This design comes from an exercise in tuning for small area on the open sky130 flow, not from production work. RTL that was checked went through simulation tests only; none was proved equivalent to the original. The series may have gaps, and a smaller design here may also do less where the tests do not look. Only the layout flow was run in runs 2 to 4; the RTL was not checked for function there. The clock cells of runs 5 to 8 come from the design's own scripts or RTL, not from TritonCTS. The clock port is modelled as an ideal driver, which makes a skipped or thinned clock tree look cheaper than it is; a real chip needs a root buffer or a tree. Power is estimated from default activity; no workload was simulated.

==> design/flow/config.mk <==
export PLATFORM = sky130hd
export DESIGN_NAME = clock
export DESIGN_NICKNAME = clock
export VERILOG_FILES = /design/flow/design.v
export SDC_FILE = /design/flow/constraint.sdc
export NUM_CORES = 4
export LEC_CHECK = 0
export CAP_MARGIN = 20
export CORE_MARGIN = 2
export CORE_UTILIZATION = 40
export SLEW_MARGIN = 20
==> design/flow/constraint.sdc <==
create_clock -name core_clock -period 20.0 [get_ports {clk}]
set_input_delay 4.0000 -clock core_clock [delete_from_list [all_inputs] [get_ports {clk}]]
set_output_delay 4.0000 -clock core_clock [all_outputs]
set_load 0.01 [all_outputs]
==> design/flow/design.v <==
module clock (
  input clk,
  input reset,
  input switch,
  output [6:0] led_a,
  output [6:0] led_b,
  output [6:0] led_c,
  output [6:0] led_d,
  output [6:0] led_e,
  output [6:0] led_f
);
reg [16:0] elapsed_seconds;
reg [7:0] current_second;
reg [7:0] current_minute;
reg [4:0] current_hour;
localparam CYCLES_PER_SECOND = 10;
reg [3:0] cycles;
reg [6:0] seg_data0;
reg [6:0] seg_data1;
reg [6:0] seg_data2;
reg [6:0] seg_data3;
reg [6:0] seg_data4;
reg [6:0] seg_data5;
always @ (posedge clk) begin
  if (reset == 0) begin
    cycles <= 0;
    elapsed_seconds <= (12 * 60 * 60) + (59 * 60);
  end
  else begin
    if (elapsed_seconds == 86_400)
      elapsed_seconds <= 0;
    if (cycles == CYCLES_PER_SECOND - 1) begin
      elapsed_seconds <= elapsed_seconds + 1;
      cycles <= 0;
    end
    else
      cycles <= cycles + 1;
  end
end
always @ (*) begin
  current_second = elapsed_seconds % 60;
  case (current_second % 10)
    0:
      seg_data0 = 7'b0000001;
    1:
      seg_data0 = 7'b1001111;
    2:
      seg_data0 = 7'b0010010;
    3:
      seg_data0 = 7'b0000110;
    4:
      seg_data0 = 7'b1001100;
    5:
      seg_data0 = 7'b0100100;
    6:
      seg_data0 = 7'b0100000;
    7:
      seg_data0 = 7'b0001111;
    8:
      seg_data0 = 7'b0000000;
    9:
      seg_data0 = 7'b0000100;
    default:
      seg_data0 = 7'b1111111;
  endcase
  case (current_second / 10)
    0:
      seg_data1 = 7'b0000001;
    1:
      seg_data1 = 7'b1001111;
    2:
      seg_data1 = 7'b0010010;
    3:
      seg_data1 = 7'b0000110;
    4:
      seg_data1 = 7'b1001100;
    5:
      seg_data1 = 7'b0100100;
    default:
      seg_data1 = 7'b1111111;
  endcase
  current_minute = (elapsed_seconds / 60) % 60;
  case (current_minute % 10)
    0:
      seg_data2 = 7'b0000001;
    1:
      seg_data2 = 7'b1001111;
    2:
      seg_data2 = 7'b0010010;
    3:
      seg_data2 = 7'b0000110;
    4:
      seg_data2 = 7'b1001100;
    5:
      seg_data2 = 7'b0100100;
    6:
      seg_data2 = 7'b0100000;
    7:
      seg_data2 = 7'b0001111;
    8:
      seg_data2 = 7'b0000000;
    9:
      seg_data2 = 7'b0000100;
    default:
      seg_data2 = 7'b1111111;
  endcase
  case (current_minute / 10)
    0:
      seg_data3 = 7'b0000001;
    1:
      seg_data3 = 7'b1001111;
    2:
      seg_data3 = 7'b0010010;
    3:
      seg_data3 = 7'b0000110;
    4:
      seg_data3 = 7'b1001100;
    5:
      seg_data3 = 7'b0100100;
    default:
      seg_data3 = 7'b1111111;
  endcase
  current_hour = (elapsed_seconds / 3_600) % 24;
  if (switch) begin  
    if (current_hour % 12 == 0)
      current_hour = 12;
    else
      current_hour = current_hour % 12;
  end
  case (current_hour % 10)
    0:
      seg_data4 = 7'b0000001;
    1:
      seg_data4 = 7'b1001111;
    2:
      seg_data4 = 7'b0010010;
    3:
      seg_data4 = 7'b0000110;
    4:
      seg_data4 = 7'b1001100;
    5:
      seg_data4 = 7'b0100100;
    6:
      seg_data4 = 7'b0100000;
    7:
      seg_data4 = 7'b0001111;
    8:
      seg_data4 = 7'b0000000;
    9:
      seg_data4 = 7'b0000100;
    default:
      seg_data4 = 7'b1111111;
  endcase
  case (current_hour / 10)
    0:
      seg_data5 = 7'b0000001;
    1:
      seg_data5 = 7'b1001111;
    2:
      seg_data5 = 7'b0010010;
    default:
      seg_data5 = 7'b1111111;
  endcase
end
assign led_a = seg_data0;
assign led_b = seg_data1;
assign led_c = seg_data2;
assign led_d = seg_data3;
assign led_e = seg_data4;
assign led_f = seg_data5;
endmodule
==> design/flow/run.sh <==
#!/bin/bash
# synth_recipe.tcl (not shown) runs the flow's synth.tcl, then flattens the netlist and writes it again
# the make line also repeats each setting of config.mk as NAME=value (left out here)
make -C /OpenROAD-flow-scripts/flow DESIGN_CONFIG=/design/flow/config.mk WORK_HOME=/design/flow/orfs CLKGATE_MAP_FILE= SYNTH_SCRIPT=/design/flow/synth_recipe.tcl finish
==> key figures, run 1 <==
Worst hold path
  – Hold depth: 1
  – Min-delay src: cycles[0]$_SDFF_PP0_
  – Worst hold path type: flip-flop to flip-flop
  – WHS Endpoint: cycles[0]$_SDFF_PP0_

Route
  – Final ANT Viol Nets: 0
  – WL/cell: 15.5 µm
  – WL final: 17900 µm
  – Post-route DRC: 0
  – Starting DRT DRC Count: a little under 600
  – Router iterations before antenna repair: 5
  – Total vias in the final route: 7150

Critical path
  – Cell family with most CP delay: compound AO/OA/AOI/OAI gates
  – Max stage delay cell, worst path: dfxtp_1
  – Reg2Reg Launch Point: elapsed_seconds[4]$_SDFFE_PN1P_
  – Crit. End Element: primary output
  – Register-to-Register Path Depth: 9
  – Crit path kind: flip-flop to primary output
  – CP Depth: 30
  – CP Launch Type: flip-flop
  – CP most frequent cell: ha_1
  – WP buf/inv: 2
  – WP data required: 16.00 ns
  – CP Max Fanout: 22
  – Worst Setup EP: led_c[6]
  – R2R Path End: elapsed_seconds[14]$_SDFFE_PN0P_
  – R2r setup slk: about 17 ns
  – Worst Setup SP: elapsed_seconds[16]$_SDFFE_PN0P_
  – Critical Path Max Stage Delay: 0.80 ns

Floorplanning
  – Io pins: 45
  – Core Footprint: 15900 µm²
  – FP Rows: 46
  – Die area: ~17000 µm²
  – TAP cells: 216
  – Starting Density: 41.0%

Power
  – P_seq: 42.9 µW
  – Combinational power share: a little over a quarter
  – Sw Share: 26.2%
  – Clock group: approximately 42 µW
  – Sequential share of power: between 30% and 40%
  – Int Power: 84.9 µW
  – Power, Total: 115 µW
  – Pwr Density: 16.3 nW/µm²
  – Worst vdd ir: ~0.043 mV
  – Comb power: 30.2 µW
  – Leakage: 2.63 nW
  – Total net switching power: between 30 and 40 µW

Logic synthesis
  – Synthesized-area fraction occupied by adder cells: 7.20%
  – Most used DFF post-synth: dfxtp_1
  – Main combinational cell family by area after synthesis: compound AO/OA/AOI/OAI gates
  – Number of nets produced by synthesis: 978
  – Mapped Avg Cell Area: roughly 6.9 µm²
  – Synth Warn #: 1
  – Synthesized instance count: 940
  – Synth Area in Compound Gates: between 40 and 50%
  – Mapped Area: 6520 µm²
  – Async set or reset register ratio after synthesis: 0%
  – Yosys reg bits: 21
  – Multiplexer area fraction after synthesis: 6.06%
  – Post-Synth Simple-Gate Area: 29.5%
  – Number of synthesized flops with an enable pin: 0
  – Yosys cell types: 118

Clocking
  – H-tree depth: 1
  – CTS Root Cell: clkbuf_16
  – CTS Buf Count: 3
  – Resized cells post-CTS: 0
  – Hold buffer count at CTS: 0
  – CTS tree: yes
  – Worst-Skew Late Latency: about 0.25 ns
  – Num Clock Sinks: 21
  – Post-CTS setup buffers: 0
  – Clock Tree Buf Depth: 2

Finish
  – Sequential cells: 21
  – Area delta synth->final: 8.14%
  – Total area of multi-input combinational cells: between 5000 and 6000 µm²
  – Top flop regs: elapsed_seconds x17, cycles x4
  – Reg area: about 420 µm²
  – Diode count: 0
  – Fill cell count: approximately 1700
  – Fin nets: 978
  – Fraction of area in multi-input gates: roughly four fifths
  – Top cell category: multi-input combinational cells
  – Post-Route Utilization: 44.4%
  – Share of cells above drive strength 1: 9.90%
  – Most frequent cells in the layout: nand2_1 (98), nor2_1 (90), a21oi_1 (56)
  – Most flop-heavy register: elapsed_seconds
  – Inverters excl. clock: 40
  – Most common cell after layout, fill and taps aside: nand2_1
  – Multi-input logic cell count: between 800 and 900
  – Clock network contribution to total cell area: 1.12%
  – Design area: approximately 7100 µm²
  – Clock buffers: 4
  – Seq/total area: 5.96%

Place
  – Dpl cell area: around 7000 µm²
  – Dpl ws: 6.85 ns
  – Post-DP HPWL: around 14000 µm
  – Placed cell count: roughly 1200
  – Placer Congestion: 0.902

STA
  – RSZ-0062 raised after global routing: no
  – Clock Skew: about 0.0038 ns
  – Tcrit/Tclk final: roughly 67%
  – Worst relative slew slack: a little over two fifths
  – Slew @ Worst Pin: about 0.86 ns
  – Final min period: 13.47 ns
  – Final Max Slew Viols: 0
  – Setup TNS Final: 0 ns
  – Final WS setup: 6.53 ns
  – Hold slack: 0.461 ns
  – Fin. Hold Viols: 0
  – Peak Freq: 0.0743 GHz

Outcome
  – Status: complete, no violations

Global routing
  – First-pass GRT wire length: 30400 µm
  – Antenna violations before repair: 0
  – Largest net degree at the start of global routing: 23
  – GRT met3 Usage: less than 1%
  – M1 GR Usage: between 20 and 30%
  – Number of global-route vias before repair: 6265

Job
  – Max-Cap Viols: 0
==> run 1: worst register-to-register path: stages (launching register included) <==
cell and delay, ns:
dfxtp_1 0.75, inv_1 0.23, nor2_1 0.21, nand2_1 0.17
nor4_1 0.61, and2_1 0.28, nand3_1 0.12, nor2_1 0.13
nor2_1 0.05, a311oi_1 0.25
==> run 1: metal layers <==
metal	routed length [µm]	vias up
li1	-	3590
met1	8860	3328
met2	8100	211
met3	723	21
met4	180	0
met5	0	-
==> run 1: synth_stat cells, types with 14 or more instances <==
library cell / n / area [µm²]
a211oi_1: 23 / 173
a21oi_1: 56 / 280
a31oi_1: 14 / 87.6
and3_1: 14 / 87.6
buf_2: 16 / 80.1
clkbuf_1: 19 / 71.3
dfxtp_1: 21 / 420
ha_1: 35 / 438
inv_1: 37 / 139
mux2i_1: 15 / 150
nand2_1: 98 / 368
nand3_1: 49 / 245
nor2_1: 90 / 338
nor3_1: 28 / 140
o211ai_1: 19 / 143
o21ai_0: 51 / 255
xnor2_1: 22 / 193
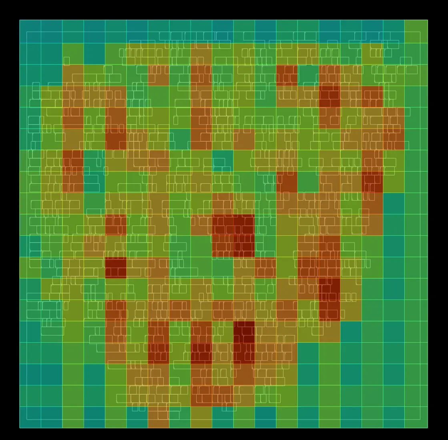
*Routing congestion, run 1*
grt met2 use: 33.0%
GRT Util Overall: 19.7%

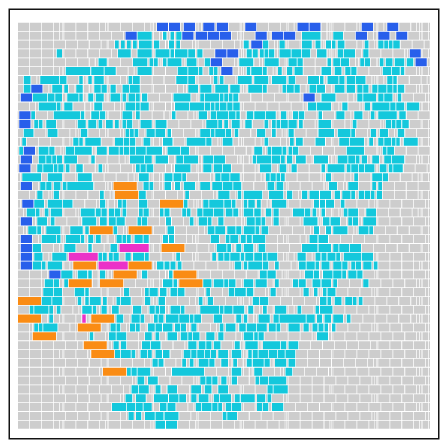
*Cell classes on the final placement, run 1*
Fill, decap, tap and diode cells in grey.
Cyan shows remaining logic cells, cells 870. Orange shows sequential cells, cells 21. Blue shows remaining buffers and delay cells, cells 44. Magenta shows clock drivers and dummy loads, cells 4.

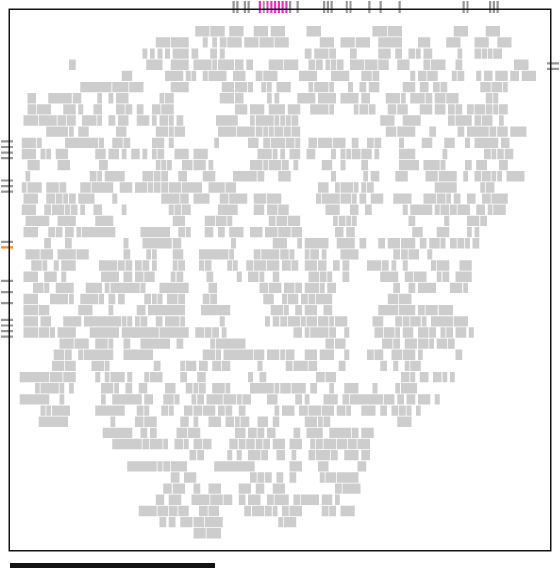
*Pin placement, run 1*
Scale bar: 50 µm. Pins as bars across the die edge, other pins in grey.
Orange shows clk, pins 1, direction input, edge left. Magenta shows led_f, pins 7, direction output, edge top.
All pins by edge: 27 top, 16 left, 2 right.
Die Span X: 132 µm
input/output buffers: 44

### Wires at chosen ports, followed through buffers, run 1

Scale bar: 50 µm.
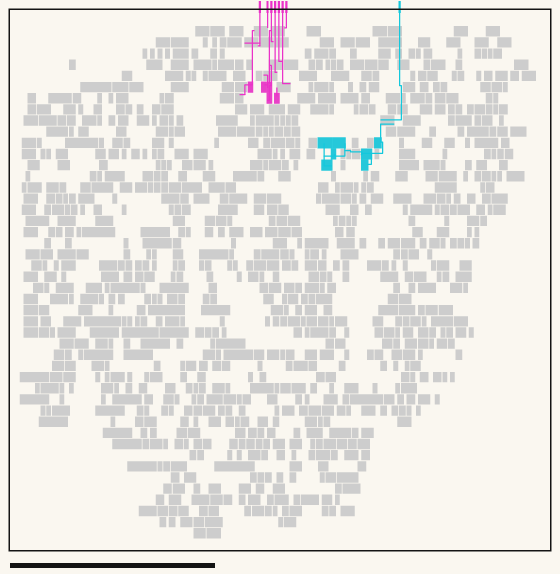

--- run 2 (changed files replaced; the others as in run 1) ---
==> design/flow/design.v <==
module clock (
  input clk,
  input reset,
  input switch,
  output [6:0] led_a,
  output [6:0] led_b,
  output [6:0] led_c,
  output [6:0] led_d,
  output [6:0] led_e,
  output [6:0] led_f
);
reg [3:0] cyc;
wire [3:0] cyc_n;
wire cyc_last;
reg [3:0] s0;
wire [3:0] s0_n;
wire s0_last;
reg [2:0] s1;
wire [2:0] s1_n;
wire s1_last;
reg [3:0] m0;
wire [3:0] m0_n;
wire m0_last;
reg [2:0] m1;
wire [2:0] m1_n;
wire m1_last;
reg [4:0] hr;
wire [4:0] hr_n;
wire hr_last;
wire en_s0 = cyc_last;
wire en_s1 = en_s0 & s0_last;
wire en_m0 = en_s1 & s1_last;
wire en_m1 = en_m0 & m0_last;
wire en_hr = en_m1 & m1_last;
assign cyc_n[0] = (~cyc[0] & reset);
assign cyc_n[1] = (cyc[0] & ~cyc[1] & ~cyc[3] & reset) | (~cyc[0] & cyc[1] & reset);
assign cyc_n[2] = (cyc[0] & cyc[1] & ~cyc[2] & reset) | (~cyc[1] & cyc[2] & reset) | (~cyc[0] & cyc[2] & reset);
assign cyc_n[3] = (~cyc[0] & cyc[3] & reset) | (cyc[0] & cyc[1] & cyc[2] & reset);
assign cyc_last = (cyc[0] & cyc[3]);
assign s0_n[0] = (s0[0] & ~en_s0 & reset) | (~s0[0] & en_s0 & reset);
assign s0_n[1] = (s0[1] & ~en_s0 & reset) | (s0[0] & ~s0[1] & ~s0[3] & en_s0 & reset) | (~s0[0] & s0[1] & reset);
assign s0_n[2] = (s0[2] & ~en_s0 & reset) | (s0[0] & s0[1] & ~s0[2] & en_s0 & reset) | (~s0[1] & s0[2] & reset) | (~s0[0] & s0[2] & reset);
assign s0_n[3] = (s0[3] & ~en_s0 & reset) | (~s0[0] & s0[3] & reset) | (s0[0] & s0[1] & s0[2] & en_s0 & reset);
assign s0_last = (s0[0] & s0[3]);
assign led_a[0] = (~s0[1] & ~s0[2] & ~s0[3]) | (s0[0] & s0[1] & s0[2]);
assign led_a[1] = (s0[0] & ~s0[2] & ~s0[3]) | (s0[1] & ~s0[2]) | (s0[0] & s0[1]);
assign led_a[2] = (s0[0]) | (~s0[1] & s0[2]);
assign led_a[3] = (s0[0] & ~s0[1] & ~s0[2] & ~s0[3]) | (~s0[0] & ~s0[1] & s0[2]) | (s0[0] & s0[1] & s0[2]);
assign led_a[4] = (~s0[0] & s0[1] & ~s0[2]);
assign led_a[5] = (s0[0] & ~s0[1] & s0[2]) | (~s0[0] & s0[1] & s0[2]);
assign led_a[6] = (s0[0] & ~s0[1] & ~s0[2] & ~s0[3]) | (~s0[0] & ~s0[1] & s0[2]);
assign s1_n[0] = (s1[0] & ~en_s1 & reset) | (~s1[0] & en_s1 & reset);
assign s1_n[1] = (s1[1] & ~en_s1 & reset) | (s1[0] & ~s1[1] & ~s1[2] & en_s1 & reset) | (~s1[0] & s1[1] & reset);
assign s1_n[2] = (s1[2] & ~en_s1 & reset) | (s1[0] & s1[1] & en_s1 & reset) | (~s1[0] & s1[2] & reset);
assign s1_last = (s1[0] & s1[2]);
assign led_b[0] = (~s1[1] & ~s1[2]);
assign led_b[1] = (s1[0] & ~s1[2]) | (s1[1]);
assign led_b[2] = (s1[0]) | (s1[2]);
assign led_b[3] = (s1[0] & ~s1[1] & ~s1[2]) | (~s1[0] & s1[2]);
assign led_b[4] = (~s1[0] & s1[1]);
assign led_b[5] = (s1[0] & s1[2]);
assign led_b[6] = (s1[0] & ~s1[1] & ~s1[2]) | (~s1[0] & s1[2]);
assign m0_n[0] = (~reset) | (m0[0] & ~en_m0) | (~m0[0] & en_m0);
assign m0_n[1] = (m0[1] & ~en_m0 & reset) | (m0[0] & ~m0[1] & ~m0[3] & en_m0 & reset) | (~m0[0] & m0[1] & reset);
assign m0_n[2] = (m0[2] & ~en_m0 & reset) | (m0[0] & m0[1] & ~m0[2] & en_m0 & reset) | (~m0[1] & m0[2] & reset) | (~m0[0] & m0[2] & reset);
assign m0_n[3] = (~reset) | (m0[3] & ~en_m0) | (~m0[0] & m0[3]) | (m0[0] & m0[1] & m0[2] & en_m0);
assign m0_last = (m0[0] & m0[3]);
assign led_c[0] = (~m0[1] & ~m0[2] & ~m0[3]) | (m0[0] & m0[1] & m0[2]);
assign led_c[1] = (m0[0] & ~m0[2] & ~m0[3]) | (m0[1] & ~m0[2]) | (m0[0] & m0[1]);
assign led_c[2] = (m0[0]) | (~m0[1] & m0[2]);
assign led_c[3] = (m0[0] & ~m0[1] & ~m0[2] & ~m0[3]) | (~m0[0] & ~m0[1] & m0[2]) | (m0[0] & m0[1] & m0[2]);
assign led_c[4] = (~m0[0] & m0[1] & ~m0[2]);
assign led_c[5] = (m0[0] & ~m0[1] & m0[2]) | (~m0[0] & m0[1] & m0[2]);
assign led_c[6] = (m0[0] & ~m0[1] & ~m0[2] & ~m0[3]) | (~m0[0] & ~m0[1] & m0[2]);
assign m1_n[0] = (~reset) | (m1[0] & ~en_m1) | (~m1[0] & en_m1);
assign m1_n[1] = (m1[1] & ~en_m1 & reset) | (m1[0] & ~m1[1] & ~m1[2] & en_m1 & reset) | (~m1[0] & m1[1] & reset);
assign m1_n[2] = (~reset) | (~m1[0] & m1[2]) | (m1[0] & m1[1] & en_m1) | (m1[2] & ~en_m1);
assign m1_last = (m1[0] & m1[2]);
assign led_d[0] = (~m1[1] & ~m1[2]);
assign led_d[1] = (m1[0] & ~m1[2]) | (m1[1]);
assign led_d[2] = (m1[0]) | (m1[2]);
assign led_d[3] = (m1[0] & ~m1[1] & ~m1[2]) | (~m1[0] & m1[2]);
assign led_d[4] = (~m1[0] & m1[1]);
assign led_d[5] = (m1[0] & m1[2]);
assign led_d[6] = (m1[0] & ~m1[1] & ~m1[2]) | (~m1[0] & m1[2]);
assign hr_n[0] = (hr[0] & ~en_hr & reset) | (~hr[0] & en_hr & reset);
assign hr_n[1] = (hr[1] & ~en_hr & reset) | (hr[0] & ~hr[1] & en_hr & reset) | (~hr[0] & hr[1] & reset);
assign hr_n[2] = (~reset) | (hr[2] & ~en_hr) | (hr[0] & hr[1] & ~hr[2] & en_hr) | (~hr[1] & hr[2]) | (~hr[0] & hr[2]);
assign hr_n[3] = (~reset) | (hr[0] & hr[1] & hr[2] & ~hr[3] & ~hr[4] & en_hr) | (hr[3] & ~en_hr) | (~hr[2] & hr[3]) | (~hr[1] & hr[3]) | (~hr[0] & hr[3]);
assign hr_n[4] = (hr[4] & ~en_hr & reset) | (hr[0] & hr[1] & hr[2] & hr[3] & en_hr & reset) | (~hr[2] & hr[4] & reset) | (~hr[1] & hr[4] & reset) | (~hr[0] & hr[4] & reset);
assign hr_last = 1'b0;
assign led_e[0] = (~hr[1] & ~hr[2] & ~hr[3] & ~hr[4] & ~switch) | (hr[0] & hr[1] & hr[2] & ~hr[3] & ~hr[4]) | (hr[0] & ~hr[1] & ~hr[2] & ~hr[3] & ~hr[4]) | (hr[1] & ~hr[2] & hr[3]) | (hr[0] & ~hr[1] & hr[2] & hr[3] & switch) | (hr[0] & hr[1] & hr[4] & switch) | (~hr[1] & hr[2] & hr[4] & ~switch) | (hr[1] & hr[2] & hr[4] & switch) | (hr[0] & ~hr[1] & hr[4] & ~switch);
assign led_f[0] = (~hr[4]) | (~hr[2]) | (switch);
assign led_e[1] = (hr[1] & ~hr[2] & ~hr[3] & ~hr[4]) | (~hr[1] & hr[2] & hr[3]) | (~hr[2] & ~hr[3] & ~hr[4] & switch) | (hr[2] & hr[3] & switch) | (hr[0] & hr[1] & switch) | (hr[1] & hr[2] & hr[4] & ~switch) | (hr[0] & ~hr[2] & ~hr[3] & ~hr[4]) | (hr[0] & ~hr[1] & hr[4] & ~switch) | (hr[0] & hr[1] & ~hr[2] & ~hr[4]) | (hr[0] & hr[1] & ~hr[3] & ~hr[4]);
assign led_f[1] = (hr[2] & hr[3] & ~switch) | (hr[4] & ~switch) | (~hr[0] & ~hr[1] & ~hr[2] & ~hr[3] & ~hr[4] & switch) | (hr[1] & ~hr[2] & hr[3]) | (~hr[0] & ~hr[1] & hr[2] & hr[3]) | (hr[1] & hr[2] & hr[4]);
assign led_e[2] = (hr[0]) | (~hr[1] & ~hr[2] & hr[4] & switch) | (~hr[1] & hr[2] & ~hr[3] & ~hr[4]) | (hr[1] & hr[2] & hr[3] & ~switch);
assign led_f[2] = (hr[2] & hr[3] & ~switch) | (~hr[0] & ~hr[1] & ~hr[2] & ~hr[3] & ~hr[4] & switch) | (hr[1] & ~hr[2] & hr[3]) | (~hr[0] & ~hr[1] & hr[2] & hr[3]) | (~hr[2] & hr[4] & ~switch) | (hr[1] & hr[2] & hr[4] & switch);
assign led_e[3] = (hr[0] & ~hr[1] & ~hr[2] & ~hr[3] & ~hr[4]) | (~hr[0] & ~hr[1] & hr[2] & ~hr[3] & ~hr[4]) | (hr[0] & hr[1] & hr[2] & ~hr[3] & ~hr[4]) | (hr[0] & hr[1] & ~hr[2] & hr[3]) | (hr[0] & ~hr[1] & hr[2] & hr[3] & switch) | (~hr[0] & hr[1] & hr[2] & hr[3] & ~switch) | (~hr[0] & ~hr[1] & ~hr[2] & hr[4] & switch) | (hr[0] & hr[1] & hr[4] & switch) | (hr[0] & ~hr[1] & hr[4] & ~switch);
assign led_f[3] = (hr[2] & hr[3] & ~switch) | (~hr[0] & ~hr[1] & ~hr[2] & ~hr[3] & ~hr[4] & switch) | (hr[1] & ~hr[2] & hr[3]) | (~hr[0] & ~hr[1] & hr[2] & hr[3]) | (~hr[2] & hr[4] & ~switch) | (hr[1] & hr[2] & hr[4] & switch);
assign led_e[4] = (~hr[0] & ~hr[2] & ~hr[3] & ~hr[4] & switch) | (~hr[0] & hr[1] & ~hr[2] & ~hr[3] & ~hr[4]) | (~hr[0] & hr[2] & hr[3] & switch) | (~hr[0] & ~hr[1] & hr[2] & hr[3]) | (~hr[0] & hr[1] & hr[2] & hr[4] & ~switch);
assign led_f[4] = (hr[2] & hr[4] & ~switch);
assign led_e[5] = (hr[0] & ~hr[1] & hr[2] & ~hr[3] & ~hr[4]) | (~hr[0] & hr[1] & hr[2] & ~hr[3] & ~hr[4]) | (~hr[0] & ~hr[1] & ~hr[2] & hr[4] & ~switch) | (hr[0] & ~hr[1] & ~hr[2] & hr[4] & switch) | (~hr[0] & hr[1] & ~hr[2] & hr[4] & switch) | (hr[0] & hr[1] & hr[2] & hr[3] & ~switch);
assign led_f[5] = 1'b0;
assign led_e[6] = (hr[0] & ~hr[1] & ~hr[2] & ~hr[3] & ~hr[4]) | (~hr[0] & ~hr[1] & hr[2] & ~hr[3] & ~hr[4]) | (hr[0] & hr[1] & ~hr[2] & hr[3]) | (hr[0] & ~hr[1] & hr[2] & hr[3] & switch) | (~hr[0] & ~hr[1] & ~hr[2] & hr[4] & switch) | (hr[0] & ~hr[1] & hr[2] & hr[4] & ~switch) | (~hr[0] & hr[1] & hr[2] & hr[3] & ~switch) | (hr[0] & hr[1] & hr[2] & hr[4] & switch);
assign led_f[6] = (hr[2] & hr[3] & ~switch) | (~hr[0] & ~hr[1] & ~hr[2] & ~hr[3] & ~hr[4] & switch) | (hr[1] & ~hr[2] & hr[3]) | (~hr[0] & ~hr[1] & hr[2] & hr[3]) | (~hr[2] & hr[4] & ~switch) | (hr[1] & hr[2] & hr[4] & switch);
always @(posedge clk) begin
  cyc <= cyc_n;
  s0 <= s0_n;
  s1 <= s1_n;
  m0 <= m0_n;
  m1 <= m1_n;
  hr <= hr_n;
end
endmodule
==> design/flow/config.mk <==
export PLATFORM = sky130hd
export DESIGN_NAME = clock
export DESIGN_NICKNAME = clock
export VERILOG_FILES = /design/flow/design.v
export SDC_FILE = /design/flow/constraint.sdc
export NUM_CORES = 4
export LEC_CHECK = 0
export ABC_AREA = 1
export CAP_MARGIN = 20
export CORE_MARGIN = 2
export CORE_UTILIZATION = 40
export SLEW_MARGIN = 20
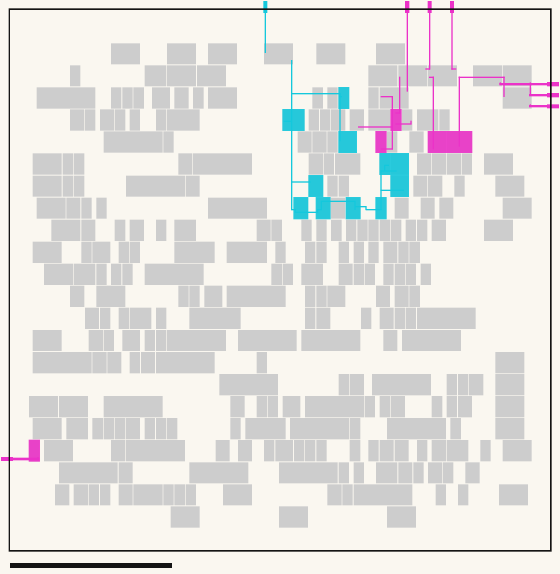
*Wires at chosen ports, followed through buffers, run 2*
Scale bar: 20 µm.
Magenta shows led_f, bits 7, direction output, end cells 5, buffers 6, wire 85.5 µm. Cyan shows switch, bits 1, direction input, end cells 11, buffers 1, wire 63.0 µm.

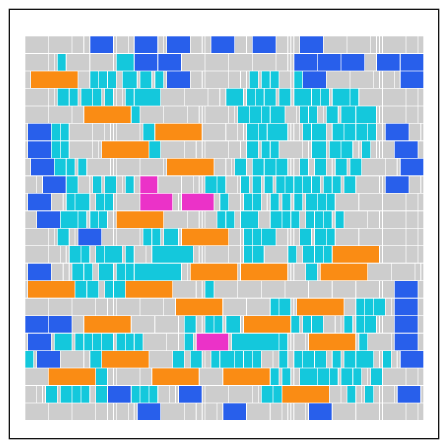
*Cell classes on the final placement, run 2*
Fill, decap, tap and diode cells in grey.
Magenta shows clock drivers and dummy loads, cells 4. Blue shows remaining buffers and delay cells, cells 43. Cyan shows remaining logic cells, cells 215. Orange shows sequential cells, cells 23.

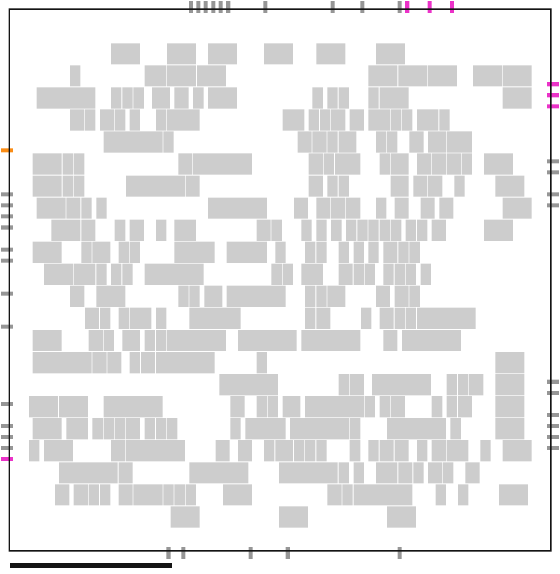
*Pin placement, run 2*
Scale bar: 20 µm. Pins as bars across the die edge, other pins in grey.
Orange shows clk, pins 1, direction input, edge left. Magenta shows led_f, pins 7, direction output, edge 3 top, 3 right, 1 left.
All pins by edge: 14 left, 13 right, 13 top, 5 bottom.

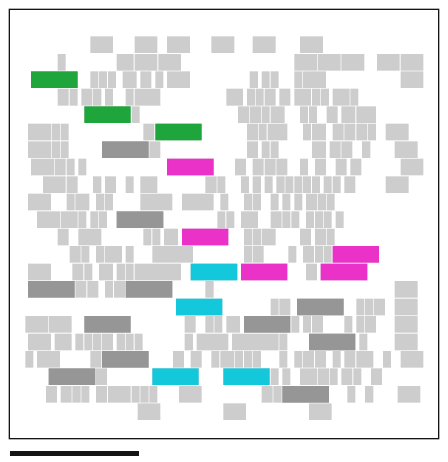
*Register map, names as in the netlist, run 2*
Scale bar: 20 µm. Other sequential cells in the stronger grey, the rest of the logic in the fainter grey.
Magenta shows hr, flops 5. Cyan shows cyc, flops 4, where bottom middle. Green shows m1, flops 3.
Another 11 sequential cells are not coloured.
Post-Route Utilization: 54.2%
Reg area: 460 µm²
P_seq: 46.5 µW

==> run 2 against run 1 <==
Hold slack worse by 0.0052 ns. Sequential share of layout area is 17 points higher. Final cell count is 71% lower. Routed wire length is 81% lower. Die area is 74% lower. Clock skew is 0.0055 ns higher. Sequential cell count is 2 higher. Synthesized cell count is 73% lower. Power is 31% lower. Sequential power is 8.4% higher. Critical path type is now input port to primary output. Critical endpoint is now led_e[4]. Largest power group unchanged. Highest routed layer unchanged.
==> key figures, run 2 <==
Outcome
  – Status: complete, no violations

STA
  – Final Max Slew Viols: 0 (unchanged)
  – Slew @ Worst Pin: 0.629 ns (-0.235 ns)
  – Final min period: 9.83 ns (-3.63 ns)
  – Fin. Hold Viols: 0 (unchanged)
  – Final setup viols: 0
  – Setup TNS Final: 0 ns (unchanged)
  – Worst relative slew slack: 57.9% (+16 points)
  – Tcrit/Tclk final: 49.2% (-18 points)
  – Clock Skew: 0.00925 ns (+0.00545 ns)
  – Hold slack: 0.455 ns (-0.00525 ns)
  – RSZ-0062 raised after global routing: no
  – Peak Freq: 0.102 GHz (+37%)
  – Final WS setup: 10.17 ns (+3.63 ns)

Logic synthesis
  – Mapped Avg Cell Area: 6.22 µm² (-10%)
  – Yosys top cell area share: 29.4% (+23 points)
  – Most used DFF post-synth: dfxtp_1
  – Top cells by area, synth: dfxtp_1 (29%), nand2_1 (13%), inv_1 (8.6%)
  – Most common cell in the netlist: nand2_1
  – Yosys cell types: 32 (-73%)
  – Synthesized instance count: 252 (-73%)
  – Number of synthesized flops with an enable pin: 0 (unchanged)
  – Most common library cells after synthesis: nand2_1 (56), inv_1 (36), nor2_1 (32), dfxtp_1 (23), o21ai_0 (20)
  – Synth Warn #: 1 (unchanged)
  – Yosys reg bits: 23 (+9.5%)
  – Mapped Area: 1570 µm² (-76%)

Power
  – Total net switching power: 17.9 µW (-41%)
  – Combinational power share: 3.6% (-23 points)
  – Pwr Density: 39.3 nW/µm² (+140%)
  – Comb power: 2.89 µW (-90%)
  – Sw Share: 22.6% (-3.6 points)
  – Leakage: 0.914 nW (-65%)
  – Sequential share of power: 58.8% (+21 points)
  – Int Power: 61.3 µW (-28%)

Critical path
  – Max stage delay cell, worst path: clkdlybuf4s50_1
  – CP Launch Type: input port
  – WP data required: 16.00 ns (about the same)
  – CP Max Fanout: 11 (-50%)
  – CP most frequent cell: clkdlybuf4s50_1
  – Register-to-Register Path Depth: 6 (-3)
  – WP buf/inv: 2 (unchanged)
  – Cell family with most CP delay: buffers and inverters
  – R2R Path End: hr[4]$_DFF_P_
  – Crit path kind: input port to primary output
  – Reg2Reg Launch Point: hr[1]$_DFF_P_
  – R2r setup slk: 18.66 ns (+1.55 ns)

Place
  – Placed cell count: 329 (-71%)
  – Placer Congestion: 0.859 (-4.7%)
  – Post-DP HPWL: 2670 µm (-81%)
  – Dpl ws: 10.15 ns (+3.31 ns)
  – Dpl cell area: 1960 µm² (-72%)

Route
  – Met2 WL: 1560 µm (-81%)
  – Starting DRT DRC Count: 166 (-72%)
  – Top routing layer in use: met4
  – WL/cell: 10.4 µm (-33%)
  – WL final: 3460 µm (-81%)
  – Final ANT Viol Nets: 0 (unchanged)

Clocking
  – Hold buffer count at CTS: 0 (unchanged)
  – CTS Buf Count: 3 (unchanged)
  – CTS tree: yes
  – H-tree depth: 1 (unchanged)
  – CTS Root Cell: clkbuf_8
  – Resized cells post-CTS: 0 (unchanged)
  – Worst-Skew Late Latency: 0.27 ns (+0.02 ns)
  – Num Clock Sinks: 23 (+9.5%)
  – Clock Tree Buf Depth: 2 (unchanged)
  – Post-CTS setup buffers: 0 (unchanged)

Floorplanning
  – Core Footprint: 3720 µm² (-77%)
  – Starting Density: 42.2% (+1.1 points)
  – FP Rows: 22 (-52%)
  – Die Span X: 66.6 µm (-49%)
  – Io pins: 45 (unchanged)
  – Die area: 4440 µm² (-74%)

Finish
  – Most flop-heavy register: hr
  – Share of cells above drive strength 1: 4.91% (-5.0 points)
  – Most common cell after layout, fill and taps aside: nand2_1
  – Design area: 2010 µm² (-71%)
  – Area delta synth->final: 28.4%
  – Fin nets: 289 (-70%)
  – Fill cell count: 392 (-76%)

Worst hold path
  – Hold depth: 1 (unchanged)
  – WHS Endpoint: cyc[2]$_DFF_P_

Global routing
  – Grt met2 use: 28.2% (-4.8 points)
  – GRT Util Overall: 17.2% (-2.5 points)
  – Largest net degree at the start of global routing: 19 (-17%)
  – Antenna violations before repair: 0 (unchanged)
  – Number of global-route vias before repair: 1492 (-76%)
[run 2: logic make-up (layout without fill, tap and decap cells)]
kind of cell	after synthesis	in the layout	synth area share (%)
AOI/OAI and AO/OA	51	51	18.0
buffers and inverters	51	84	14.8
and+or+nand+nor	126	126	37.5
DFF	23	23	29.4
other	1	1	0.239
[run 2: final cells by class]
| class | instances | area, µm² | area share, % |
|---|---|---|---|
| well taps | 48 | 60.1 | 2.98 |
| inverters | 37 | 139 | 6.90 |
| clock inverters | 1 | 7.51 | 0.373 |
| repair buffers | 43 | 430 | 21.4 |
| clock buffers | 3 | 41.3 | 2.05 |
| flip-flops and latches | 23 | 460 | 22.9 |
| multi-input cells | 178 | 875 | 43.4 |
[run 2: how the worst max path moves through the flow]
stage                to    from  cells after the start  slack (ns)
2_1_floorplan  led_f[3]  switch                      5       11.10
3_3_place_gp   led_e[4]  switch                      7       10.21
3_5_place_dp   led_e[4]  switch                      7       10.15
4_1_cts        led_e[4]  switch                      7       10.15
5_1_grt        led_e[4]  switch                      7       10.01
6_report       led_e[4]  switch                      7       10.17
### Routing congestion, run 2

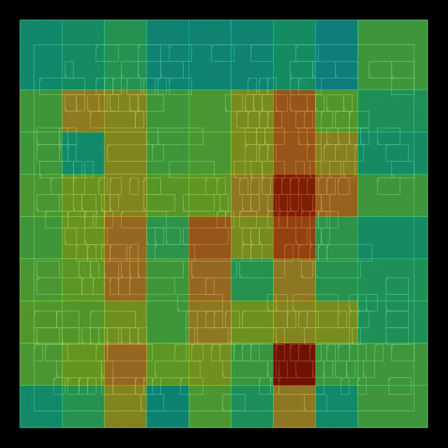

## Run 3: what changed since run 2
==> design/flow/flow/run.sh (new file) <==
#!/bin/bash
# Standard ORFS flow, with two changes: the combinational logic of the standard
# synthesis netlist is re-optimised with a stronger ABC script (registers are kept
# as the standard synthesis made them), and ports are buffered with buf_1.
set -euo pipefail
W=$(pwd)
R=$W/orfs/results/$FLOW_PLATFORM/clock/base
LIB=$FLOW_HOME/platforms/$FLOW_PLATFORM/lib/sky130_fd_sc_hd__tt_025C_1v80.lib

bash standard.sh synth > $W/std_synth.log 2>&1
cp $R/1_2_yosys.v $W/std_netlist.v

cat > $W/reopt.ys <<EOF
read_liberty -ignore_miss_func $LIB
read_verilog $W/std_netlist.v
hierarchy -top $FLOW_TOP
setattr -mod -set keep_hierarchy 1 sky130_fd_sc_hd__df*
flatten
opt_clean -purge
abc -script $W/flow/deep.abc -liberty $LIB -dont_use *probe* -dont_use *lpflow* -dont_use *clkbuf* -dont_use *clkinv*
opt_clean -purge
hilomap -singleton -hicell sky130_fd_sc_hd__conb_1 HI -locell sky130_fd_sc_hd__conb_1 LO
select $FLOW_TOP
write_verilog -noattr -noexpr -selected $W/reopt_netlist.v
EOF
yosys -l $W/reopt.log -q $W/reopt.ys > /dev/null 2>&1

rm -f $R/1_synth.odb $R/1_synth.sdc
cp $W/reopt_netlist.v $R/1_2_yosys.v
bash standard.sh BUFFER_PORTS_ARGS="-buffer_cell sky130_fd_sc_hd__buf_1" CTS_ARGS="-sink_clustering_enable -repair_clock_nets -buf_list sky130_fd_sc_hd__clkbuf_8 -root_buf sky130_fd_sc_hd__clkbuf_8 -sink_clustering_size 30 -dont_use_dummy_load" finish > $W/std_flow.log 2>&1
==> design/flow/flow/deep.abc (new file) <==
strash
dc2
&get -n
&deepsyn -T 20
&put
dch -f
amap
topo
==> design/flow/standard.sh (new file) <==
#!/bin/bash
# synth_recipe.tcl (not shown) runs the flow's synth.tcl, then flattens the netlist and writes it again
# the make line also repeats each setting of config.mk as NAME=value (left out here)
make -C /OpenROAD-flow-scripts/flow DESIGN_CONFIG=/design/flow/config.mk WORK_HOME=/design/flow/orfs CLKGATE_MAP_FILE= SYNTH_SCRIPT=/design/flow/synth_recipe.tcl "${@:-finish}"
removed: design/flow/run.sh
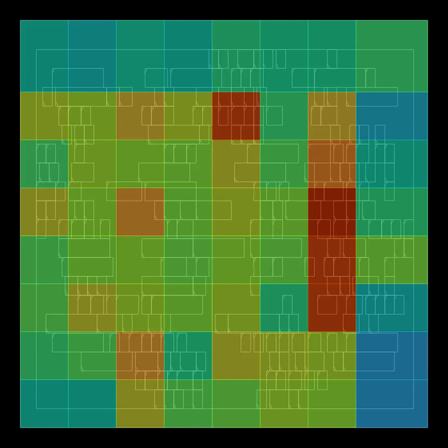
*Routing congestion, run 3*
Post-Route Utilization: 51.1%
M1 GR Usage: 20.2%

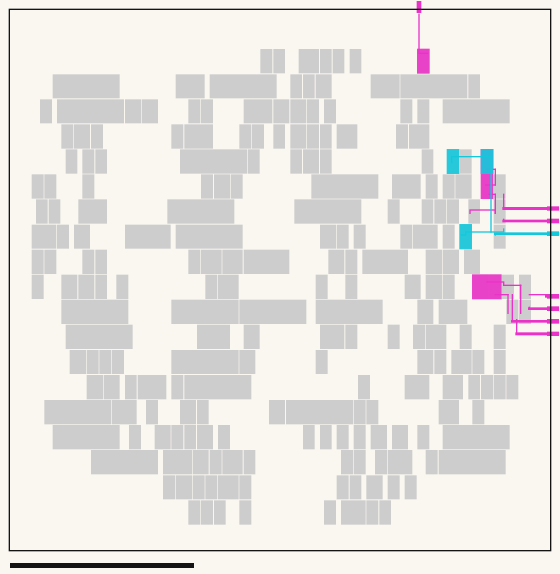
*Wires at chosen ports, followed through buffers, run 3*
Scale bar: 20 µm.
Magenta shows led_f, bits 7, direction output, end cells 5, buffers 6, wire 53.1 µm. Cyan shows switch, bits 1, direction input, end cells 3, buffers 1, wire 24.3 µm.
io pins: 45
input/output buffers: 43

==> run 3 against run 2 <==
Clock skew is 0.0027 ns higher. Hold slack better by 0.0083 ns. Sequential cell count stayed put. Global-route usage is 0.60 points lower. Power is 3.5% lower. First-iteration DRC count is 70% lower. Critical path type unchanged. Critical endpoint is now led_f[3]. Largest cell class unchanged.
==> key figures, run 3 <==
Outcome
  – Status: complete, no violations

Floorplanning
  – Die Height: 58.6 µm
  – Starting Density: 42.5% (+0.32 points)
  – Die Span X: 58.6 µm (-12%)
  – FP Rows: 19 (-14%)
  – Core Footprint: 2810 µm² (-25%)
  – Die area: 3430 µm² (-23%)

Job
  – Max-Cap Viols: 0

Place
  – Placed cell count: 251 (-24%)
  – Dpl cell area: 1390 µm² (-29%)
  – Placer Congestion: 0.911 (+6.1%)
  – Post-DP HPWL: 2180 µm (-19%)
  – Dpl ws: 9.95 ns (-0.202 ns)

Critical path
  – WP data required: 16.00 ns (about the same)
  – Critical Path, Cell by Cell: buf_1 -> nor2_1 -> nor3_1 -> nor2_1 -> o21ai_0 -> inv_1 -> o21ai_0 -> nand2_1 -> a311oi_1 -> nor2_1 -> o21ai_0 -> o21ai_0 -> buf_1
  – Max stage delay cell, worst path: a311oi_1
  – R2R Path End: hr[3]$_DFF_P_
  – Worst Setup SP: switch
  – Crit path kind: input port to primary output
  – CP most frequent cell: o21ai_0
  – Worst Setup EP: led_f[3]
  – CP Max Fanout: 3 (-8)
  – Reg2Reg Launch Point: cyc[0]$_DFF_P_
  – CP Launch Type: input port
  – Critical Path Max Stage Delay: 0.34 ns
  – Register-to-Register Path Depth: 14 (+8)
  – R2r setup slk: 17.34 ns (-1.32 ns)
  – CP arrival: about 6 ns
  – Crit. End Element: primary output

Finish
  – Fill cell count: 306 (-22%)
  – Share of cells above drive strength 1: 1.35% (-3.6 points)
  – Most common cell after layout, fill and taps aside: nor2_1
  – Most flop-heavy register: hr
  – Total area of multi-input combinational cells: 619 µm² (-29%)
  – Max reg flops: 5
  – Reg area: 460 µm² (unchanged)
  – Final Instance Count excl. Fillers: 254
  – Area delta synth->final: 20.3%
  – Most frequent cells in the layout: nor2_1 (44), buf_1 (43), inv_1 (30)
  – Fin nets: 228 (-21%)
  – Design area: 1430 µm² (-29%)
  – Diode count: 0

Clocking
  – CTS Root Cell: clkbuf_8
  – Clock Tree Buf Depth: 2 (unchanged)
  – Resized cells post-CTS: 0 (unchanged)
  – Num Clock Sinks: 23 (unchanged)
  – CTS Buf Count: 3 (unchanged)
  – Hold buffer count at CTS: 0 (unchanged)
  – Worst-Skew Late Latency: 0.26 ns (about the same)
  – Post-CTS setup buffers: 0 (unchanged)
  – CTS tree: yes
  – H-tree depth: 1 (unchanged)
  – Clk slew on worst S/H paths: 0.08 ns

STA
  – Final min period: 10.02 ns (+0.190 ns)
  – Final setup viols: 0 (unchanged)
  – Peak Freq: 0.0998 GHz (-1.9%)
  – Tcrit/Tclk final: 50.1% (+0.95 points)
  – Final WS setup: 9.98 ns (-0.190 ns)
  – Hold slack: 0.464 ns (+0.00832 ns)
  – Fin. Hold Viols: 0 (unchanged)
  – Clock Skew: 0.0119 ns (+0.00266 ns)
  – Final Max Slew Viols: 0 (unchanged)
  – RSZ-0062 raised after global routing: no
  – Setup TNS Final: 0 ns (unchanged)

Logic synthesis
  – Mapped Area: 1190 µm² (-24%)
  – Synth Warn #: 1 (unchanged)
  – Synthesized instance count: 177 (-30%)
  – Mapped Avg Cell Area: 6.74 µm² (+8.3%)
  – Number of nets produced by synthesis: 180

Worst hold path
  – Min-delay src: cyc[3]$_DFF_P_
  – Worst hold path type: flip-flop to flip-flop

Power
  – Worst vdd ir: roughly 0.053 mV
  – Leakage: 0.610 nW (-33%)
  – P_seq: 46.5 µW (about the same)
  – Clock group: around 27 µW
  – Pwr Density: 53.3 nW/µm² (+35%)
  – Largest power group: sequential cells
  – Power, Total: 76.4 µW
  – Comb power: 3.37 µW (+17%)
  – Int Power: 60.6 µW (-1.0%)
  – Sw Share: 20.7% (-2.0 points)
  – Clock share of power: 34.8%
  – Total net switching power: 15.8 µW (-12%)
  – Sequential share of power: 60.8% (+2.0 points)
  – Combinational power share: 4.4% (+0.8 points)

Route
  – WL/cell: 10.5 µm (+1.2%)
  – Total vias in the final route: approximately 1300
  – Vias per inst: 5.05
  – Starting DRT DRC Count: 50 (-70%)
  – Post-route DRC: 0
  – WL final: 2670 µm (-23%)
  – Router iterations before antenna repair: 20
  – Final ANT Viol Nets: 0 (unchanged)

Global routing
  – GRT Residual Overflow: 0
  – GRT Util Overall: 16.6% (-0.60 points)
  – Largest net degree at the start of global routing: 15 (-4)
  – Number of global-route vias before repair: 1065 (-29%)
  – First-pass GRT wire length: 4450 µm
  – Antenna violations before repair: 0 (unchanged)
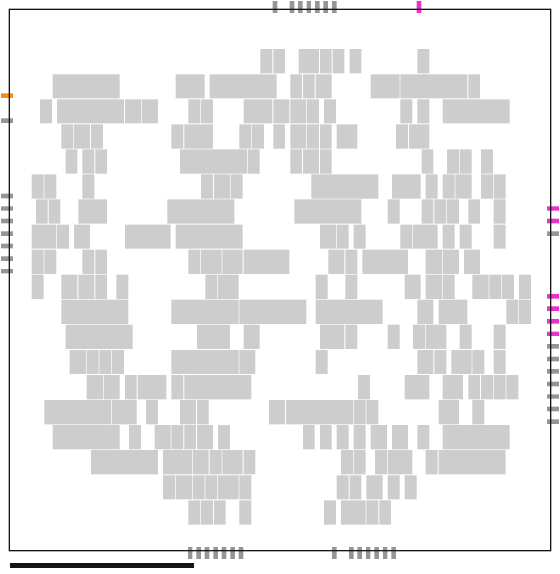
*Pin placement, run 3*
Scale bar: 20 µm. Pins as bars across the die edge, other pins in grey.
Magenta shows led_f, pins 7, direction output, edge 6 right, 1 top. Orange shows clk, pins 1, direction input, edge left.
All pins by edge: 14 bottom, 14 right, 9 left, 8 top.

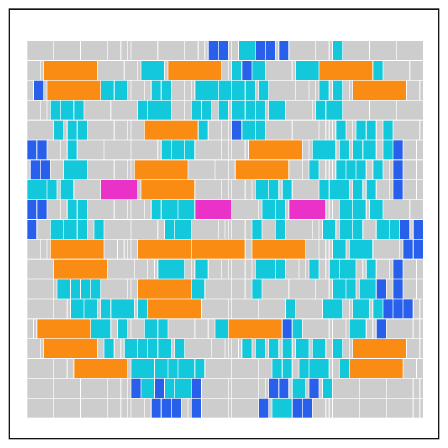
*Cell classes on the final placement, run 3*
Fill, decap, tap and diode cells in grey.
Magenta shows clock-net drivers, cells 3. Orange shows sequential cells, cells 23. Cyan shows remaining logic cells, cells 154. Blue shows remaining buffers and delay cells, cells 43.

run 3: cell count changes in the layout (fill, tap and decap cells not counted), sizes merged, moves of 12 or more:
cell,previous run,this run
a21oi,19,7
buf,0,43
clkdlybuf4s50,43,0
nand2,58,13
nand3,18,0
run 3: worst min-delay path by stage:
stage,endpoint,slack [ns],cells after the start
global placement,cyc[2]$_DFF_P_,0.44,1
finish,cyc[3]$_DFF_P_,0.46,1
global route,cyc[2]$_DFF_P_,0.48,1
CTS,cyc[2]$_DFF_P_,0.46,1
floorplan,cyc[2]$_DFF_P_,0.42,1
detailed placement,cyc[2]$_DFF_P_,0.45,1
run 3: layout make-up:
type / count / area share [%]
multi-input cells: 124 / 43.2
flip-flops and latches: 23 / 32.1
repair buffers: 43 / 11.3
inverters: 30 / 7.85
clock buffers: 3 / 2.88
well taps: 31 / 2.71
run 3: worst max-delay path, delay by kind of cell:
kind / cells / cell delay [ns]
and+or+nand+nor: 5 / 0.55
AOI/OAI and AO/OA: 5 / 1.13
buffers and inverters: 3 / 0.35
run 3: layer usage:
metal | track usage (%) | wire, µm
met1 | 20.2 | 1160
met2 | 29.1 | 1320
met3 | 4.62 | 171
met4 | 3.90 | 15
met5 | 0 | 0
### Register map, names as in the netlist, run 3

Scale bar: 20 µm. Other sequential cells in the stronger grey, the rest of the logic in the fainter grey.
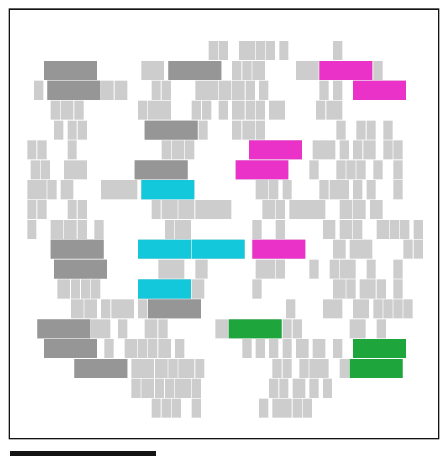

## Run 4: what changed since run 3
--- a/design/flow/flow/run.sh
+++ b/design/flow/flow/run.sh
@@ -27,4 +27,4 @@
 
 rm -f $R/1_synth.odb $R/1_synth.sdc
 cp $W/reopt_netlist.v $R/1_2_yosys.v
-bash standard.sh BUFFER_PORTS_ARGS="-buffer_cell sky130_fd_sc_hd__buf_1" CTS_ARGS="-sink_clustering_enable -repair_clock_nets -buf_list sky130_fd_sc_hd__clkbuf_8 -root_buf sky130_fd_sc_hd__clkbuf_8 -sink_clustering_size 30 -dont_use_dummy_load" finish > $W/std_flow.log 2>&1
+bash standard.sh BUFFER_PORTS_ARGS="-buffer_cell sky130_fd_sc_hd__buf_1" finish > $W/std_flow.log 2>&1
--- a/design/flow/config.mk
+++ b/design/flow/config.mk
@@ -9,4 +9,6 @@
 export CAP_MARGIN = 20
 export CORE_MARGIN = 2
 export CORE_UTILIZATION = 40
+export CTS_BUF_LIST = sky130_fd_sc_hd__clkbuf_8
+export CTS_CLUSTER_SIZE = 30
 export SLEW_MARGIN = 20
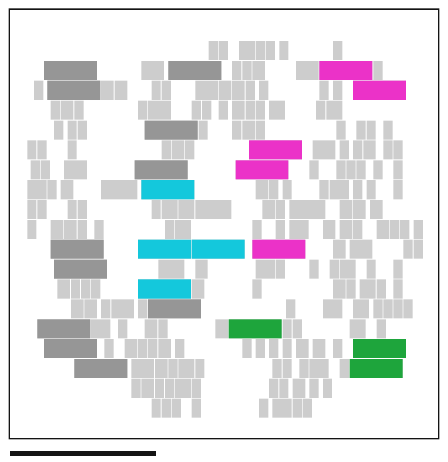
*Register map, names as in the netlist, run 4*
Scale bar: 20 µm. Other sequential cells in the stronger grey, the rest of the logic in the fainter grey.
Green shows m1, flops 3. Cyan shows cyc, flops 4. Magenta shows hr, flops 5.
Another 11 sequential cells are not coloured.
Post-Route Utilization: 51.4%
Seq/total area: 31.9%

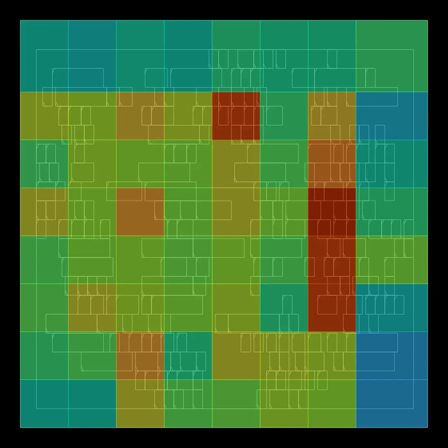
*Routing congestion, run 4*
grt met2 use: 29.1%
GRT Util Overall: 16.6%
grt peak-use layer: met2
WL/cell: 10.4 µm

==> run 4 against run 3 <==
Still clean on timing, DRC and antenna. First-iteration DRC count decreased by 8.0%. Sequential power about the same. Clock power rose by 7.9%. Core utilization rose by 0.27 points. Critical path depth unchanged. Final cell count increased by 0.39%. Die area unchanged. Count of clock-buffer cells in the layout is the same. Sequential share of layout area is 0.17 points lower. Register-to-register slack barely moved. Setup slack better by 0.0054 ns. Routed wire length is 0.37% lower. Largest power group unchanged.
==> key figures, run 4 <==
Outcome
  – Status: complete, no violations

Critical path
  – CP most frequent cell: o21ai_0
  – Critical Path Max Stage Delay: 0.33 ns (about the same)
  – CP Max Fanout: 3 (unchanged)
  – Reg2Reg Launch Point: cyc[0]$_DFF_P_
  – Cell family with most CP delay: compound AO/OA/AOI/OAI gates
  – Register-to-Register Path Depth: 14 (unchanged)
  – R2R Path End: hr[3]$_DFF_P_
  – WP data required: 16.00 ns (about the same)
  – Crit. End Element: primary output
  – WP buf/inv: 3 (unchanged)
  – CP Launch Type: input port
  – Critical Path, Cell by Cell: buf_1 -> nor2_1 -> nor3_1 -> nor2_1 -> o21ai_0 -> inv_1 -> o21ai_0 -> nand2_1 -> a311oi_1 -> nor2_1 -> o21ai_0 -> o21ai_0 -> buf_1
  – R2r setup slk: 17.35 ns (about the same)
  – Crit path kind: input port to primary output
  – CP arrival: 6.02 ns (about the same)
  – Max stage delay cell, worst path: a311oi_1

Logic synthesis
  – Synthesized instance count: 177 (unchanged)
  – Synth Warn #: 1 (unchanged)
  – Mapped Avg Cell Area: 6.74 µm² (unchanged)
  – Mapped Area: 1190 µm² (unchanged)
  – Number of nets produced by synthesis: 180 (unchanged)

Route
  – Starting DRT DRC Count: 46 (-8.0%)
  – WL final: 2660 µm (-0.37%)
  – Post-route DRC: 0 (unchanged)
  – Top routing layer in use: met4
  – Router iterations before antenna repair: 20 (unchanged)
  – Final ANT Viol Nets: 0 (unchanged)
  – Vias per inst: 5.04 (-0.16%)
  – Met3 WL: 170 µm (-0.58%)
  – Wl on met1: 1170 µm (+0.52%)
  – Met2 WL: 1310 µm (-1.1%)
  – Total vias in the final route: 1286 (+0.23%)

STA
  – Final setup viols: 0 (unchanged)
  – Final Max Slew Viols: 0 (unchanged)
  – Peak Freq: 0.0998 GHz (about the same)
  – RSZ-0062 raised after global routing: no
  – Clock Skew: 0.000705 ns (-0.0112 ns)
  – Setup TNS Final: 0 ns (unchanged)
  – Fin. Hold Viols: 0 (unchanged)
  – Tcrit/Tclk final: 50.1% (about the same)
  – Final min period: 10.02 ns (-0.00543 ns)
  – Final WS setup: 9.98 ns (+0.00543 ns)

Worst hold path
  – Hold depth: 1 (unchanged)
  – Min-delay src: cyc[3]$_DFF_P_
  – Worst hold path type: flip-flop to flip-flop
  – WHS Endpoint: cyc[3]$_DFF_P_

Finish
  – Final Instance Count excl. Fillers: 255 (+0.39%)
  – Share of cells above drive strength 1: 1.79% (+0.44 points)
  – Diode count: 0 (unchanged)
  – Design area: 1440 µm² (+0.52%)
  – Area delta synth->final: 20.9%
  – Most common cell after layout, fill and taps aside: nor2_1
  – Most flop-heavy register: hr
  – Max reg flops: 5 (unchanged)
  – Fin nets: 228 (unchanged)
  – Most frequent cells in the layout: nor2_1 (44), buf_1 (43), inv_1 (30)

Power
  – Leakage: 0.610 nW (about the same)
  – Worst vdd ir: 0.0542 mV (+1.8%)
  – Pwr Density: 54.5 nW/µm² (+2.3%)

Floorplanning
  – Die Span X: 58.6 µm (unchanged)
  – Die Height: 58.6 µm (unchanged)
  – Die area: 3430 µm² (unchanged)
  – Io pins: 45 (unchanged)
  – FP Rows: 19 (unchanged)
  – Core Footprint: 2810 µm² (unchanged)
  – Starting Density: 42.5% (unchanged)

Place
  – Dpl cell area: 1390 µm² (unchanged)
  – Dpl ws: 9.95 ns (unchanged)
  – Input/output buffers: 43 (unchanged)
  – Post-DP HPWL: 2180 µm (unchanged)
  – Placer Congestion: 0.911 (unchanged)
  – Placed cell count: 251 (unchanged)

Global routing
  – Antenna violations before repair: 0 (unchanged)
  – GRT Residual Overflow: 0 (unchanged)
  – Number of global-route vias before repair: 1068 (+0.28%)
  – Largest net degree at the start of global routing: 15 (unchanged)
  – First-pass GRT wire length: 4460 µm (+0.16%)

Clocking
  – Post-CTS setup buffers: 0 (unchanged)
  – Num Clock Sinks: 23 (unchanged)
  – Hold buffer count at CTS: 0 (unchanged)
  – CTS tree: yes
  – Clock Tree Buf Depth: 2 (unchanged)
  – CTS Buf Count: 3 (unchanged)
  – CTS Root Cell: clkbuf_8
  – Clk slew on worst S/H paths: 0.08 ns (about the same)
  – Worst-Skew Late Latency: 0.26 ns (about the same)
  – H-tree depth: 1 (unchanged)
  – Resized cells post-CTS: 0 (unchanged)

Job
  – Max-Cap Viols: 0 (unchanged)
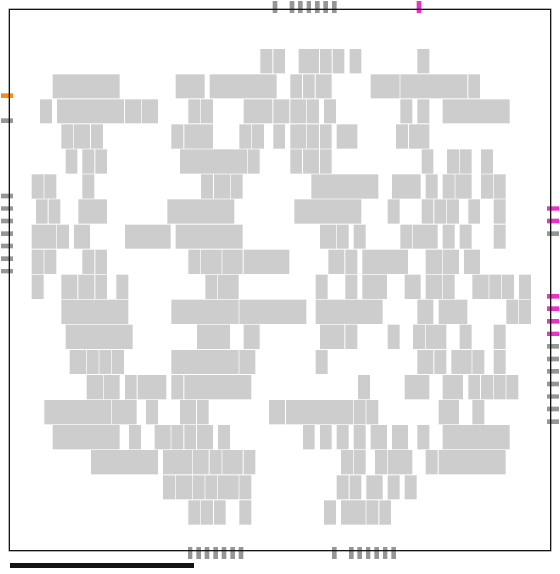
*Pin placement, run 4*
Scale bar: 20 µm. Pins as bars across the die edge, other pins in grey.
Orange shows clk, pins 1, direction input, edge left. Magenta shows led_f, pins 7, direction output, edge 6 right, 1 top.

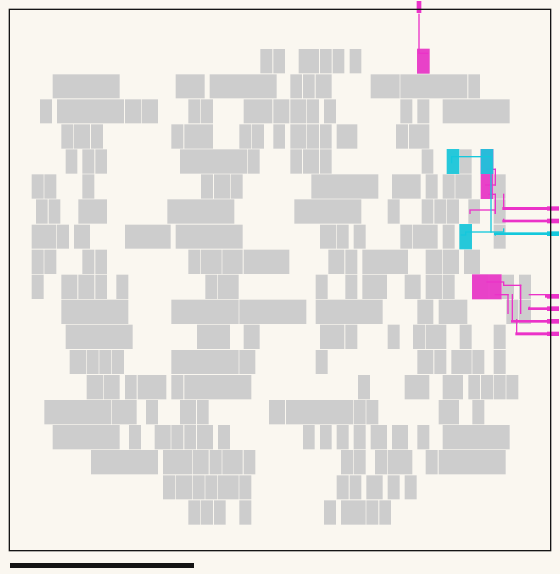
*Wires at chosen ports, followed through buffers, run 4*
Scale bar: 20 µm.
Magenta shows led_f, bits 7, direction output, end cells 5, buffers 6, wire 53.1 µm. Cyan shows switch, bits 1, direction input, end cells 3, buffers 1, wire 24.3 µm.

[run 4: final cells by class]
cell class	count	area [µm²]
clock buffer	3	41.3
clock inverter	1	7.51
fill	305	1360
inverter	30	113
multi-input combinational	124	619
sequential	23	460
tap	31	38.8
timing repair buffer	43	161
[run 4: report_power, final]
group | internal, mW | switching, mW
clock network | 0.0141 | 0.0147
registers | 0.0462 | 0.000279
logic | 0.00100 | 0.00237
total | 0.0613 | 0.0173
[run 4: metal layers]
metal | vias to the layer above | GRT usage, %
met3 | 2 | 4.62
met2 | 40 | 29.1
li1 | 679 | -
met4 | 0 | 3.90
met5 | - | 0
met1 | 565 | 20.2
[run 4: through the flow]
stage               hold WS (ns)  total power, mW
floorplan                  0.422           0.0496
global placement           0.444           0.0508
detailed placement         0.448           0.0510
CTS                        0.465           0.0802
global route               0.484           0.0823
finish                     0.464           0.0786
[run 4: worst max path at each step]
stage	start	end	slack [ns]	depth (start not counted)
after floorplan	switch	led_f[2]	10.26	10
after global placement	switch	led_f[2]	10.13	13
after detailed placement	switch	led_f[3]	9.95	13
after CTS	switch	led_f[3]	9.96	13
after global routing	switch	led_f[2]	9.61	13
final	switch	led_f[3]	9.98	13
### Cell classes on the final placement, run 4

Fill, decap, tap and diode cells in grey.
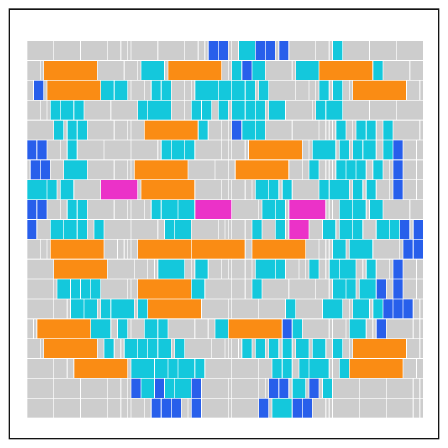

## Run 5: files that changed since run 4, shown whole
removed: design/flow/flow/deep.abc
==> design/flow/design.v <==
module clock (
  input clk,
  input reset,
  input switch,
  output [6:0] led_a,
  output [6:0] led_b,
  output [6:0] led_c,
  output [6:0] led_d,
  output [6:0] led_e,
  output [6:0] led_f
);
reg [3:0] cyc;
wire [3:0] cyc_n, cyc_f;
wire cyc_last;
reg [3:0] s0;
wire [3:0] s0_n, s0_f;
wire s0_last;
reg [2:0] s1;
wire [2:0] s1_n, s1_f;
wire s1_last;
reg [3:0] m0;
wire [3:0] m0_n, m0_f;
wire m0_last;
reg [2:0] m1;
wire [2:0] m1_n, m1_f;
wire m1_last;
reg [4:0] hr;
wire [4:0] hr_n, hr_f;
wire hr_last;
wire en_s0 = cyc_last;
wire en_s1 = en_s0 & s0_last;
wire en_m0 = en_s1 & s1_last;
wire en_m1 = en_m0 & m0_last;
wire en_hr = en_m1 & m1_last;
assign cyc_n[0] = (~reset) | (cyc[1]);
assign cyc_n[1] = (~cyc[0] & ~cyc[3] & reset) | (~cyc[0] & ~cyc[1] & reset) | (cyc[2] & reset);
assign cyc_n[2] = (~cyc[0] & ~cyc[2] & cyc[3] & reset);
assign cyc_n[3] = (~reset) | (~cyc[3]) | (~cyc[0] & ~cyc[2]);
assign cyc_last = (cyc[0] & cyc[1] & ~cyc[3]);
assign s0_f[0] = (s0[1]) | (s0[2] & s0[3]);
assign s0_n[0] = reset & (en_s0 ? s0_f[0] : s0[0]);
assign s0_f[1] = (~s0[0] & ~s0[1]);
assign s0_n[1] = reset & (en_s0 ? s0_f[1] : s0[1]);
assign s0_f[2] = (~s0[0] & ~s0[3]) | (s0[1] & ~s0[2]) | (s0[0] & ~s0[2]);
assign s0_n[2] = ~reset | (en_s0 ? s0_f[2] : s0[2]);
assign s0_f[3] = (~s0[3]) | (~s0[0] & ~s0[2]) | (~s0[1] & s0[2]);
assign s0_n[3] = reset & (en_s0 ? s0_f[3] : s0[3]);
assign s0_last = (s0[0] & ~s0[1] & ~s0[2] & s0[3]);
assign led_a[0] = (~s0[0] & s0[1]) | (~s0[0] & ~s0[3]);
assign led_a[1] = (~s0[2] & ~s0[3]) | (~s0[0] & s0[1]) | (~s0[0] & s0[2] & s0[3]);
assign led_a[2] = (s0[0] & s0[2] & ~s0[3]) | (s0[0] & ~s0[2] & s0[3]) | (s0[1]) | (~s0[0] & s0[2] & s0[3]);
assign led_a[3] = (s0[1]);
assign led_a[4] = (~s0[2] & ~s0[3]);
assign led_a[5] = (~s0[0] & ~s0[1] & ~s0[2]) | (s0[0] & s0[2] & ~s0[3]);
assign led_a[6] = (s0[0] & s0[1]) | (s0[1] & s0[2]);
assign s1_f[0] = (~s1[2]) | (s1[0] & s1[1]);
assign s1_n[0] = reset & (en_s1 ? s1_f[0] : s1[0]);
assign s1_f[1] = (~s1[1]);
assign s1_n[1] = ~reset | (en_s1 ? s1_f[1] : s1[1]);
assign s1_f[2] = (s1[0]) | (s1[1] & s1[2]);
assign s1_n[2] = reset & (en_s1 ? s1_f[2] : s1[2]);
assign s1_last = (~s1[0] & ~s1[1]);
assign led_b[0] = (~s1[2]);
assign led_b[1] = (s1[0]);
assign led_b[2] = (~s1[1]) | (~s1[0] & s1[2]);
assign led_b[3] = (~s1[0] & s1[1] & s1[2]) | (~s1[1] & ~s1[2]);
assign led_b[4] = (s1[0] & s1[1]);
assign led_b[5] = (~s1[0] & ~s1[1]);
assign led_b[6] = (~s1[0] & s1[1] & s1[2]) | (~s1[1] & ~s1[2]);
assign m0_f[0] = (~m0[2] & ~m0[3]) | (~m0[1] & ~m0[3]);
assign m0_n[0] = reset & (en_m0 ? m0_f[0] : m0[0]);
assign m0_f[1] = (m0[0] & m0[2]) | (m0[1] & m0[2]) | (m0[1] & m0[3]);
assign m0_n[1] = ~reset | (en_m0 ? m0_f[1] : m0[1]);
assign m0_f[2] = (~m0[0] & m0[3]) | (m0[0] & ~m0[1]);
assign m0_n[2] = ~reset | (en_m0 ? m0_f[2] : m0[2]);
assign m0_f[3] = (m0[0] & m0[2]) | (~m0[2] & m0[3]) | (m0[1] & ~m0[2]);
assign m0_n[3] = reset & (en_m0 ? m0_f[3] : m0[3]);
assign m0_last = (m0[1] & m0[2] & ~m0[3]);
assign led_c[0] = (~m0[2] & m0[3]) | (m0[1] & ~m0[2]);
assign led_c[1] = (~m0[2] & m0[3]) | (~m0[0] & ~m0[1]);
assign led_c[2] = (m0[2] & ~m0[3]) | (~m0[2] & m0[3]) | (m0[0] & ~m0[1]);
assign led_c[3] = (~m0[2] & m0[3]) | (m0[0] & ~m0[2]);
assign led_c[4] = (~m0[1] & m0[2] & m0[3]);
assign led_c[5] = (m0[0] & m0[2]);
assign led_c[6] = (~m0[1] & ~m0[2]);
assign m1_f[0] = (~m1[2]) | (m1[0] & m1[1]);
assign m1_n[0] = reset & (en_m1 ? m1_f[0] : m1[0]);
assign m1_f[1] = (~m1[1]);
assign m1_n[1] = reset & (en_m1 ? m1_f[1] : m1[1]);
assign m1_f[2] = (m1[0]) | (m1[1] & m1[2]);
assign m1_n[2] = ~reset | (en_m1 ? m1_f[2] : m1[2]);
assign m1_last = (~m1[0] & ~m1[1]);
assign led_d[0] = (~m1[2]);
assign led_d[1] = (m1[0]);
assign led_d[2] = (~m1[1]) | (~m1[0] & m1[2]);
assign led_d[3] = (~m1[0] & m1[1] & m1[2]) | (~m1[1] & ~m1[2]);
assign led_d[4] = (m1[0] & m1[1]);
assign led_d[5] = (~m1[0] & ~m1[1]);
assign led_d[6] = (~m1[0] & m1[1] & m1[2]) | (~m1[1] & ~m1[2]);
assign hr_f[0] = (~hr[0]);
assign hr_n[0] = reset & (en_hr ? hr_f[0] : hr[0]);
assign hr_f[1] = (hr[0] & ~hr[1]) | (~hr[0] & hr[1]);
assign hr_n[1] = reset & (en_hr ? hr_f[1] : hr[1]);
assign hr_f[2] = (hr[0] & hr[1] & ~hr[2] & ~hr[3]) | (~hr[1] & hr[2]) | (~hr[0] & hr[2]);
assign hr_n[2] = reset & (en_hr ? hr_f[2] : hr[2]);
assign hr_f[3] = (hr[0] & hr[1] & hr[2]) | (~hr[1] & hr[3]) | (~hr[0] & hr[3]);
assign hr_n[3] = reset & (en_hr ? hr_f[3] : hr[3]);
assign hr_f[4] = (hr[0] & hr[1] & hr[3] & ~hr[4]) | (~hr[3] & hr[4]) | (~hr[1] & hr[4]) | (~hr[0] & hr[4]);
assign hr_n[4] = ~reset | (en_hr ? hr_f[4] : hr[4]);
assign hr_last = 1'b0;
assign led_e[0] = (~hr[1] & ~hr[2] & ~hr[3] & ~hr[4] & ~switch) | (hr[0] & hr[1] & hr[2] & ~hr[4]) | (hr[1] & hr[3] & ~hr[4]) | (hr[0] & ~hr[1] & ~hr[2] & ~hr[3] & switch) | (hr[0] & ~hr[1] & hr[2] & hr[4] & ~switch) | (hr[0] & hr[1] & hr[2] & switch) | (~hr[1] & hr[3] & hr[4] & ~switch) | (hr[1] & hr[3] & switch);
assign led_f[0] = (~hr[4]) | (~hr[3]) | (switch);
assign led_e[1] = (hr[1] & ~hr[2] & ~hr[3] & ~hr[4]) | (hr[0] & hr[1] & ~hr[4]) | (~hr[2] & ~hr[3] & switch) | (~hr[1] & ~hr[2] & ~hr[3] & hr[4]) | (hr[0] & ~hr[1] & hr[4] & ~switch) | (hr[0] & hr[1] & switch) | (hr[1] & hr[3] & hr[4] & ~switch) | (hr[0] & ~hr[2] & ~hr[3] & ~hr[4]);
assign led_f[1] = (hr[1] & hr[3]) | (~hr[0] & ~hr[1] & ~hr[2] & ~hr[3] & switch) | (hr[4] & ~switch);
assign led_e[2] = (hr[0]) | (hr[1] & ~hr[2] & ~hr[3] & hr[4] & ~switch) | (~hr[1] & hr[2] & ~hr[4]) | (~hr[1] & hr[2] & switch);
assign led_f[2] = (hr[1] & hr[3] & ~hr[4]) | (~hr[0] & ~hr[1] & ~hr[2] & ~hr[3] & switch) | (~hr[3] & hr[4] & ~switch) | (hr[1] & hr[3] & switch);
assign led_e[3] = (hr[0] & ~hr[1] & ~hr[2] & ~hr[3] & ~hr[4]) | (~hr[0] & ~hr[1] & hr[2] & ~hr[4]) | (hr[0] & hr[1] & hr[2] & ~hr[4]) | (hr[0] & hr[1] & hr[3] & ~hr[4]) | (hr[0] & ~hr[1] & ~hr[2] & ~hr[3] & switch) | (~hr[0] & hr[1] & ~hr[2] & ~hr[3] & hr[4] & ~switch) | (~hr[0] & ~hr[1] & hr[2] & switch) | (hr[0] & ~hr[1] & hr[3] & hr[4] & ~switch) | (hr[0] & hr[1] & hr[3] & switch) | (hr[0] & ~hr[1] & hr[2] & hr[4] & ~switch) | (hr[0] & hr[1] & hr[2] & switch);
assign led_f[3] = (hr[1] & hr[3] & ~hr[4]) | (~hr[0] & ~hr[1] & ~hr[2] & ~hr[3] & switch) | (~hr[3] & hr[4] & ~switch) | (hr[1] & hr[3] & switch);
assign led_e[4] = (~hr[0] & ~hr[2] & ~hr[3] & switch) | (~hr[0] & ~hr[1] & ~hr[2] & ~hr[3] & hr[4]) | (~hr[0] & hr[1] & ~hr[2] & ~hr[3] & ~hr[4]) | (~hr[0] & hr[1] & hr[3] & hr[4] & ~switch);
assign led_f[4] = (hr[3] & hr[4] & ~switch);
assign led_e[5] = (hr[0] & ~hr[1] & hr[2] & ~hr[4]) | (~hr[0] & hr[1] & hr[2] & ~hr[4]) | (hr[0] & hr[1] & ~hr[2] & ~hr[3] & hr[4] & ~switch) | (~hr[0] & ~hr[1] & hr[2] & hr[4] & ~switch) | (hr[0] & ~hr[1] & hr[2] & switch) | (~hr[0] & hr[1] & hr[2] & switch);
assign led_f[5] = 1'b0;
assign led_e[6] = (hr[0] & ~hr[1] & ~hr[2] & ~hr[3] & ~hr[4]) | (~hr[0] & ~hr[1] & hr[2] & ~hr[4]) | (hr[0] & hr[1] & hr[3] & ~hr[4]) | (hr[0] & ~hr[1] & ~hr[2] & ~hr[3] & switch) | (hr[0] & ~hr[1] & hr[3] & hr[4] & ~switch) | (~hr[0] & hr[1] & ~hr[2] & ~hr[3] & hr[4] & ~switch) | (hr[0] & hr[1] & hr[3] & switch) | (~hr[0] & ~hr[1] & hr[2] & switch);
assign led_f[6] = (hr[1] & hr[3] & ~hr[4]) | (~hr[0] & ~hr[1] & ~hr[2] & ~hr[3] & switch) | (~hr[3] & hr[4] & ~switch) | (hr[1] & hr[3] & switch);
always @(posedge clk) begin
  cyc <= cyc_n;
  s0 <= s0_n;
  s1 <= s1_n;
  m0 <= m0_n;
  m1 <= m1_n;
  hr <= hr_n;
end
endmodule
==> design/flow/flow/run.sh <==
#!/bin/bash
# Standard ORFS flow with three changes:
#  1. the combinational logic of the standard synthesis netlist is re-optimised with
#     ABC's &deepsyn (several seeds, the smallest result is kept); the registers stay
#     exactly as the standard synthesis made them;
#  2. ports are buffered with buf_1;
#  3. after CTS the clock tree is collapsed into one clkbuf_16 (flow/onebuf.tcl).
set -euo pipefail
W=$(pwd)
R=$W/orfs/results/$FLOW_PLATFORM/clock/base
LIB=$FLOW_HOME/platforms/$FLOW_PLATFORM/lib/sky130_fd_sc_hd__tt_025C_1v80.lib

bash standard.sh synth > $W/std_synth.log 2>&1
cp $R/1_2_yosys.v $W/std_netlist.v

reopt() {
  local s=$1
  printf 'strash\ndc2\n&get -n\n&deepsyn -T %s -S %s\n&put\ndch -f\namap\ntopo\n' "$DEEP_T" "$s" > $W/deep_$s.abc
  cat > $W/reopt_$s.ys <<EOF
read_liberty -ignore_miss_func $LIB
read_verilog $W/std_netlist.v
hierarchy -top $FLOW_TOP
setattr -mod -set keep_hierarchy 1 sky130_fd_sc_hd__df*
flatten
opt_clean -purge
abc -script $W/deep_$s.abc -liberty $LIB -dont_use *probe* -dont_use *lpflow* -dont_use *clkbuf* -dont_use *clkinv*
opt_clean -purge
hilomap -singleton -hicell sky130_fd_sc_hd__conb_1 HI -locell sky130_fd_sc_hd__conb_1 LO
select $FLOW_TOP
write_verilog -noattr -noexpr -selected $W/reopt_$s.v
EOF
  yosys -l $W/reopt_$s.log -q $W/reopt_$s.ys > /dev/null 2>&1 || true
  yosys -l $W/reopt_stat_$s.log -q -p "read_liberty -lib $LIB; read_verilog $W/reopt_$s.v; hierarchy -top $FLOW_TOP; tee -o $W/reopt_$s.stat stat -liberty $LIB" > /dev/null 2>&1 || true
}
DEEP_T=${DEEP_T:-60}
for s in 1 2 3 4; do reopt $s & done
wait
best=""; bestA=1e18
for s in 1 2 3 4; do
  [[ -s $W/reopt_$s.v && -s $W/reopt_$s.stat ]] || continue
  a=$(grep "Chip area for module" $W/reopt_$s.stat | tail -1 | awk '{print $NF}')
  [[ -n "$a" ]] || continue
  if python3 -c "import sys; sys.exit(0 if $a < $bestA else 1)"; then best=$s; bestA=$a; fi
done
echo "reopt areas:"; grep -H "Chip area for module" $W/reopt_*.stat || true
echo "best seed $best area $bestA"
if [[ -n "$best" ]]; then
  rm -f $R/1_synth.odb $R/1_synth.sdc
  cp $W/reopt_$best.v $R/1_2_yosys.v
fi

bash standard.sh BUFFER_PORTS_ARGS="-buffer_cell sky130_fd_sc_hd__buf_1" \
  CTS_ARGS="-sink_clustering_enable -repair_clock_nets -dont_use_dummy_load" \
  POST_CTS_TCL=$W/flow/onebuf.tcl ONEBUF_CELL=sky130_fd_sc_hd__clkbuf_16 \
  finish > $W/std_flow.log 2>&1
==> design/flow/flow/onebuf.tcl <==
# Collapse the clock tree CTS built into its root buffer: every leaf buffer's sinks
# move to the root buffer's net, the leaf buffers go, and the root becomes one strong buffer.
set root_name clkbuf_0_clk
set root_pin [get_pins $root_name/X]
set rnet [get_nets -of_objects $root_pin]
foreach leaf [get_cells -quiet clkbuf_1_*] {
  set lname [get_full_name $leaf]
  set onet [get_nets -of_objects [get_pins $lname/X]]
  set inet [get_nets -of_objects [get_pins $lname/A]]
  foreach p [get_pins -of_objects $onet] {
    if {[get_full_name $p] ne "$lname/X"} {
      disconnect_pin $onet $p
      connect_pin $rnet $p
    }
  }
  disconnect_pin $inet [get_pins $lname/A]
  disconnect_pin $onet [get_pins $lname/X]
  delete_instance $leaf
  delete_net $onet
}
if {[info exists ::env(ONEBUF_CELL)]} { set cell $::env(ONEBUF_CELL) } else { set cell sky130_fd_sc_hd__clkbuf_16 }
replace_cell [get_cells $root_name] $cell
detailed_placement
check_placement -verbose
==> design/flow/config.mk <==
export PLATFORM = sky130hd
export DESIGN_NAME = clock
export DESIGN_NICKNAME = clock
export VERILOG_FILES = /design/flow/design.v
export SDC_FILE = /design/flow/constraint.sdc
export NUM_CORES = 4
export LEC_CHECK = 0
export ABC_AREA = 1
export CAP_MARGIN = 20
export CELL_PAD_IN_SITES_DETAIL_PLACEMENT = 1
export CORE_AREA = 2 2 66 66
export DIE_AREA = 0 0 68 68
export PLACE_DENSITY = 0.4
export SLEW_MARGIN = 20
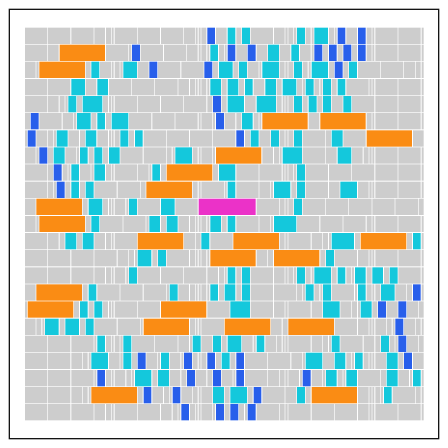
*Cell classes on the final placement, run 5*
Fill, decap, tap and diode cells in grey.
Magenta shows clock-net drivers, cells 1. Orange shows sequential cells, cells 23. Blue shows remaining buffers and delay cells, cells 43. Cyan shows remaining logic cells, cells 133.
Post-Route Utilization: 34.3%
FP Rows: 23
design area: 1360 µm²
Core Footprint: 3970 µm²

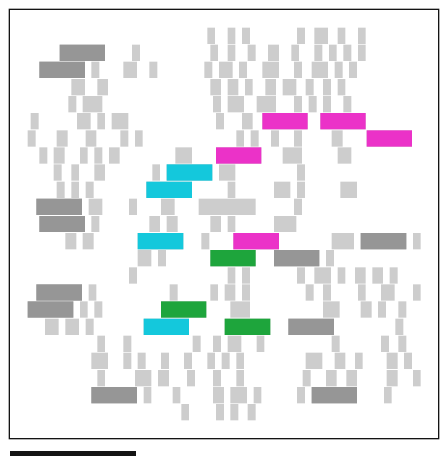
*Register map, names as in the netlist, run 5*
Scale bar: 20 µm. Other sequential cells in the stronger grey, the rest of the logic in the fainter grey.
Cyan shows cyc, flops 4. Magenta shows hr, flops 5. Green shows m1, flops 3.

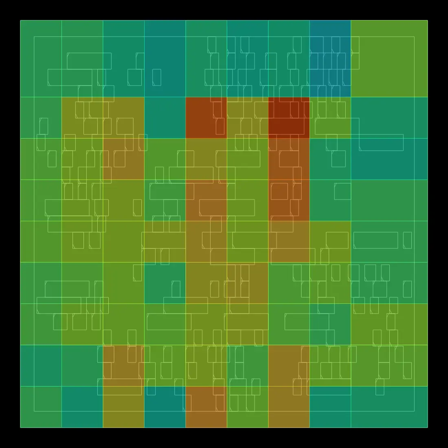
*Routing congestion, run 5*
M1 GR Usage: 20.0%
GRT met3 Usage: 1.97%
WL/cell: 12.7 µm

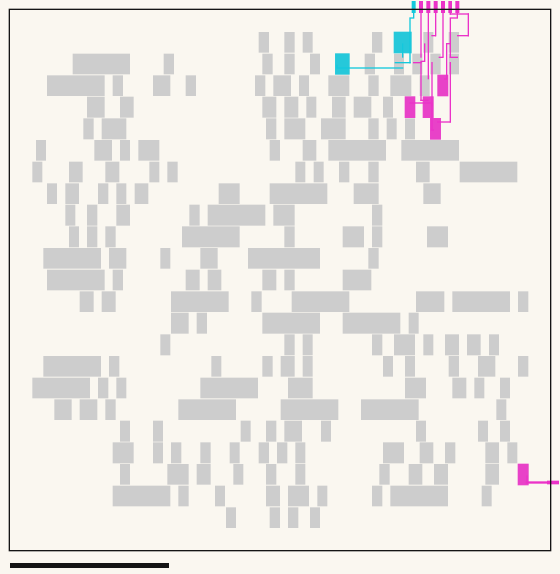
*Wires at chosen ports, followed through buffers, run 5*
Scale bar: 20 µm.
Magenta shows led_f, bits 7, direction output, end cells 5, buffers 6, wire 76.2 µm. Cyan shows switch, bits 1, direction input, end cells 2, buffers 1, wire 18.9 µm.

==> run 5 against run 4 <==
Final area shrank 5.4%. Core utilization shrank 17 points. Power shrank 5.2%. Largest cell class unchanged.
==> key figures, run 5 <==
Critical path
  – Crit path kind: input port to primary output
  – Critical Path Max Stage Delay: 0.31 ns (-0.02 ns)
  – Crit. End Element: primary output
  – Critical Path, Cell by Cell: buf_1 -> nor2b_1 -> inv_1 -> nor2_1 -> nor2_1 -> o21ai_0 -> o21a_1 -> o21ai_0 -> o32ai_1 -> o21a_1 -> or2_0 -> nor2_1 -> buf_1
  – WP buf/inv: 3 (unchanged)
  – CP arrival: 5.89 ns (-0.13 ns)
  – CP Launch Type: input port
  – CP most frequent cell: nor2_1
  – Cell family with most CP delay: compound AO/OA/AOI/OAI gates
  – WP data required: 16.00 ns (about the same)
  – CP Max Fanout: 3 (unchanged)

Power
  – Sw Share: 22.7% (+0.70 points)
  – Clock group: 21.5 µW (-25%)
  – Worst vdd ir: 0.0334 mV (-38%)
  – P_seq: 47.4 µW (+2%)
  – Combinational power share: 7.5% (+3.2 points)
  – Int Power: 57.6 µW (-6.0%)
  – Clock share of power: 28.8% (-7.8 points)
  – Sequential share of power: 63.7% (+4.6 points)
  – Pwr Density: 54.6 nW/µm² (+0.22%)
  – Total net switching power: 16.9 µW (-2.1%)
  – Largest power group: sequential cells

Clocking
  – Clk slew on worst S/H paths: 0.09 ns (about the same)
  – Num Clock Sinks: 23 (unchanged)

STA
  – Final Max Slew Viols: 0 (unchanged)
  – Final min period: 9.89 ns (-0.129 ns)
  – Clock Skew: 0.00267 ns (+0.00197 ns)
  – Final WS setup: 10.11 ns (+0.129 ns)
  – Fin. Hold Viols: 0 (unchanged)
  – RSZ-0062 raised after global routing: no
  – Tcrit/Tclk final: 49.4% (-0.64 points)
  – Peak Freq: 0.101 GHz (+1.3%)

Place
  – Post-DP HPWL: 2480 µm (+14%)
  – Placer Congestion: 0.765 (-16%)
  – Placed cell count: 249 (-0.80%)
  – Dpl ws: 10.11 ns (+0.160 ns)
  – Input/output buffers: 43 (unchanged)

Finish
  – Most flop-heavy register: hr
  – Max reg flops: 5 (unchanged)
  – Final Instance Count excl. Fillers: 250 (-2.0%)
  – Diode count: 0 (unchanged)
  – Most frequent cells in the layout: buf_1 (43), nor2_1 (30), inv_1 (29)
  – Share of cells above drive strength 1: 0.500% (-1.3 points)
  – Most common cell after layout, fill and taps aside: buf_1
  – Fin nets: 205 (-10%)

Global routing
  – GRT Residual Overflow: 0 (unchanged)
  – First-pass GRT wire length: 5100 µm (+14%)
  – Antenna violations before repair: 0 (unchanged)
  – GRT Util Overall: 16.5% (-0.13 points)
  – Number of global-route vias before repair: 1152 (+7.9%)
  – Largest net degree at the start of global routing: 24 (+9)

Logic synthesis
  – Number of nets produced by synthesis: 159 (-12%)
  – Synth Warn #: 1 (unchanged)
  – Mapped Area: 1110 µm² (-6.5%)
  – Synthesized instance count: 156 (-12%)

Route
  – WL final: 3160 µm (+19%)
  – Final ANT Viol Nets: 0 (unchanged)
  – Post-route DRC: 0 (unchanged)
  – Starting DRT DRC Count: 60 (+30%)
  – Total vias in the final route: 1214 (-5.6%)
  – Router iterations before antenna repair: 6 (-70%)

Floorplanning
  – Io pins: 45 (unchanged)
  – Starting Density: 28.1% (-14 points)
  – Die area: 4620 µm² (+35%)
  – Die Height: 68 µm (+16%)
  – Die Span X: 68 µm (+16%)

Worst hold path
  – Worst hold path type: flip-flop to flip-flop

Outcome
  – Status: complete, no violations

Job
  – Max-Cap Viols: 0 (unchanged)
run 5: worst paths after layout:
check                 start             end  slack, ns  depth (start not counted)
max                  switch        led_e[5]      10.11                         13
min          cyc[3]$_DFF_P_  cyc[3]$_DFF_P_       0.44                          1
max reg2reg   s0[0]$_DFF_P_   hr[4]$_DFF_P_      16.85                         13
min reg2reg  cyc[3]$_DFF_P_  cyc[3]$_DFF_P_       0.44                          1
run 5: per-stage QoR:
step / cell area, µm² / total power, mW / hold slack [ns]
after floorplan: 1110 / 0.0519 / 0.398
after global placement: 1340 / 0.0540 / 0.410
after detailed placement: 1340 / 0.0541 / 0.423
after global routing: 1360 / 0.0786 / 0.482
final: 1360 / 0.0745 / 0.443
run 5: final cells by class:
class / count / area (µm²)
fillers: 545 / 2610
multi-input cells: 104 / 546
flip-flops and latches: 23 / 460
repair buffers: 43 / 161
inverters: 29 / 109
well taps: 50 / 62.6
clock buffers: 1 / 25.0
run 5: metal layers:
metal / share of wire, % / track usage (%) / routed length [µm] / vias up
met5: 0 / 0 / 0 / -
met4: 0.44 / 2.25 / 14 / 0
met3: 4.0 / 1.97 / 126 / 2
met2: 54 / 31.4 / 1720 / 28
met1: 41 / 20.0 / 1300 / 565
li1: - / - / - / 619
### Pin placement, run 5

Scale bar: 20 µm. Pins as bars across the die edge, other pins in grey.
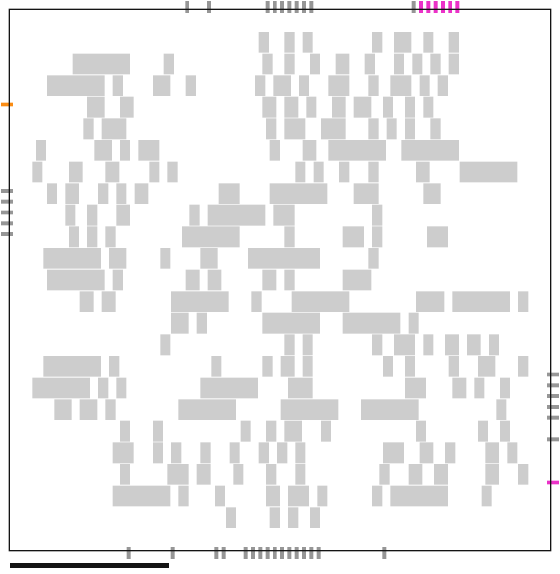

## Run 6: what changed since run 5
--- a/design/flow/flow/run.sh
+++ b/design/flow/flow/run.sh
@@ -23,7 +23,7 @@
 setattr -mod -set keep_hierarchy 1 sky130_fd_sc_hd__df*
 flatten
 opt_clean -purge
-abc -script $W/deep_$s.abc -liberty $LIB -dont_use *probe* -dont_use *lpflow* -dont_use *clkbuf* -dont_use *clkinv*
+abc -script $W/deep_$s.abc -liberty $LIB -dont_use *probe* -dont_use *lpflow* -dont_use *clkbuf* -dont_use *clkinv* -dont_use *_0
 opt_clean -purge
 hilomap -singleton -hicell sky130_fd_sc_hd__conb_1 HI -locell sky130_fd_sc_hd__conb_1 LO
 select $FLOW_TOP
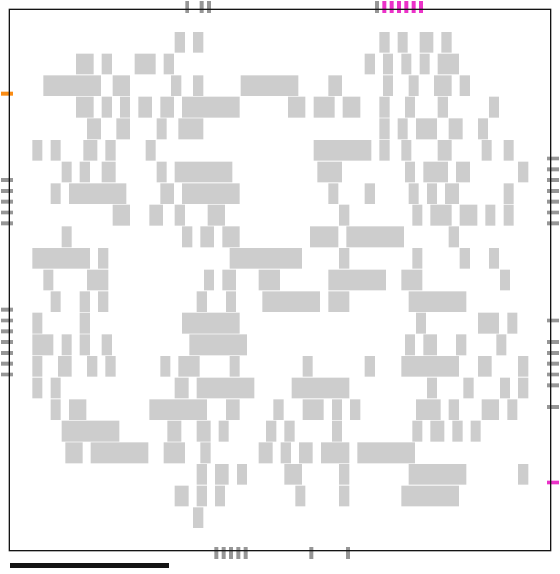
*Pin placement, run 6*
Scale bar: 20 µm. Pins as bars across the die edge, other pins in grey.
Magenta shows led_f, pins 7, direction output, edge 6 top, 1 right. Orange shows clk, pins 1, direction input, edge left.
Die Span X: 68 µm
Die Height: 68 µm

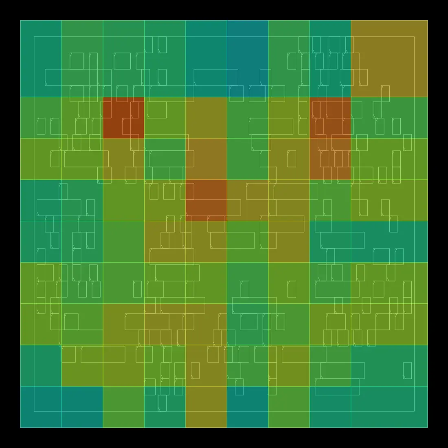
*Routing congestion, run 6*
WL/cell: 12.5 µm
GRT Util Overall: 16.1%
grt met2 use: 29.4%
M1 GR Usage: 20.7%

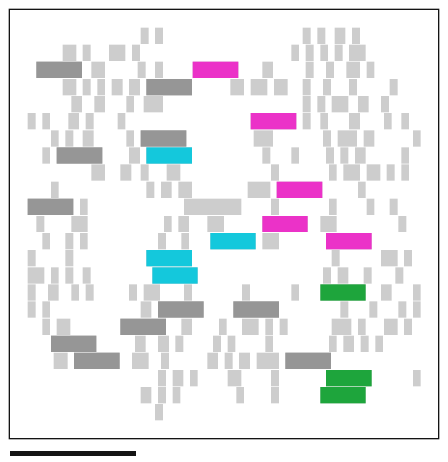
*Register map, names as in the netlist, run 6*
Scale bar: 20 µm. Other sequential cells in the stronger grey, the rest of the logic in the fainter grey.
Magenta shows hr, flops 5. Cyan shows cyc, flops 4. Green shows m1, flops 3.
Another 11 sequential cells are not coloured.
Seq/total area: 33.8%
P_seq: 47.4 µW

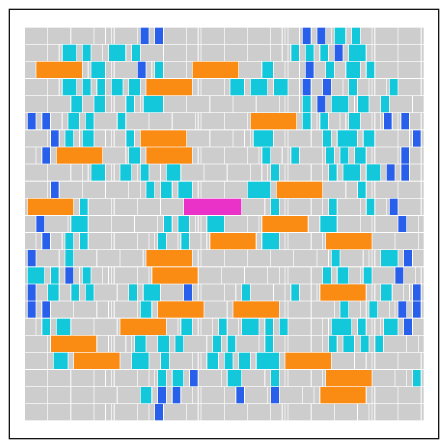
*Cell classes on the final placement, run 6*
Fill, decap, tap and diode cells in grey.
Orange shows sequential cells, cells 23. Cyan shows remaining logic cells, cells 133. Magenta shows clock-net drivers, cells 1. Blue shows remaining buffers and delay cells, cells 43.

==> run 6 against run 5 <==
Combinational power grew 4.6%. Sequential cell count is the same. Die area is the same. Largest cell class unchanged.
==> key figures, run 6 <==
Critical path
  – Max stage delay cell, worst path: o32ai_1
  – Cell family with most CP delay: compound AO/OA/AOI/OAI gates
  – WP buf/inv: 3 (unchanged)
  – CP Max Fanout: 3 (unchanged)
  – Crit path kind: input port to primary output
  – CP Launch Type: input port
  – Critical Path, Cell by Cell: buf_1 -> nor2b_1 -> inv_1 -> nor2_1 -> nor2_1 -> o21ai_1 -> o21a_1 -> o21ai_1 -> o32ai_1 -> o21a_1 -> or2_1 -> nor2_1 -> buf_1
  – R2r setup slk: 16.91 ns (+0.06 ns)
  – Critical Path Max Stage Delay: 0.33 ns (+0.02 ns)
  – CP Depth: 13 (unchanged)
  – Reg2Reg Launch Point: s0[2]$_DFF_P_
  – CP most frequent cell: nor2_1
  – R2R Path End: hr[4]$_DFF_P_
  – WP data required: 16.00 ns (about the same)
  – Crit. End Element: primary output
  – Register-to-Register Path Depth: 13 (unchanged)
  – Worst Setup EP: led_e[5]
  – Worst Setup SP: switch
  – CP arrival: 5.92 ns (+0.03 ns)

Logic synthesis
  – Number of nets produced by synthesis: 159 (unchanged)
  – Mapped Avg Cell Area: 7.15 µm²
  – Synthesized instance count: 156 (unchanged)
  – Synth Warn #: 1 (unchanged)
  – Mapped Area: 1110 µm² (unchanged)

STA
  – Fin. Hold Viols: 0 (unchanged)
  – Final Max Slew Viols: 0 (unchanged)
  – Final setup viols: 0
  – Clock Skew: 0.00282 ns (+0.000141 ns)
  – Final min period: 9.92 ns (+0.0291 ns)
  – Setup TNS Final: 0 ns
  – Tcrit/Tclk final: 49.6% (+0.15 points)
  – RSZ-0062 raised after global routing: no
  – Worst relative slew slack: 60.3%
  – Peak Freq: 0.101 GHz (-0.29%)
  – Slew @ Worst Pin: 0.590 ns

Global routing
  – Antenna violations before repair: 0 (unchanged)
  – GRT Residual Overflow: 0 (unchanged)
  – Number of global-route vias before repair: 1151 (-0.087%)
  – First-pass GRT wire length: 5080 µm (-0.41%)
  – Largest net degree at the start of global routing: 24 (unchanged)

Floorplanning
  – Die area: 4620 µm² (unchanged)
  – Core Footprint: 3970 µm² (unchanged)
  – FP Rows: 23 (unchanged)
  – Starting Density: 28.1% (unchanged)
  – Io pins: 45 (unchanged)

Finish
  – Diode count: 0 (unchanged)
  – Most frequent cells in the layout: buf_1 (43), nor2_1 (30), inv_1 (29)
  – Fin nets: 205 (unchanged)
  – Post-Route Utilization: 34.3% (unchanged)
  – Most flop-heavy register: hr
  – Area delta synth->final: 22.3%
  – Final Instance Count excl. Fillers: 250 (unchanged)
  – Max reg flops: 5 (unchanged)
  – Fill cell count: 519 (-4.8%)
  – Share of cells above drive strength 1: 0.500% (unchanged)
  – Most common cell after layout, fill and taps aside: buf_1

Worst hold path
  – WHS Endpoint: cyc[3]$_DFF_P_
  – Min-delay src: cyc[3]$_DFF_P_
  – Hold depth: 1 (unchanged)
  – Worst hold path type: flip-flop to flip-flop

Place
  – Input/output buffers: 43 (unchanged)
  – Post-DP HPWL: 2490 µm (+0.64%)
  – Placed cell count: 249 (unchanged)
  – Placer Congestion: 0.825 (+7.9%)

Power
  – Sequential share of power: 63.6% (about the same)
  – Combinational power share: 7.9% (+0.4 points)
  – Clock share of power: 28.6% (-0.2 points)
  – Comb power: 5.86 µW
  – Leakage: 0.538 nW
  – Clock group: 21.3 µW (about the same)
  – Int Power: 57.6 µW (+0.10%)
  – Sw Share: 22.7% (-0.028 points)
  – Pwr Density: 54.7 nW/µm² (about the same)
  – Total net switching power: 16.9 µW (about the same)
  – Largest power group: sequential cells
  – Worst vdd ir: 0.0312 mV (-6.6%)

Route
  – Post-route DRC: 0 (unchanged)
  – Vias per inst: 4.99
  – Router iterations before antenna repair: 5 (-1)
  – Starting DRT DRC Count: 84 (+40%)
  – Final ANT Viol Nets: 0 (unchanged)
  – Total vias in the final route: 1247 (+2.7%)
  – WL final: 3140 µm (-0.85%)

Clocking
  – Worst-Skew Late Latency: 0.15 ns
  – Clk slew on worst S/H paths: 0.09 ns (about the same)
  – Num Clock Sinks: 23 (unchanged)

Outcome
  – Status: complete, no violations

Job
  – Max-Cap Viols: 0 (unchanged)
run 6: cell types whose count changed in the layout (fill, tap and decap cells not counted):
cell / previous run / this run
o21ai_0: 13 / 0
o21ai_1: 0 / 13
or2_0: 2 / 0
or2_1: 0 / 2
run 6: layer usage:
| metal | global-route usage (%) | share of wire, % | vias to the layer above |
|---|---|---|---|
| met5 | 0 | 0 | - |
| met4 | 2.25 | 0.67 | 0 |
| met3 | 1.97 | 6.9 | 2 |
| met2 | 29.4 | 51 | 48 |
| met1 | 20.7 | 41 | 581 |
| li1 | - | - | 616 |
run 6: area by class of cell:
cell class | instances | area, µm² | share of cell area [%]
multi-input cells | 104 | 546 | 40.0
flip-flops and latches | 23 | 460 | 33.8
repair buffers | 43 | 161 | 11.8
inverters | 29 | 109 | 7.98
well taps | 50 | 62.6 | 4.59
clock buffers | 1 | 25.0 | 1.83
run 6: through the flow:
step | power (mW) | hold slack (ns) | cell area (µm²) | setup WS, ns
global route | 0.0786 | 0.466 | 1360 | 9.84
global placement | 0.0541 | 0.416 | 1340 | 10.33
finish | 0.0745 | 0.442 | 1360 | 10.08
detailed placement | 0.0544 | 0.422 | 1340 | 10.09
floorplan | 0.0521 | 0.398 | 1110 | 10.46
### Wires at chosen ports, followed through buffers, run 6

Scale bar: 20 µm.
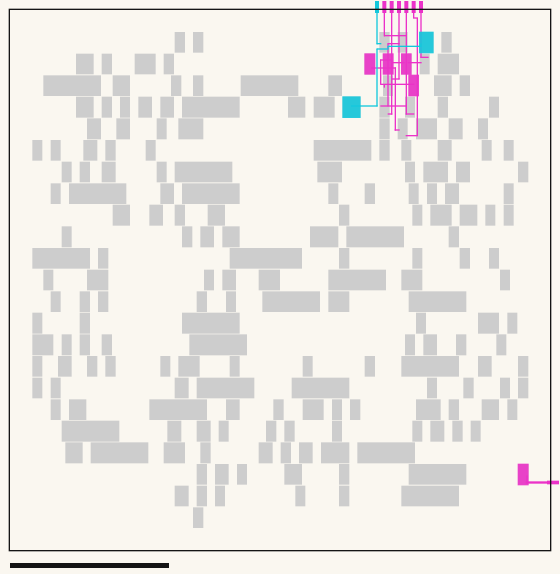

## Run 7: what changed since run 6
--- a/design/flow/flow/run.sh
+++ b/design/flow/flow/run.sh
@@ -1,7 +1,7 @@
 #!/bin/bash
 # Standard ORFS flow with three changes:
-#  1. the combinational logic of the standard synthesis netlist is re-optimised with
-#     ABC's &deepsyn (several seeds, the smallest result is kept); the registers stay
+#  1. the combinational logic of the standard synthesis netlist is collapsed and
+#     re-optimised with ABC's &deepsyn (8 seeds, the smallest result is kept); the registers stay
 #     exactly as the standard synthesis made them;
 #  2. ports are buffered with buf_1;
 #  3. after CTS the clock tree is collapsed into one clkbuf_16 (flow/onebuf.tcl).
@@ -15,7 +15,7 @@
 
 reopt() {
   local s=$1
-  printf 'strash\ndc2\n&get -n\n&deepsyn -T %s -S %s\n&put\ndch -f\namap\ntopo\n' "$DEEP_T" "$s" > $W/deep_$s.abc
+  printf 'strash\ncollapse\nsop\nstrash\ndc2\n&get -n\n&deepsyn -T %s -S %s\n&put\ndch -f\namap\ntopo\n' "$DEEP_T" "$s" > $W/deep_$s.abc
   cat > $W/reopt_$s.ys <<EOF
 read_liberty -ignore_miss_func $LIB
 read_verilog $W/std_netlist.v
@@ -32,11 +32,13 @@
   yosys -l $W/reopt_$s.log -q $W/reopt_$s.ys > /dev/null 2>&1 || true
   yosys -l $W/reopt_stat_$s.log -q -p "read_liberty -lib $LIB; read_verilog $W/reopt_$s.v; hierarchy -top $FLOW_TOP; tee -o $W/reopt_$s.stat stat -liberty $LIB" > /dev/null 2>&1 || true
 }
-DEEP_T=${DEEP_T:-60}
+DEEP_T=${DEEP_T:-30}
 for s in 1 2 3 4; do reopt $s & done
 wait
+for s in 13 29 47 71; do reopt $s & done
+wait
 best=""; bestA=1e18
-for s in 1 2 3 4; do
+for s in 1 2 3 4 13 29 47 71; do
   [[ -s $W/reopt_$s.v && -s $W/reopt_$s.stat ]] || continue
   a=$(grep "Chip area for module" $W/reopt_$s.stat | tail -1 | awk '{print $NF}')
   [[ -n "$a" ]] || continue
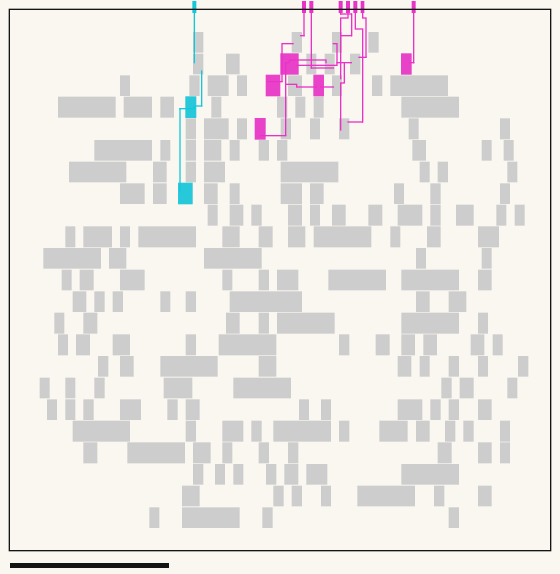
*Wires at chosen ports, followed through buffers, run 7*
Scale bar: 20 µm.
Cyan shows switch, bits 1, direction input, end cells 2, buffers 1, wire 24.3 µm. Magenta shows led_f, bits 7, direction output, end cells 5, buffers 6, wire 109 µm.

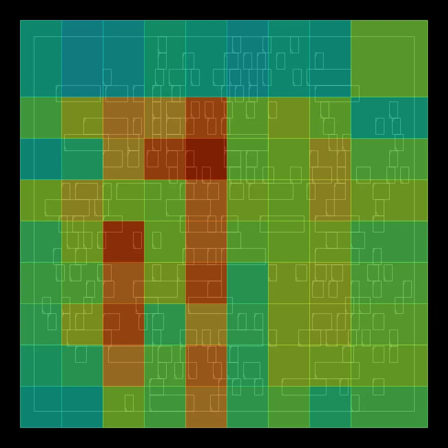
*Routing congestion, run 7*
GRT met3 Usage: 2.30%
Post-Route Utilization: 34.1%
GRT Util Overall: 17.0%
M1 GR Usage: 18.6%

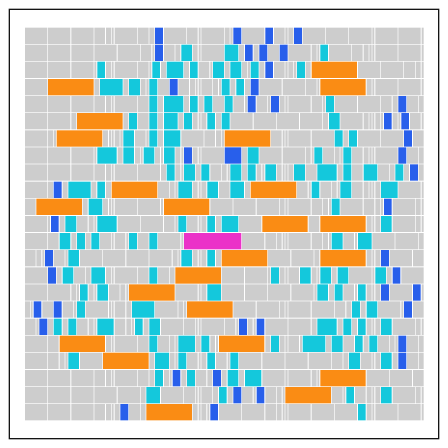
*Cell classes on the final placement, run 7*
Fill, decap, tap and diode cells in grey.
Cyan shows remaining logic cells, cells 129. Magenta shows clock-net drivers, cells 1. Orange shows sequential cells, cells 23. Blue shows remaining buffers and delay cells, cells 44.
design area: 1350 µm²
Seq/total area: 34.0%

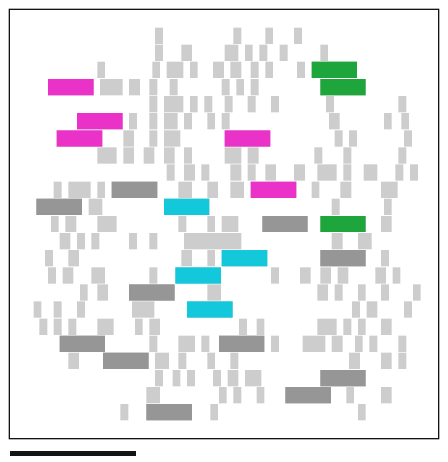
*Register map, names as in the netlist, run 7*
Scale bar: 20 µm. Other sequential cells in the stronger grey, the rest of the logic in the fainter grey.
Magenta shows hr, flops 5. Cyan shows cyc, flops 4, where middle. Green shows m1, flops 3.

==> run 7 against run 6 <==
Via count shrank 0.48%. Global-route usage grew 0.89 points. Largest power group unchanged. First-iteration DRC count is 30% lower. Critical path type unchanged.
==> key figures, run 7 <==
Floorplanning
  – Starting Density: 27.6% (-0.47 points)
  – Die area: 4620 µm² (unchanged)
  – Core Footprint: 3970 µm² (unchanged)
  – Io pins: 45 (unchanged)
  – Die Height: 68 µm (unchanged)
  – Die Span X: 68 µm (unchanged)
  – FP Rows: 23 (unchanged)

Global routing
  – Antenna violations before repair: 0 (unchanged)
  – First-pass GRT wire length: 5210 µm (+2.6%)
  – Number of global-route vias before repair: 1188 (+3.2%)
  – GRT Residual Overflow: 0 (unchanged)
  – Largest net degree at the start of global routing: 24 (unchanged)

Place
  – Placed cell count: 246 (-1.2%)
  – Placer Congestion: 0.759 (-8.0%)
  – Input/output buffers: 43 (unchanged)
  – Dpl ws: 10.17 ns (+0.0890 ns)
  – Post-DP HPWL: 2590 µm (+3.8%)
  – Dpl cell area: 1330 µm² (-0.84%)

Route
  – WL/cell: 13.3 µm (+6.2%)
  – Post-route DRC: 0 (unchanged)
  – Router iterations before antenna repair: 5 (unchanged)
  – Vias per inst: 5.02 (+0.73%)
  – WL final: 3290 µm (+4.9%)
  – Final ANT Viol Nets: 0 (unchanged)
  – Starting DRT DRC Count: 59 (-30%)
  – Total vias in the final route: 1241 (-0.48%)

Critical path
  – Max stage delay cell, worst path: nor3_1
  – Cell family with most CP delay: simple AND/OR/NAND/NOR gates
  – WP buf/inv: 4 (+1)
  – CP Max Fanout: 3 (unchanged)
  – CP arrival: 5.88 ns (-0.04 ns)
  – CP Launch Type: input port
  – Critical Path Max Stage Delay: 0.26 ns (-0.07 ns)
  – Critical Path, Cell by Cell: buf_1 -> nor2_1 -> inv_1 -> nor2_1 -> nor2_1 -> o21ai_1 -> a21oi_1 -> nor3_1 -> a22oi_1 -> inv_1 -> o21ai_1 -> nor2_1 -> buf_1
  – Crit. End Element: primary output
  – CP most frequent cell: nor2_1
  – WP data required: 16.00 ns (about the same)
  – Crit path kind: input port to primary output

STA
  – Slew @ Worst Pin: 0.501 ns (-0.0884 ns)
  – Fin. Hold Viols: 0 (unchanged)
  – Final setup viols: 0 (unchanged)
  – Worst relative slew slack: 66.6% (+6.3 points)
  – Peak Freq: 0.101 GHz (+0.37%)
  – Final WS setup: 10.12 ns (+0.0362 ns)
  – Hold slack: 0.453 ns (+0.0112 ns)
  – Tcrit/Tclk final: 49.4% (-0.18 points)
  – Final Max Slew Viols: 0 (unchanged)
  – Setup TNS Final: 0 ns (unchanged)
  – RSZ-0062 raised after global routing: no
  – Final min period: 9.88 ns (-0.0362 ns)
  – Clock Skew: 0.00508 ns (+0.00227 ns)

Power
  – Leakage: 0.521 nW (-3.2%)
  – Power, Total: 74.6 µW (about the same)
  – Pwr Density: 55.1 nW/µm² (+0.86%)
  – Worst vdd ir: 0.0270 mV (-14%)

Finish
  – Share of cells above drive strength 1: 1.02% (+0.52 points)
  – Diode count: 0 (unchanged)
  – Most frequent cells in the layout: buf_1 (43), inv_1 (27), nor2_1 (26)
  – Most common cell after layout, fill and taps aside: buf_1
  – Fin nets: 202 (-1.5%)
  – Max reg flops: 5 (unchanged)
  – Area delta synth->final: 23.4%
  – Most flop-heavy register: hr
  – Final Instance Count excl. Fillers: 247 (-1.2%)

Logic synthesis
  – Synth Warn #: 1 (unchanged)
  – Mapped Area: 1100 µm² (-1.7%)
  – Synthesized instance count: 152 (-2.6%)
  – Number of nets produced by synthesis: 155 (-2.5%)
  – Mapped Avg Cell Area: 7.21 µm² (+0.90%)

Worst hold path
  – Worst hold path type: flip-flop to flip-flop

Clocking
  – Num Clock Sinks: 23 (unchanged)
  – Clk slew on worst S/H paths: 0.09 ns (about the same)
  – Worst-Skew Late Latency: 0.16 ns (about the same)

Outcome
  – Status: complete, no violations

Job
  – Max-Cap Viols: 0 (unchanged)
==> run 7: final cells by class <==
cell class | count | area (µm²)
multi-input cells | 102 | 534
well taps | 50 | 62.6
inverters | 27 | 101
repair buffers | 44 | 169
flip-flops and latches | 23 | 460
fillers | 539 | 2620
clock buffers | 1 | 25.0
==> run 7: worst paths after layout <==
| check | cells after the start | end | start | slack (ns) |
|---|---|---|---|---|
| worst max-delay path | 13 | led_e[6] | switch | 10.12 |
| worst min-delay path | 1 | cyc[3]$_DFF_P_ | cyc[3]$_DFF_P_ | 0.45 |
| worst max register to register | 13 | hr[4]$_DFF_P_ | s0[0]$_DFF_P_ | 16.94 |
| worst min register to register | 1 | cyc[3]$_DFF_P_ | cyc[3]$_DFF_P_ | 0.45 |
==> run 7: power breakdown <==
part	total (mW)	internal, mW	leakage, nW	switching, mW
Clock	0.0213	0.00918	0.0123	0.0121
Sequential	0.0475	0.0466	0.187	0.000887
Combinational	0.00577	0.00184	0.322	0.00392
==> run 7: per-layer routing <==
metal	routed length [µm]	vias up	track usage [%]	share of wire (%)
li1	-	618	-	-
met3	213	6	2.30	6.5
met4	53	0	3.75	1.6
met5	0	-	0	0
met1	1360	565	18.6	41
met2	1670	52	34.1	51
### Pin placement, run 7

Scale bar: 20 µm. Pins as bars across the die edge, other pins in grey.
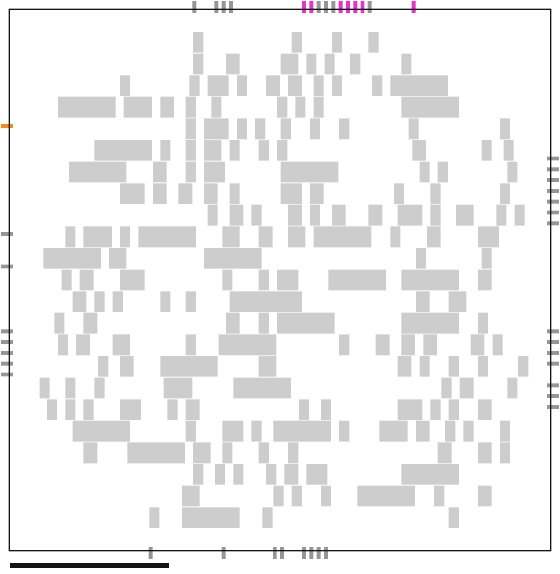

## Run 8: what changed since run 7
--- a/design/flow/design.v
+++ b/design/flow/design.v
@@ -37,66 +37,66 @@
 assign cyc_n[2] = (~cyc[0] & ~cyc[2] & cyc[3] & reset);
 assign cyc_n[3] = (~reset) | (~cyc[3]) | (~cyc[0] & ~cyc[2]);
 assign cyc_last = (cyc[0] & cyc[1] & ~cyc[3]);
-assign s0_f[0] = (s0[1]) | (s0[2] & s0[3]);
-assign s0_n[0] = reset & (en_s0 ? s0_f[0] : s0[0]);
-assign s0_f[1] = (~s0[0] & ~s0[1]);
+assign s0_f[0] = (s0[2] & ~s0[3]) | (s0[0] & s0[1] & s0[3]) | (~s0[0] & s0[2]);
+assign s0_n[0] = ~reset | (en_s0 ? s0_f[0] : s0[0]);
+assign s0_f[1] = (~s0[0] & s0[3]) | (s0[0] & s0[1] & ~s0[3]) | (s0[2] & s0[3]) | (~s0[0] & s0[2]);
 assign s0_n[1] = reset & (en_s0 ? s0_f[1] : s0[1]);
-assign s0_f[2] = (~s0[0] & ~s0[3]) | (s0[1] & ~s0[2]) | (s0[0] & ~s0[2]);
+assign s0_f[2] = (~s0[0] & ~s0[3]) | (~s0[1]) | (s0[0] & ~s0[2] & s0[3]);
 assign s0_n[2] = ~reset | (en_s0 ? s0_f[2] : s0[2]);
-assign s0_f[3] = (~s0[3]) | (~s0[0] & ~s0[2]) | (~s0[1] & s0[2]);
+assign s0_f[3] = (~s0[3]);
 assign s0_n[3] = reset & (en_s0 ? s0_f[3] : s0[3]);
-assign s0_last = (s0[0] & ~s0[1] & ~s0[2] & s0[3]);
-assign led_a[0] = (~s0[0] & s0[1]) | (~s0[0] & ~s0[3]);
-assign led_a[1] = (~s0[2] & ~s0[3]) | (~s0[0] & s0[1]) | (~s0[0] & s0[2] & s0[3]);
-assign led_a[2] = (s0[0] & s0[2] & ~s0[3]) | (s0[0] & ~s0[2] & s0[3]) | (s0[1]) | (~s0[0] & s0[2] & s0[3]);
-assign led_a[3] = (s0[1]);
-assign led_a[4] = (~s0[2] & ~s0[3]);
-assign led_a[5] = (~s0[0] & ~s0[1] & ~s0[2]) | (s0[0] & s0[2] & ~s0[3]);
-assign led_a[6] = (s0[0] & s0[1]) | (s0[1] & s0[2]);
-assign s1_f[0] = (~s1[2]) | (s1[0] & s1[1]);
-assign s1_n[0] = reset & (en_s1 ? s1_f[0] : s1[0]);
-assign s1_f[1] = (~s1[1]);
+assign s0_last = (s0[0] & ~s0[2] & s0[3]);
+assign led_a[0] = (~s0[1]);
+assign led_a[1] = (~s0[0] & s0[2]) | (s0[2] & s0[3]);
+assign led_a[2] = (s0[0] & ~s0[2]) | (s0[3]);
+assign led_a[3] = (s0[0] & ~s0[2] & ~s0[3]) | (~s0[1] & s0[3]);
+assign led_a[4] = (~s0[0] & s0[1] & s0[2]);
+assign led_a[5] = (~s0[0] & ~s0[2]);
+assign led_a[6] = (s0[0] & ~s0[2] & ~s0[3]) | (s0[0] & ~s0[1] & s0[3]);
+assign s1_f[0] = (~s1[0]);
+assign s1_n[0] = ~reset | (en_s1 ? s1_f[0] : s1[0]);
+assign s1_f[1] = (~s1[0] & s1[2]) | (s1[1] & s1[2]);
 assign s1_n[1] = ~reset | (en_s1 ? s1_f[1] : s1[1]);
-assign s1_f[2] = (s1[0]) | (s1[1] & s1[2]);
-assign s1_n[2] = reset & (en_s1 ? s1_f[2] : s1[2]);
-assign s1_last = (~s1[0] & ~s1[1]);
-assign led_b[0] = (~s1[2]);
-assign led_b[1] = (s1[0]);
-assign led_b[2] = (~s1[1]) | (~s1[0] & s1[2]);
-assign led_b[3] = (~s1[0] & s1[1] & s1[2]) | (~s1[1] & ~s1[2]);
-assign led_b[4] = (s1[0] & s1[1]);
-assign led_b[5] = (~s1[0] & ~s1[1]);
-assign led_b[6] = (~s1[0] & s1[1] & s1[2]) | (~s1[1] & ~s1[2]);
-assign m0_f[0] = (~m0[2] & ~m0[3]) | (~m0[1] & ~m0[3]);
+assign s1_f[2] = (~s1[0] & ~s1[1]) | (~s1[1] & s1[2]);
+assign s1_n[2] = ~reset | (en_s1 ? s1_f[2] : s1[2]);
+assign s1_last = (~s1[0] & s1[2]);
+assign led_b[0] = (s1[1]);
+assign led_b[1] = (~s1[2]);
+assign led_b[2] = (~s1[0]) | (~s1[1] & s1[2]);
+assign led_b[3] = (s1[0] & ~s1[1] & s1[2]) | (~s1[0] & s1[1]);
+assign led_b[4] = (s1[0] & ~s1[2]);
+assign led_b[5] = (~s1[0] & s1[2]);
+assign led_b[6] = (s1[0] & ~s1[1] & s1[2]) | (~s1[0] & s1[1]);
+assign m0_f[0] = (m0[0] & ~m0[3]) | (~m0[1] & ~m0[3]);
 assign m0_n[0] = reset & (en_m0 ? m0_f[0] : m0[0]);
-assign m0_f[1] = (m0[0] & m0[2]) | (m0[1] & m0[2]) | (m0[1] & m0[3]);
+assign m0_f[1] = (m0[1] & ~m0[2]) | (~m0[0] & ~m0[1]);
 assign m0_n[1] = ~reset | (en_m0 ? m0_f[1] : m0[1]);
-assign m0_f[2] = (~m0[0] & m0[3]) | (m0[0] & ~m0[1]);
-assign m0_n[2] = ~reset | (en_m0 ? m0_f[2] : m0[2]);
-assign m0_f[3] = (m0[0] & m0[2]) | (~m0[2] & m0[3]) | (m0[1] & ~m0[2]);
-assign m0_n[3] = reset & (en_m0 ? m0_f[3] : m0[3]);
-assign m0_last = (m0[1] & m0[2] & ~m0[3]);
-assign led_c[0] = (~m0[2] & m0[3]) | (m0[1] & ~m0[2]);
-assign led_c[1] = (~m0[2] & m0[3]) | (~m0[0] & ~m0[1]);
-assign led_c[2] = (m0[2] & ~m0[3]) | (~m0[2] & m0[3]) | (m0[0] & ~m0[1]);
-assign led_c[3] = (~m0[2] & m0[3]) | (m0[0] & ~m0[2]);
-assign led_c[4] = (~m0[1] & m0[2] & m0[3]);
-assign led_c[5] = (m0[0] & m0[2]);
-assign led_c[6] = (~m0[1] & ~m0[2]);
-assign m1_f[0] = (~m1[2]) | (m1[0] & m1[1]);
-assign m1_n[0] = reset & (en_m1 ? m1_f[0] : m1[0]);
-assign m1_f[1] = (~m1[1]);
+assign m0_f[2] = (m0[0] & m0[1]) | (~m0[2] & m0[3]) | (m0[1] & m0[3]);
+assign m0_n[2] = reset & (en_m0 ? m0_f[2] : m0[2]);
+assign m0_f[3] = (~m0[1] & ~m0[2]) | (~m0[0] & ~m0[2]);
+assign m0_n[3] = ~reset | (en_m0 ? m0_f[3] : m0[3]);
+assign m0_last = (~m0[0] & ~m0[2] & m0[3]);
+assign led_c[0] = (~m0[0] & m0[2]);
+assign led_c[1] = (m0[0] & m0[1]) | (~m0[0] & ~m0[1]);
+assign led_c[2] = (~m0[1] & ~m0[3]) | (m0[1] & ~m0[2] & m0[3]) | (~m0[1] & m0[2]) | (m0[2] & ~m0[3]);
+assign led_c[3] = (~m0[1] & m0[2]);
+assign led_c[4] = (m0[0] & m0[1] & ~m0[2]);
+assign led_c[5] = (~m0[1] & ~m0[2]);
+assign led_c[6] = (~m0[1] & m0[2] & ~m0[3]);
+assign m1_f[0] = (m1[2]);
+assign m1_n[0] = ~reset | (en_m1 ? m1_f[0] : m1[0]);
+assign m1_f[1] = (~m1[0]);
 assign m1_n[1] = reset & (en_m1 ? m1_f[1] : m1[1]);
-assign m1_f[2] = (m1[0]) | (m1[1] & m1[2]);
-assign m1_n[2] = ~reset | (en_m1 ? m1_f[2] : m1[2]);
-assign m1_last = (~m1[0] & ~m1[1]);
-assign led_d[0] = (~m1[2]);
-assign led_d[1] = (m1[0]);
-assign led_d[2] = (~m1[1]) | (~m1[0] & m1[2]);
-assign led_d[3] = (~m1[0] & m1[1] & m1[2]) | (~m1[1] & ~m1[2]);
-assign led_d[4] = (m1[0] & m1[1]);
-assign led_d[5] = (~m1[0] & ~m1[1]);
-assign led_d[6] = (~m1[0] & m1[1] & m1[2]) | (~m1[1] & ~m1[2]);
+assign m1_f[2] = (m1[1]);
+assign m1_n[2] = reset & (en_m1 ? m1_f[2] : m1[2]);
+assign m1_last = (m1[0] & ~m1[2]);
+assign led_d[0] = (~m1[0] & ~m1[2]);
+assign led_d[1] = (m1[1]);
+assign led_d[2] = (m1[0]) | (m1[1] & ~m1[2]);
+assign led_d[3] = (m1[1] & ~m1[2]) | (~m1[1] & m1[2]);
+assign led_d[4] = (~m1[0] & m1[2]);
+assign led_d[5] = (m1[0] & ~m1[2]);
+assign led_d[6] = (m1[1] & ~m1[2]) | (~m1[1] & m1[2]);
 assign hr_f[0] = (~hr[0]);
 assign hr_n[0] = reset & (en_hr ? hr_f[0] : hr[0]);
 assign hr_f[1] = (hr[0] & ~hr[1]) | (~hr[0] & hr[1]);
--- a/design/flow/flow/run.sh
+++ b/design/flow/flow/run.sh
@@ -4,7 +4,7 @@
 #     re-optimised with ABC's &deepsyn (8 seeds, the smallest result is kept); the registers stay
 #     exactly as the standard synthesis made them;
 #  2. ports are buffered with buf_1;
-#  3. after CTS the clock tree is collapsed into one clkbuf_16 (flow/onebuf.tcl).
+#  3. after CTS the clock tree is collapsed into one buf_12 (flow/onebuf.tcl).
 set -euo pipefail
 W=$(pwd)
 R=$W/orfs/results/$FLOW_PLATFORM/clock/base
@@ -53,5 +53,5 @@
 
 bash standard.sh BUFFER_PORTS_ARGS="-buffer_cell sky130_fd_sc_hd__buf_1" \
   CTS_ARGS="-sink_clustering_enable -repair_clock_nets -dont_use_dummy_load" \
-  POST_CTS_TCL=$W/flow/onebuf.tcl ONEBUF_CELL=sky130_fd_sc_hd__clkbuf_16 \
+  POST_CTS_TCL=$W/flow/onebuf.tcl ONEBUF_CELL=sky130_fd_sc_hd__buf_12 \
   finish > $W/std_flow.log 2>&1
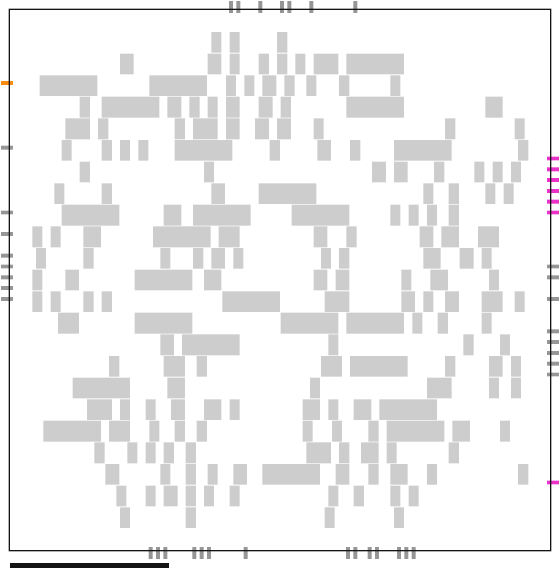
*Pin placement, run 8*
Scale bar: 20 µm. Pins as bars across the die edge, other pins in grey.
Magenta shows led_f, pins 7, direction output, edge right. Orange shows clk, pins 1, direction input, edge left.
All pins by edge: 15 right, 14 bottom, 9 left, 7 top.

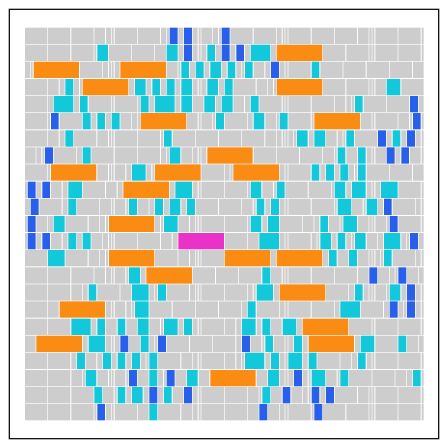
*Cell classes on the final placement, run 8*
Fill, decap, tap and diode cells in grey.
Orange shows sequential cells, cells 23. Cyan shows remaining logic cells, cells 130. Blue shows remaining buffers and delay cells, cells 43. Magenta shows clock-net drivers, cells 1.

==> run 8 against run 7 <==
Clock skew is 0.0022 ns lower. Sequential cell count stayed put. Sequential power hardly changed. Critical endpoint unchanged. Largest cell class unchanged. Highest routed layer unchanged.
==> key figures, run 8 <==
Logic synthesis
  – Number of nets produced by synthesis: 156 (+0.65%)
  – Synthesized instance count: 153 (+0.66%)
  – Synth Warn #: 1 (unchanged)
  – Mapped Area: 1080 µm² (-1.4%)
  – Mapped Avg Cell Area: 7.07 µm² (-2.0%)

Critical path
  – CP arrival: 5.77 ns (-0.11 ns)
  – R2r setup slk: 17.22 ns (+0.28 ns)
  – Max stage delay cell, worst path: nor2b_1
  – Critical Path Max Stage Delay: 0.21 ns (-0.05 ns)
  – Crit path kind: input port to primary output
  – Crit. End Element: primary output
  – CP Max Fanout: 3 (unchanged)
  – CP Launch Type: input port
  – WP buf/inv: 4 (unchanged)
  – Critical Path, Cell by Cell: buf_1 -> nor2_1 -> inv_1 -> nor2b_1 -> nor2_1 -> o21ai_1 -> a21oi_1 -> nor3_1 -> a22oi_1 -> inv_1 -> o21ai_1 -> a31oi_1 -> buf_1
  – Cell family with most CP delay: simple AND/OR/NAND/NOR gates
  – WP data required: 16.00 ns (about the same)

Global routing
  – Antenna violations before repair: 0 (unchanged)
  – Largest net degree at the start of global routing: 24 (unchanged)
  – Number of global-route vias before repair: 1062 (-11%)
  – First-pass GRT wire length: 4860 µm (-6.6%)

Floorplanning
  – Core Footprint: 3970 µm² (unchanged)
  – Die Span X: 68 µm (unchanged)
  – Die area: 4620 µm² (unchanged)
  – Io pins: 45 (unchanged)
  – Die Height: 68 µm (unchanged)

Power
  – Clock share of power: 27.3% (-1.2 points)
  – Worst vdd ir: 0.0241 mV (-11%)
  – Leakage: 0.577 nW (+11%)
  – Pwr Density: 54.8 nW/µm² (-0.64%)
  – Clock group: 19.8 µW (-7%)
  – Power, Total: 72.6 µW (-2.7%)
  – Comb power: 5.43 µW (-5.9%)
  – Int Power: 56.5 µW (-2.0%)
  – Sequential share of power: 65.2% (+1.5 points)
  – Sw Share: 22.1% (-0.53 points)
  – Total net switching power: 16.1 µW (-4.9%)
  – Largest power group: sequential cells
  – Combinational power share: 7.5% (-0.2 points)

Route
  – Vias per inst: 4.94 (-1.7%)
  – Post-route DRC: 0 (unchanged)
  – Total vias in the final route: 1220 (-1.7%)
  – WL/cell: 12.2 µm (-8.8%)
  – Router iterations before antenna repair: 4 (-1)
  – Starting DRT DRC Count: 25 (-58%)
  – WL final: 3000 µm (-8.8%)

Place
  – Dpl cell area: 1310 µm² (-1.7%)
  – Input/output buffers: 43 (unchanged)
  – Post-DP HPWL: 2430 µm (-6.0%)
  – Dpl ws: 10.23 ns (+0.0540 ns)
  – Placed cell count: 246 (unchanged)

Finish
  – Most common cell after layout, fill and taps aside: buf_1
  – Diode count: 0 (unchanged)
  – Fin nets: 202 (unchanged)
  – Design area: 1330 µm² (-2.0%)
  – Most frequent cells in the layout: buf_1 (43), nor2_1 (32), inv_1 (28)
  – Post-Route Utilization: 33.4% (-0.69 points)
  – Most flop-heavy register: hr
  – Final Instance Count excl. Fillers: 247 (unchanged)
  – Max reg flops: 5 (unchanged)
  – Area delta synth->final: 22.6%

STA
  – Tcrit/Tclk final: 48.8% (-0.58 points)
  – Fin. Hold Viols: 0 (unchanged)
  – Setup TNS Final: 0 ns (unchanged)
  – Worst relative slew slack: 66.2% (-0.41 points)
  – Final Max Slew Viols: 0 (unchanged)
  – Peak Freq: 0.102 GHz (+1.2%)
  – Final min period: 9.77 ns (-0.116 ns)
  – Clock Skew: 0.00290 ns (-0.00218 ns)
  – Final WS setup: 10.23 ns (+0.116 ns)
  – RSZ-0062 raised after global routing: no
  – Hold slack: 0.450 ns (-0.00260 ns)

Worst hold path
  – Worst hold path type: flip-flop to flip-flop

Job
  – Max-Cap Viols: 0 (unchanged)

Clocking
  – Worst-Skew Late Latency: 0.13 ns (-0.03 ns)
  – Clk slew on worst S/H paths: 0.09 ns (about the same)
  – Num Clock Sinks: 23 (unchanged)

Outcome
  – Status: complete, no violations
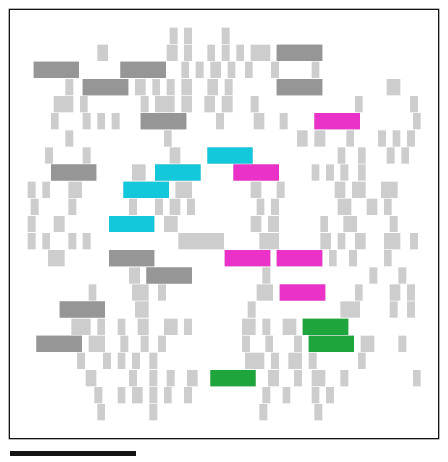
*Register map, names as in the netlist, run 8*
Scale bar: 20 µm. Other sequential cells in the stronger grey, the rest of the logic in the fainter grey.
Green shows m1, flops 3. Cyan shows cyc, flops 4. Magenta shows hr, flops 5.
Seq/total area: 34.7%
P_seq: 47.3 µW

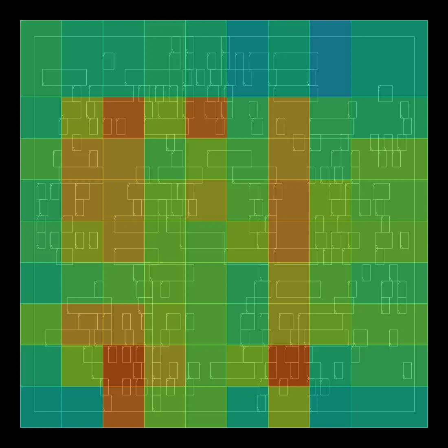
*Routing congestion, run 8*
grt met2 use: 27.5%
GRT met3 Usage: 1.48%
GRT Util Overall: 15.4%

==> run 8: per-layer routing <==
metal  wire length, µm  vias up  share of wire [%]  global-route usage, %
li1                  -      608                  -                      -
met5                 0        -                  0                      0
met4                26        0               0.87                   3.00
met2              1540       28                 51                   27.5
met1              1290      582                 43                   20.1
met3               138        2                4.6                   1.48
==> run 8: layout make-up <==
| type | instances | area, µm² |
|---|---|---|
| clock buffer | 1 | 20.0 |
| fill | 533 | 2650 |
| inverter | 28 | 105 |
| multi-input combinational | 102 | 515 |
| sequential | 23 | 460 |
| tap | 50 | 62.6 |
| timing repair buffer | 43 | 161 |
==> run 8: path summary, 6_finish.rpt <==
kind,from,to,depth (start not counted)
max,switch,led_e[6],13
min,cyc[3]$_DFF_P_,cyc[3]$_DFF_P_,1
max reg2reg,cyc[3]$_DFF_P_,hr[2]$_DFF_P_,13
min reg2reg,cyc[3]$_DFF_P_,cyc[3]$_DFF_P_,1
==> run 8: worst reg2reg max path: cells and delay by family (launching register included) <==
family                 cells  cell delay [ns]
AOI/OAI and AO/OA          3             0.33
and+or+nand+nor            7             1.69
buffers and inverters      3             0.35
DFF                        1             0.34

separate check: timing with driven ports:
How much do the figures lean on ideal ports? The routed layouts below were timed once more, with nothing changed but the port constraints.
Step 1, drivers: a clkbuf_16 drives clk and a buf_2 each remaining input, both assumed.
Step 2 adds t to the input delays and takes it off the output delays; t is the mean of the earliest and latest rising clock arrival at the registers after step 1. Input paths then give back, and output paths get back, about the clock's delay inside the block.
Slacks: ideal / step 1 / step 2; pairs: ideal / step 1.
run	t, ns	setup WS [ns]	latest minus earliest clock arrival (ns)	pins driven straight from the clock port
run 1	0.280	6.533 / 6.502 / 6.782	0.004 / 0.003	1
run 2	0.286	10.167 / 10.146 / 10.146	0.009 / 0.009	1
run 3	0.278	9.977 / 9.952 / 9.952	0.012 / 0.012	1
run 4	0.283	9.982 / 9.958 / 9.958	0.001 / 0.001	1
run 5	0.184	10.111 / 10.088 / 10.088	0.003 / 0.003	1
run 6	0.184	10.082 / 10.062 / 10.062	0.003 / 0.003	1
run 7	0.182	10.118 / 10.098 / 10.098	0.005 / 0.005	1
run 8	0.159	10.234 / 10.211 / 10.211	0.003 / 0.002	1
After both steps every run listed still meets setup and hold. For run 3, which loses most, drivers alone change the setup slack by -0.025 ns; drivers and shift together by -0.025 ns.
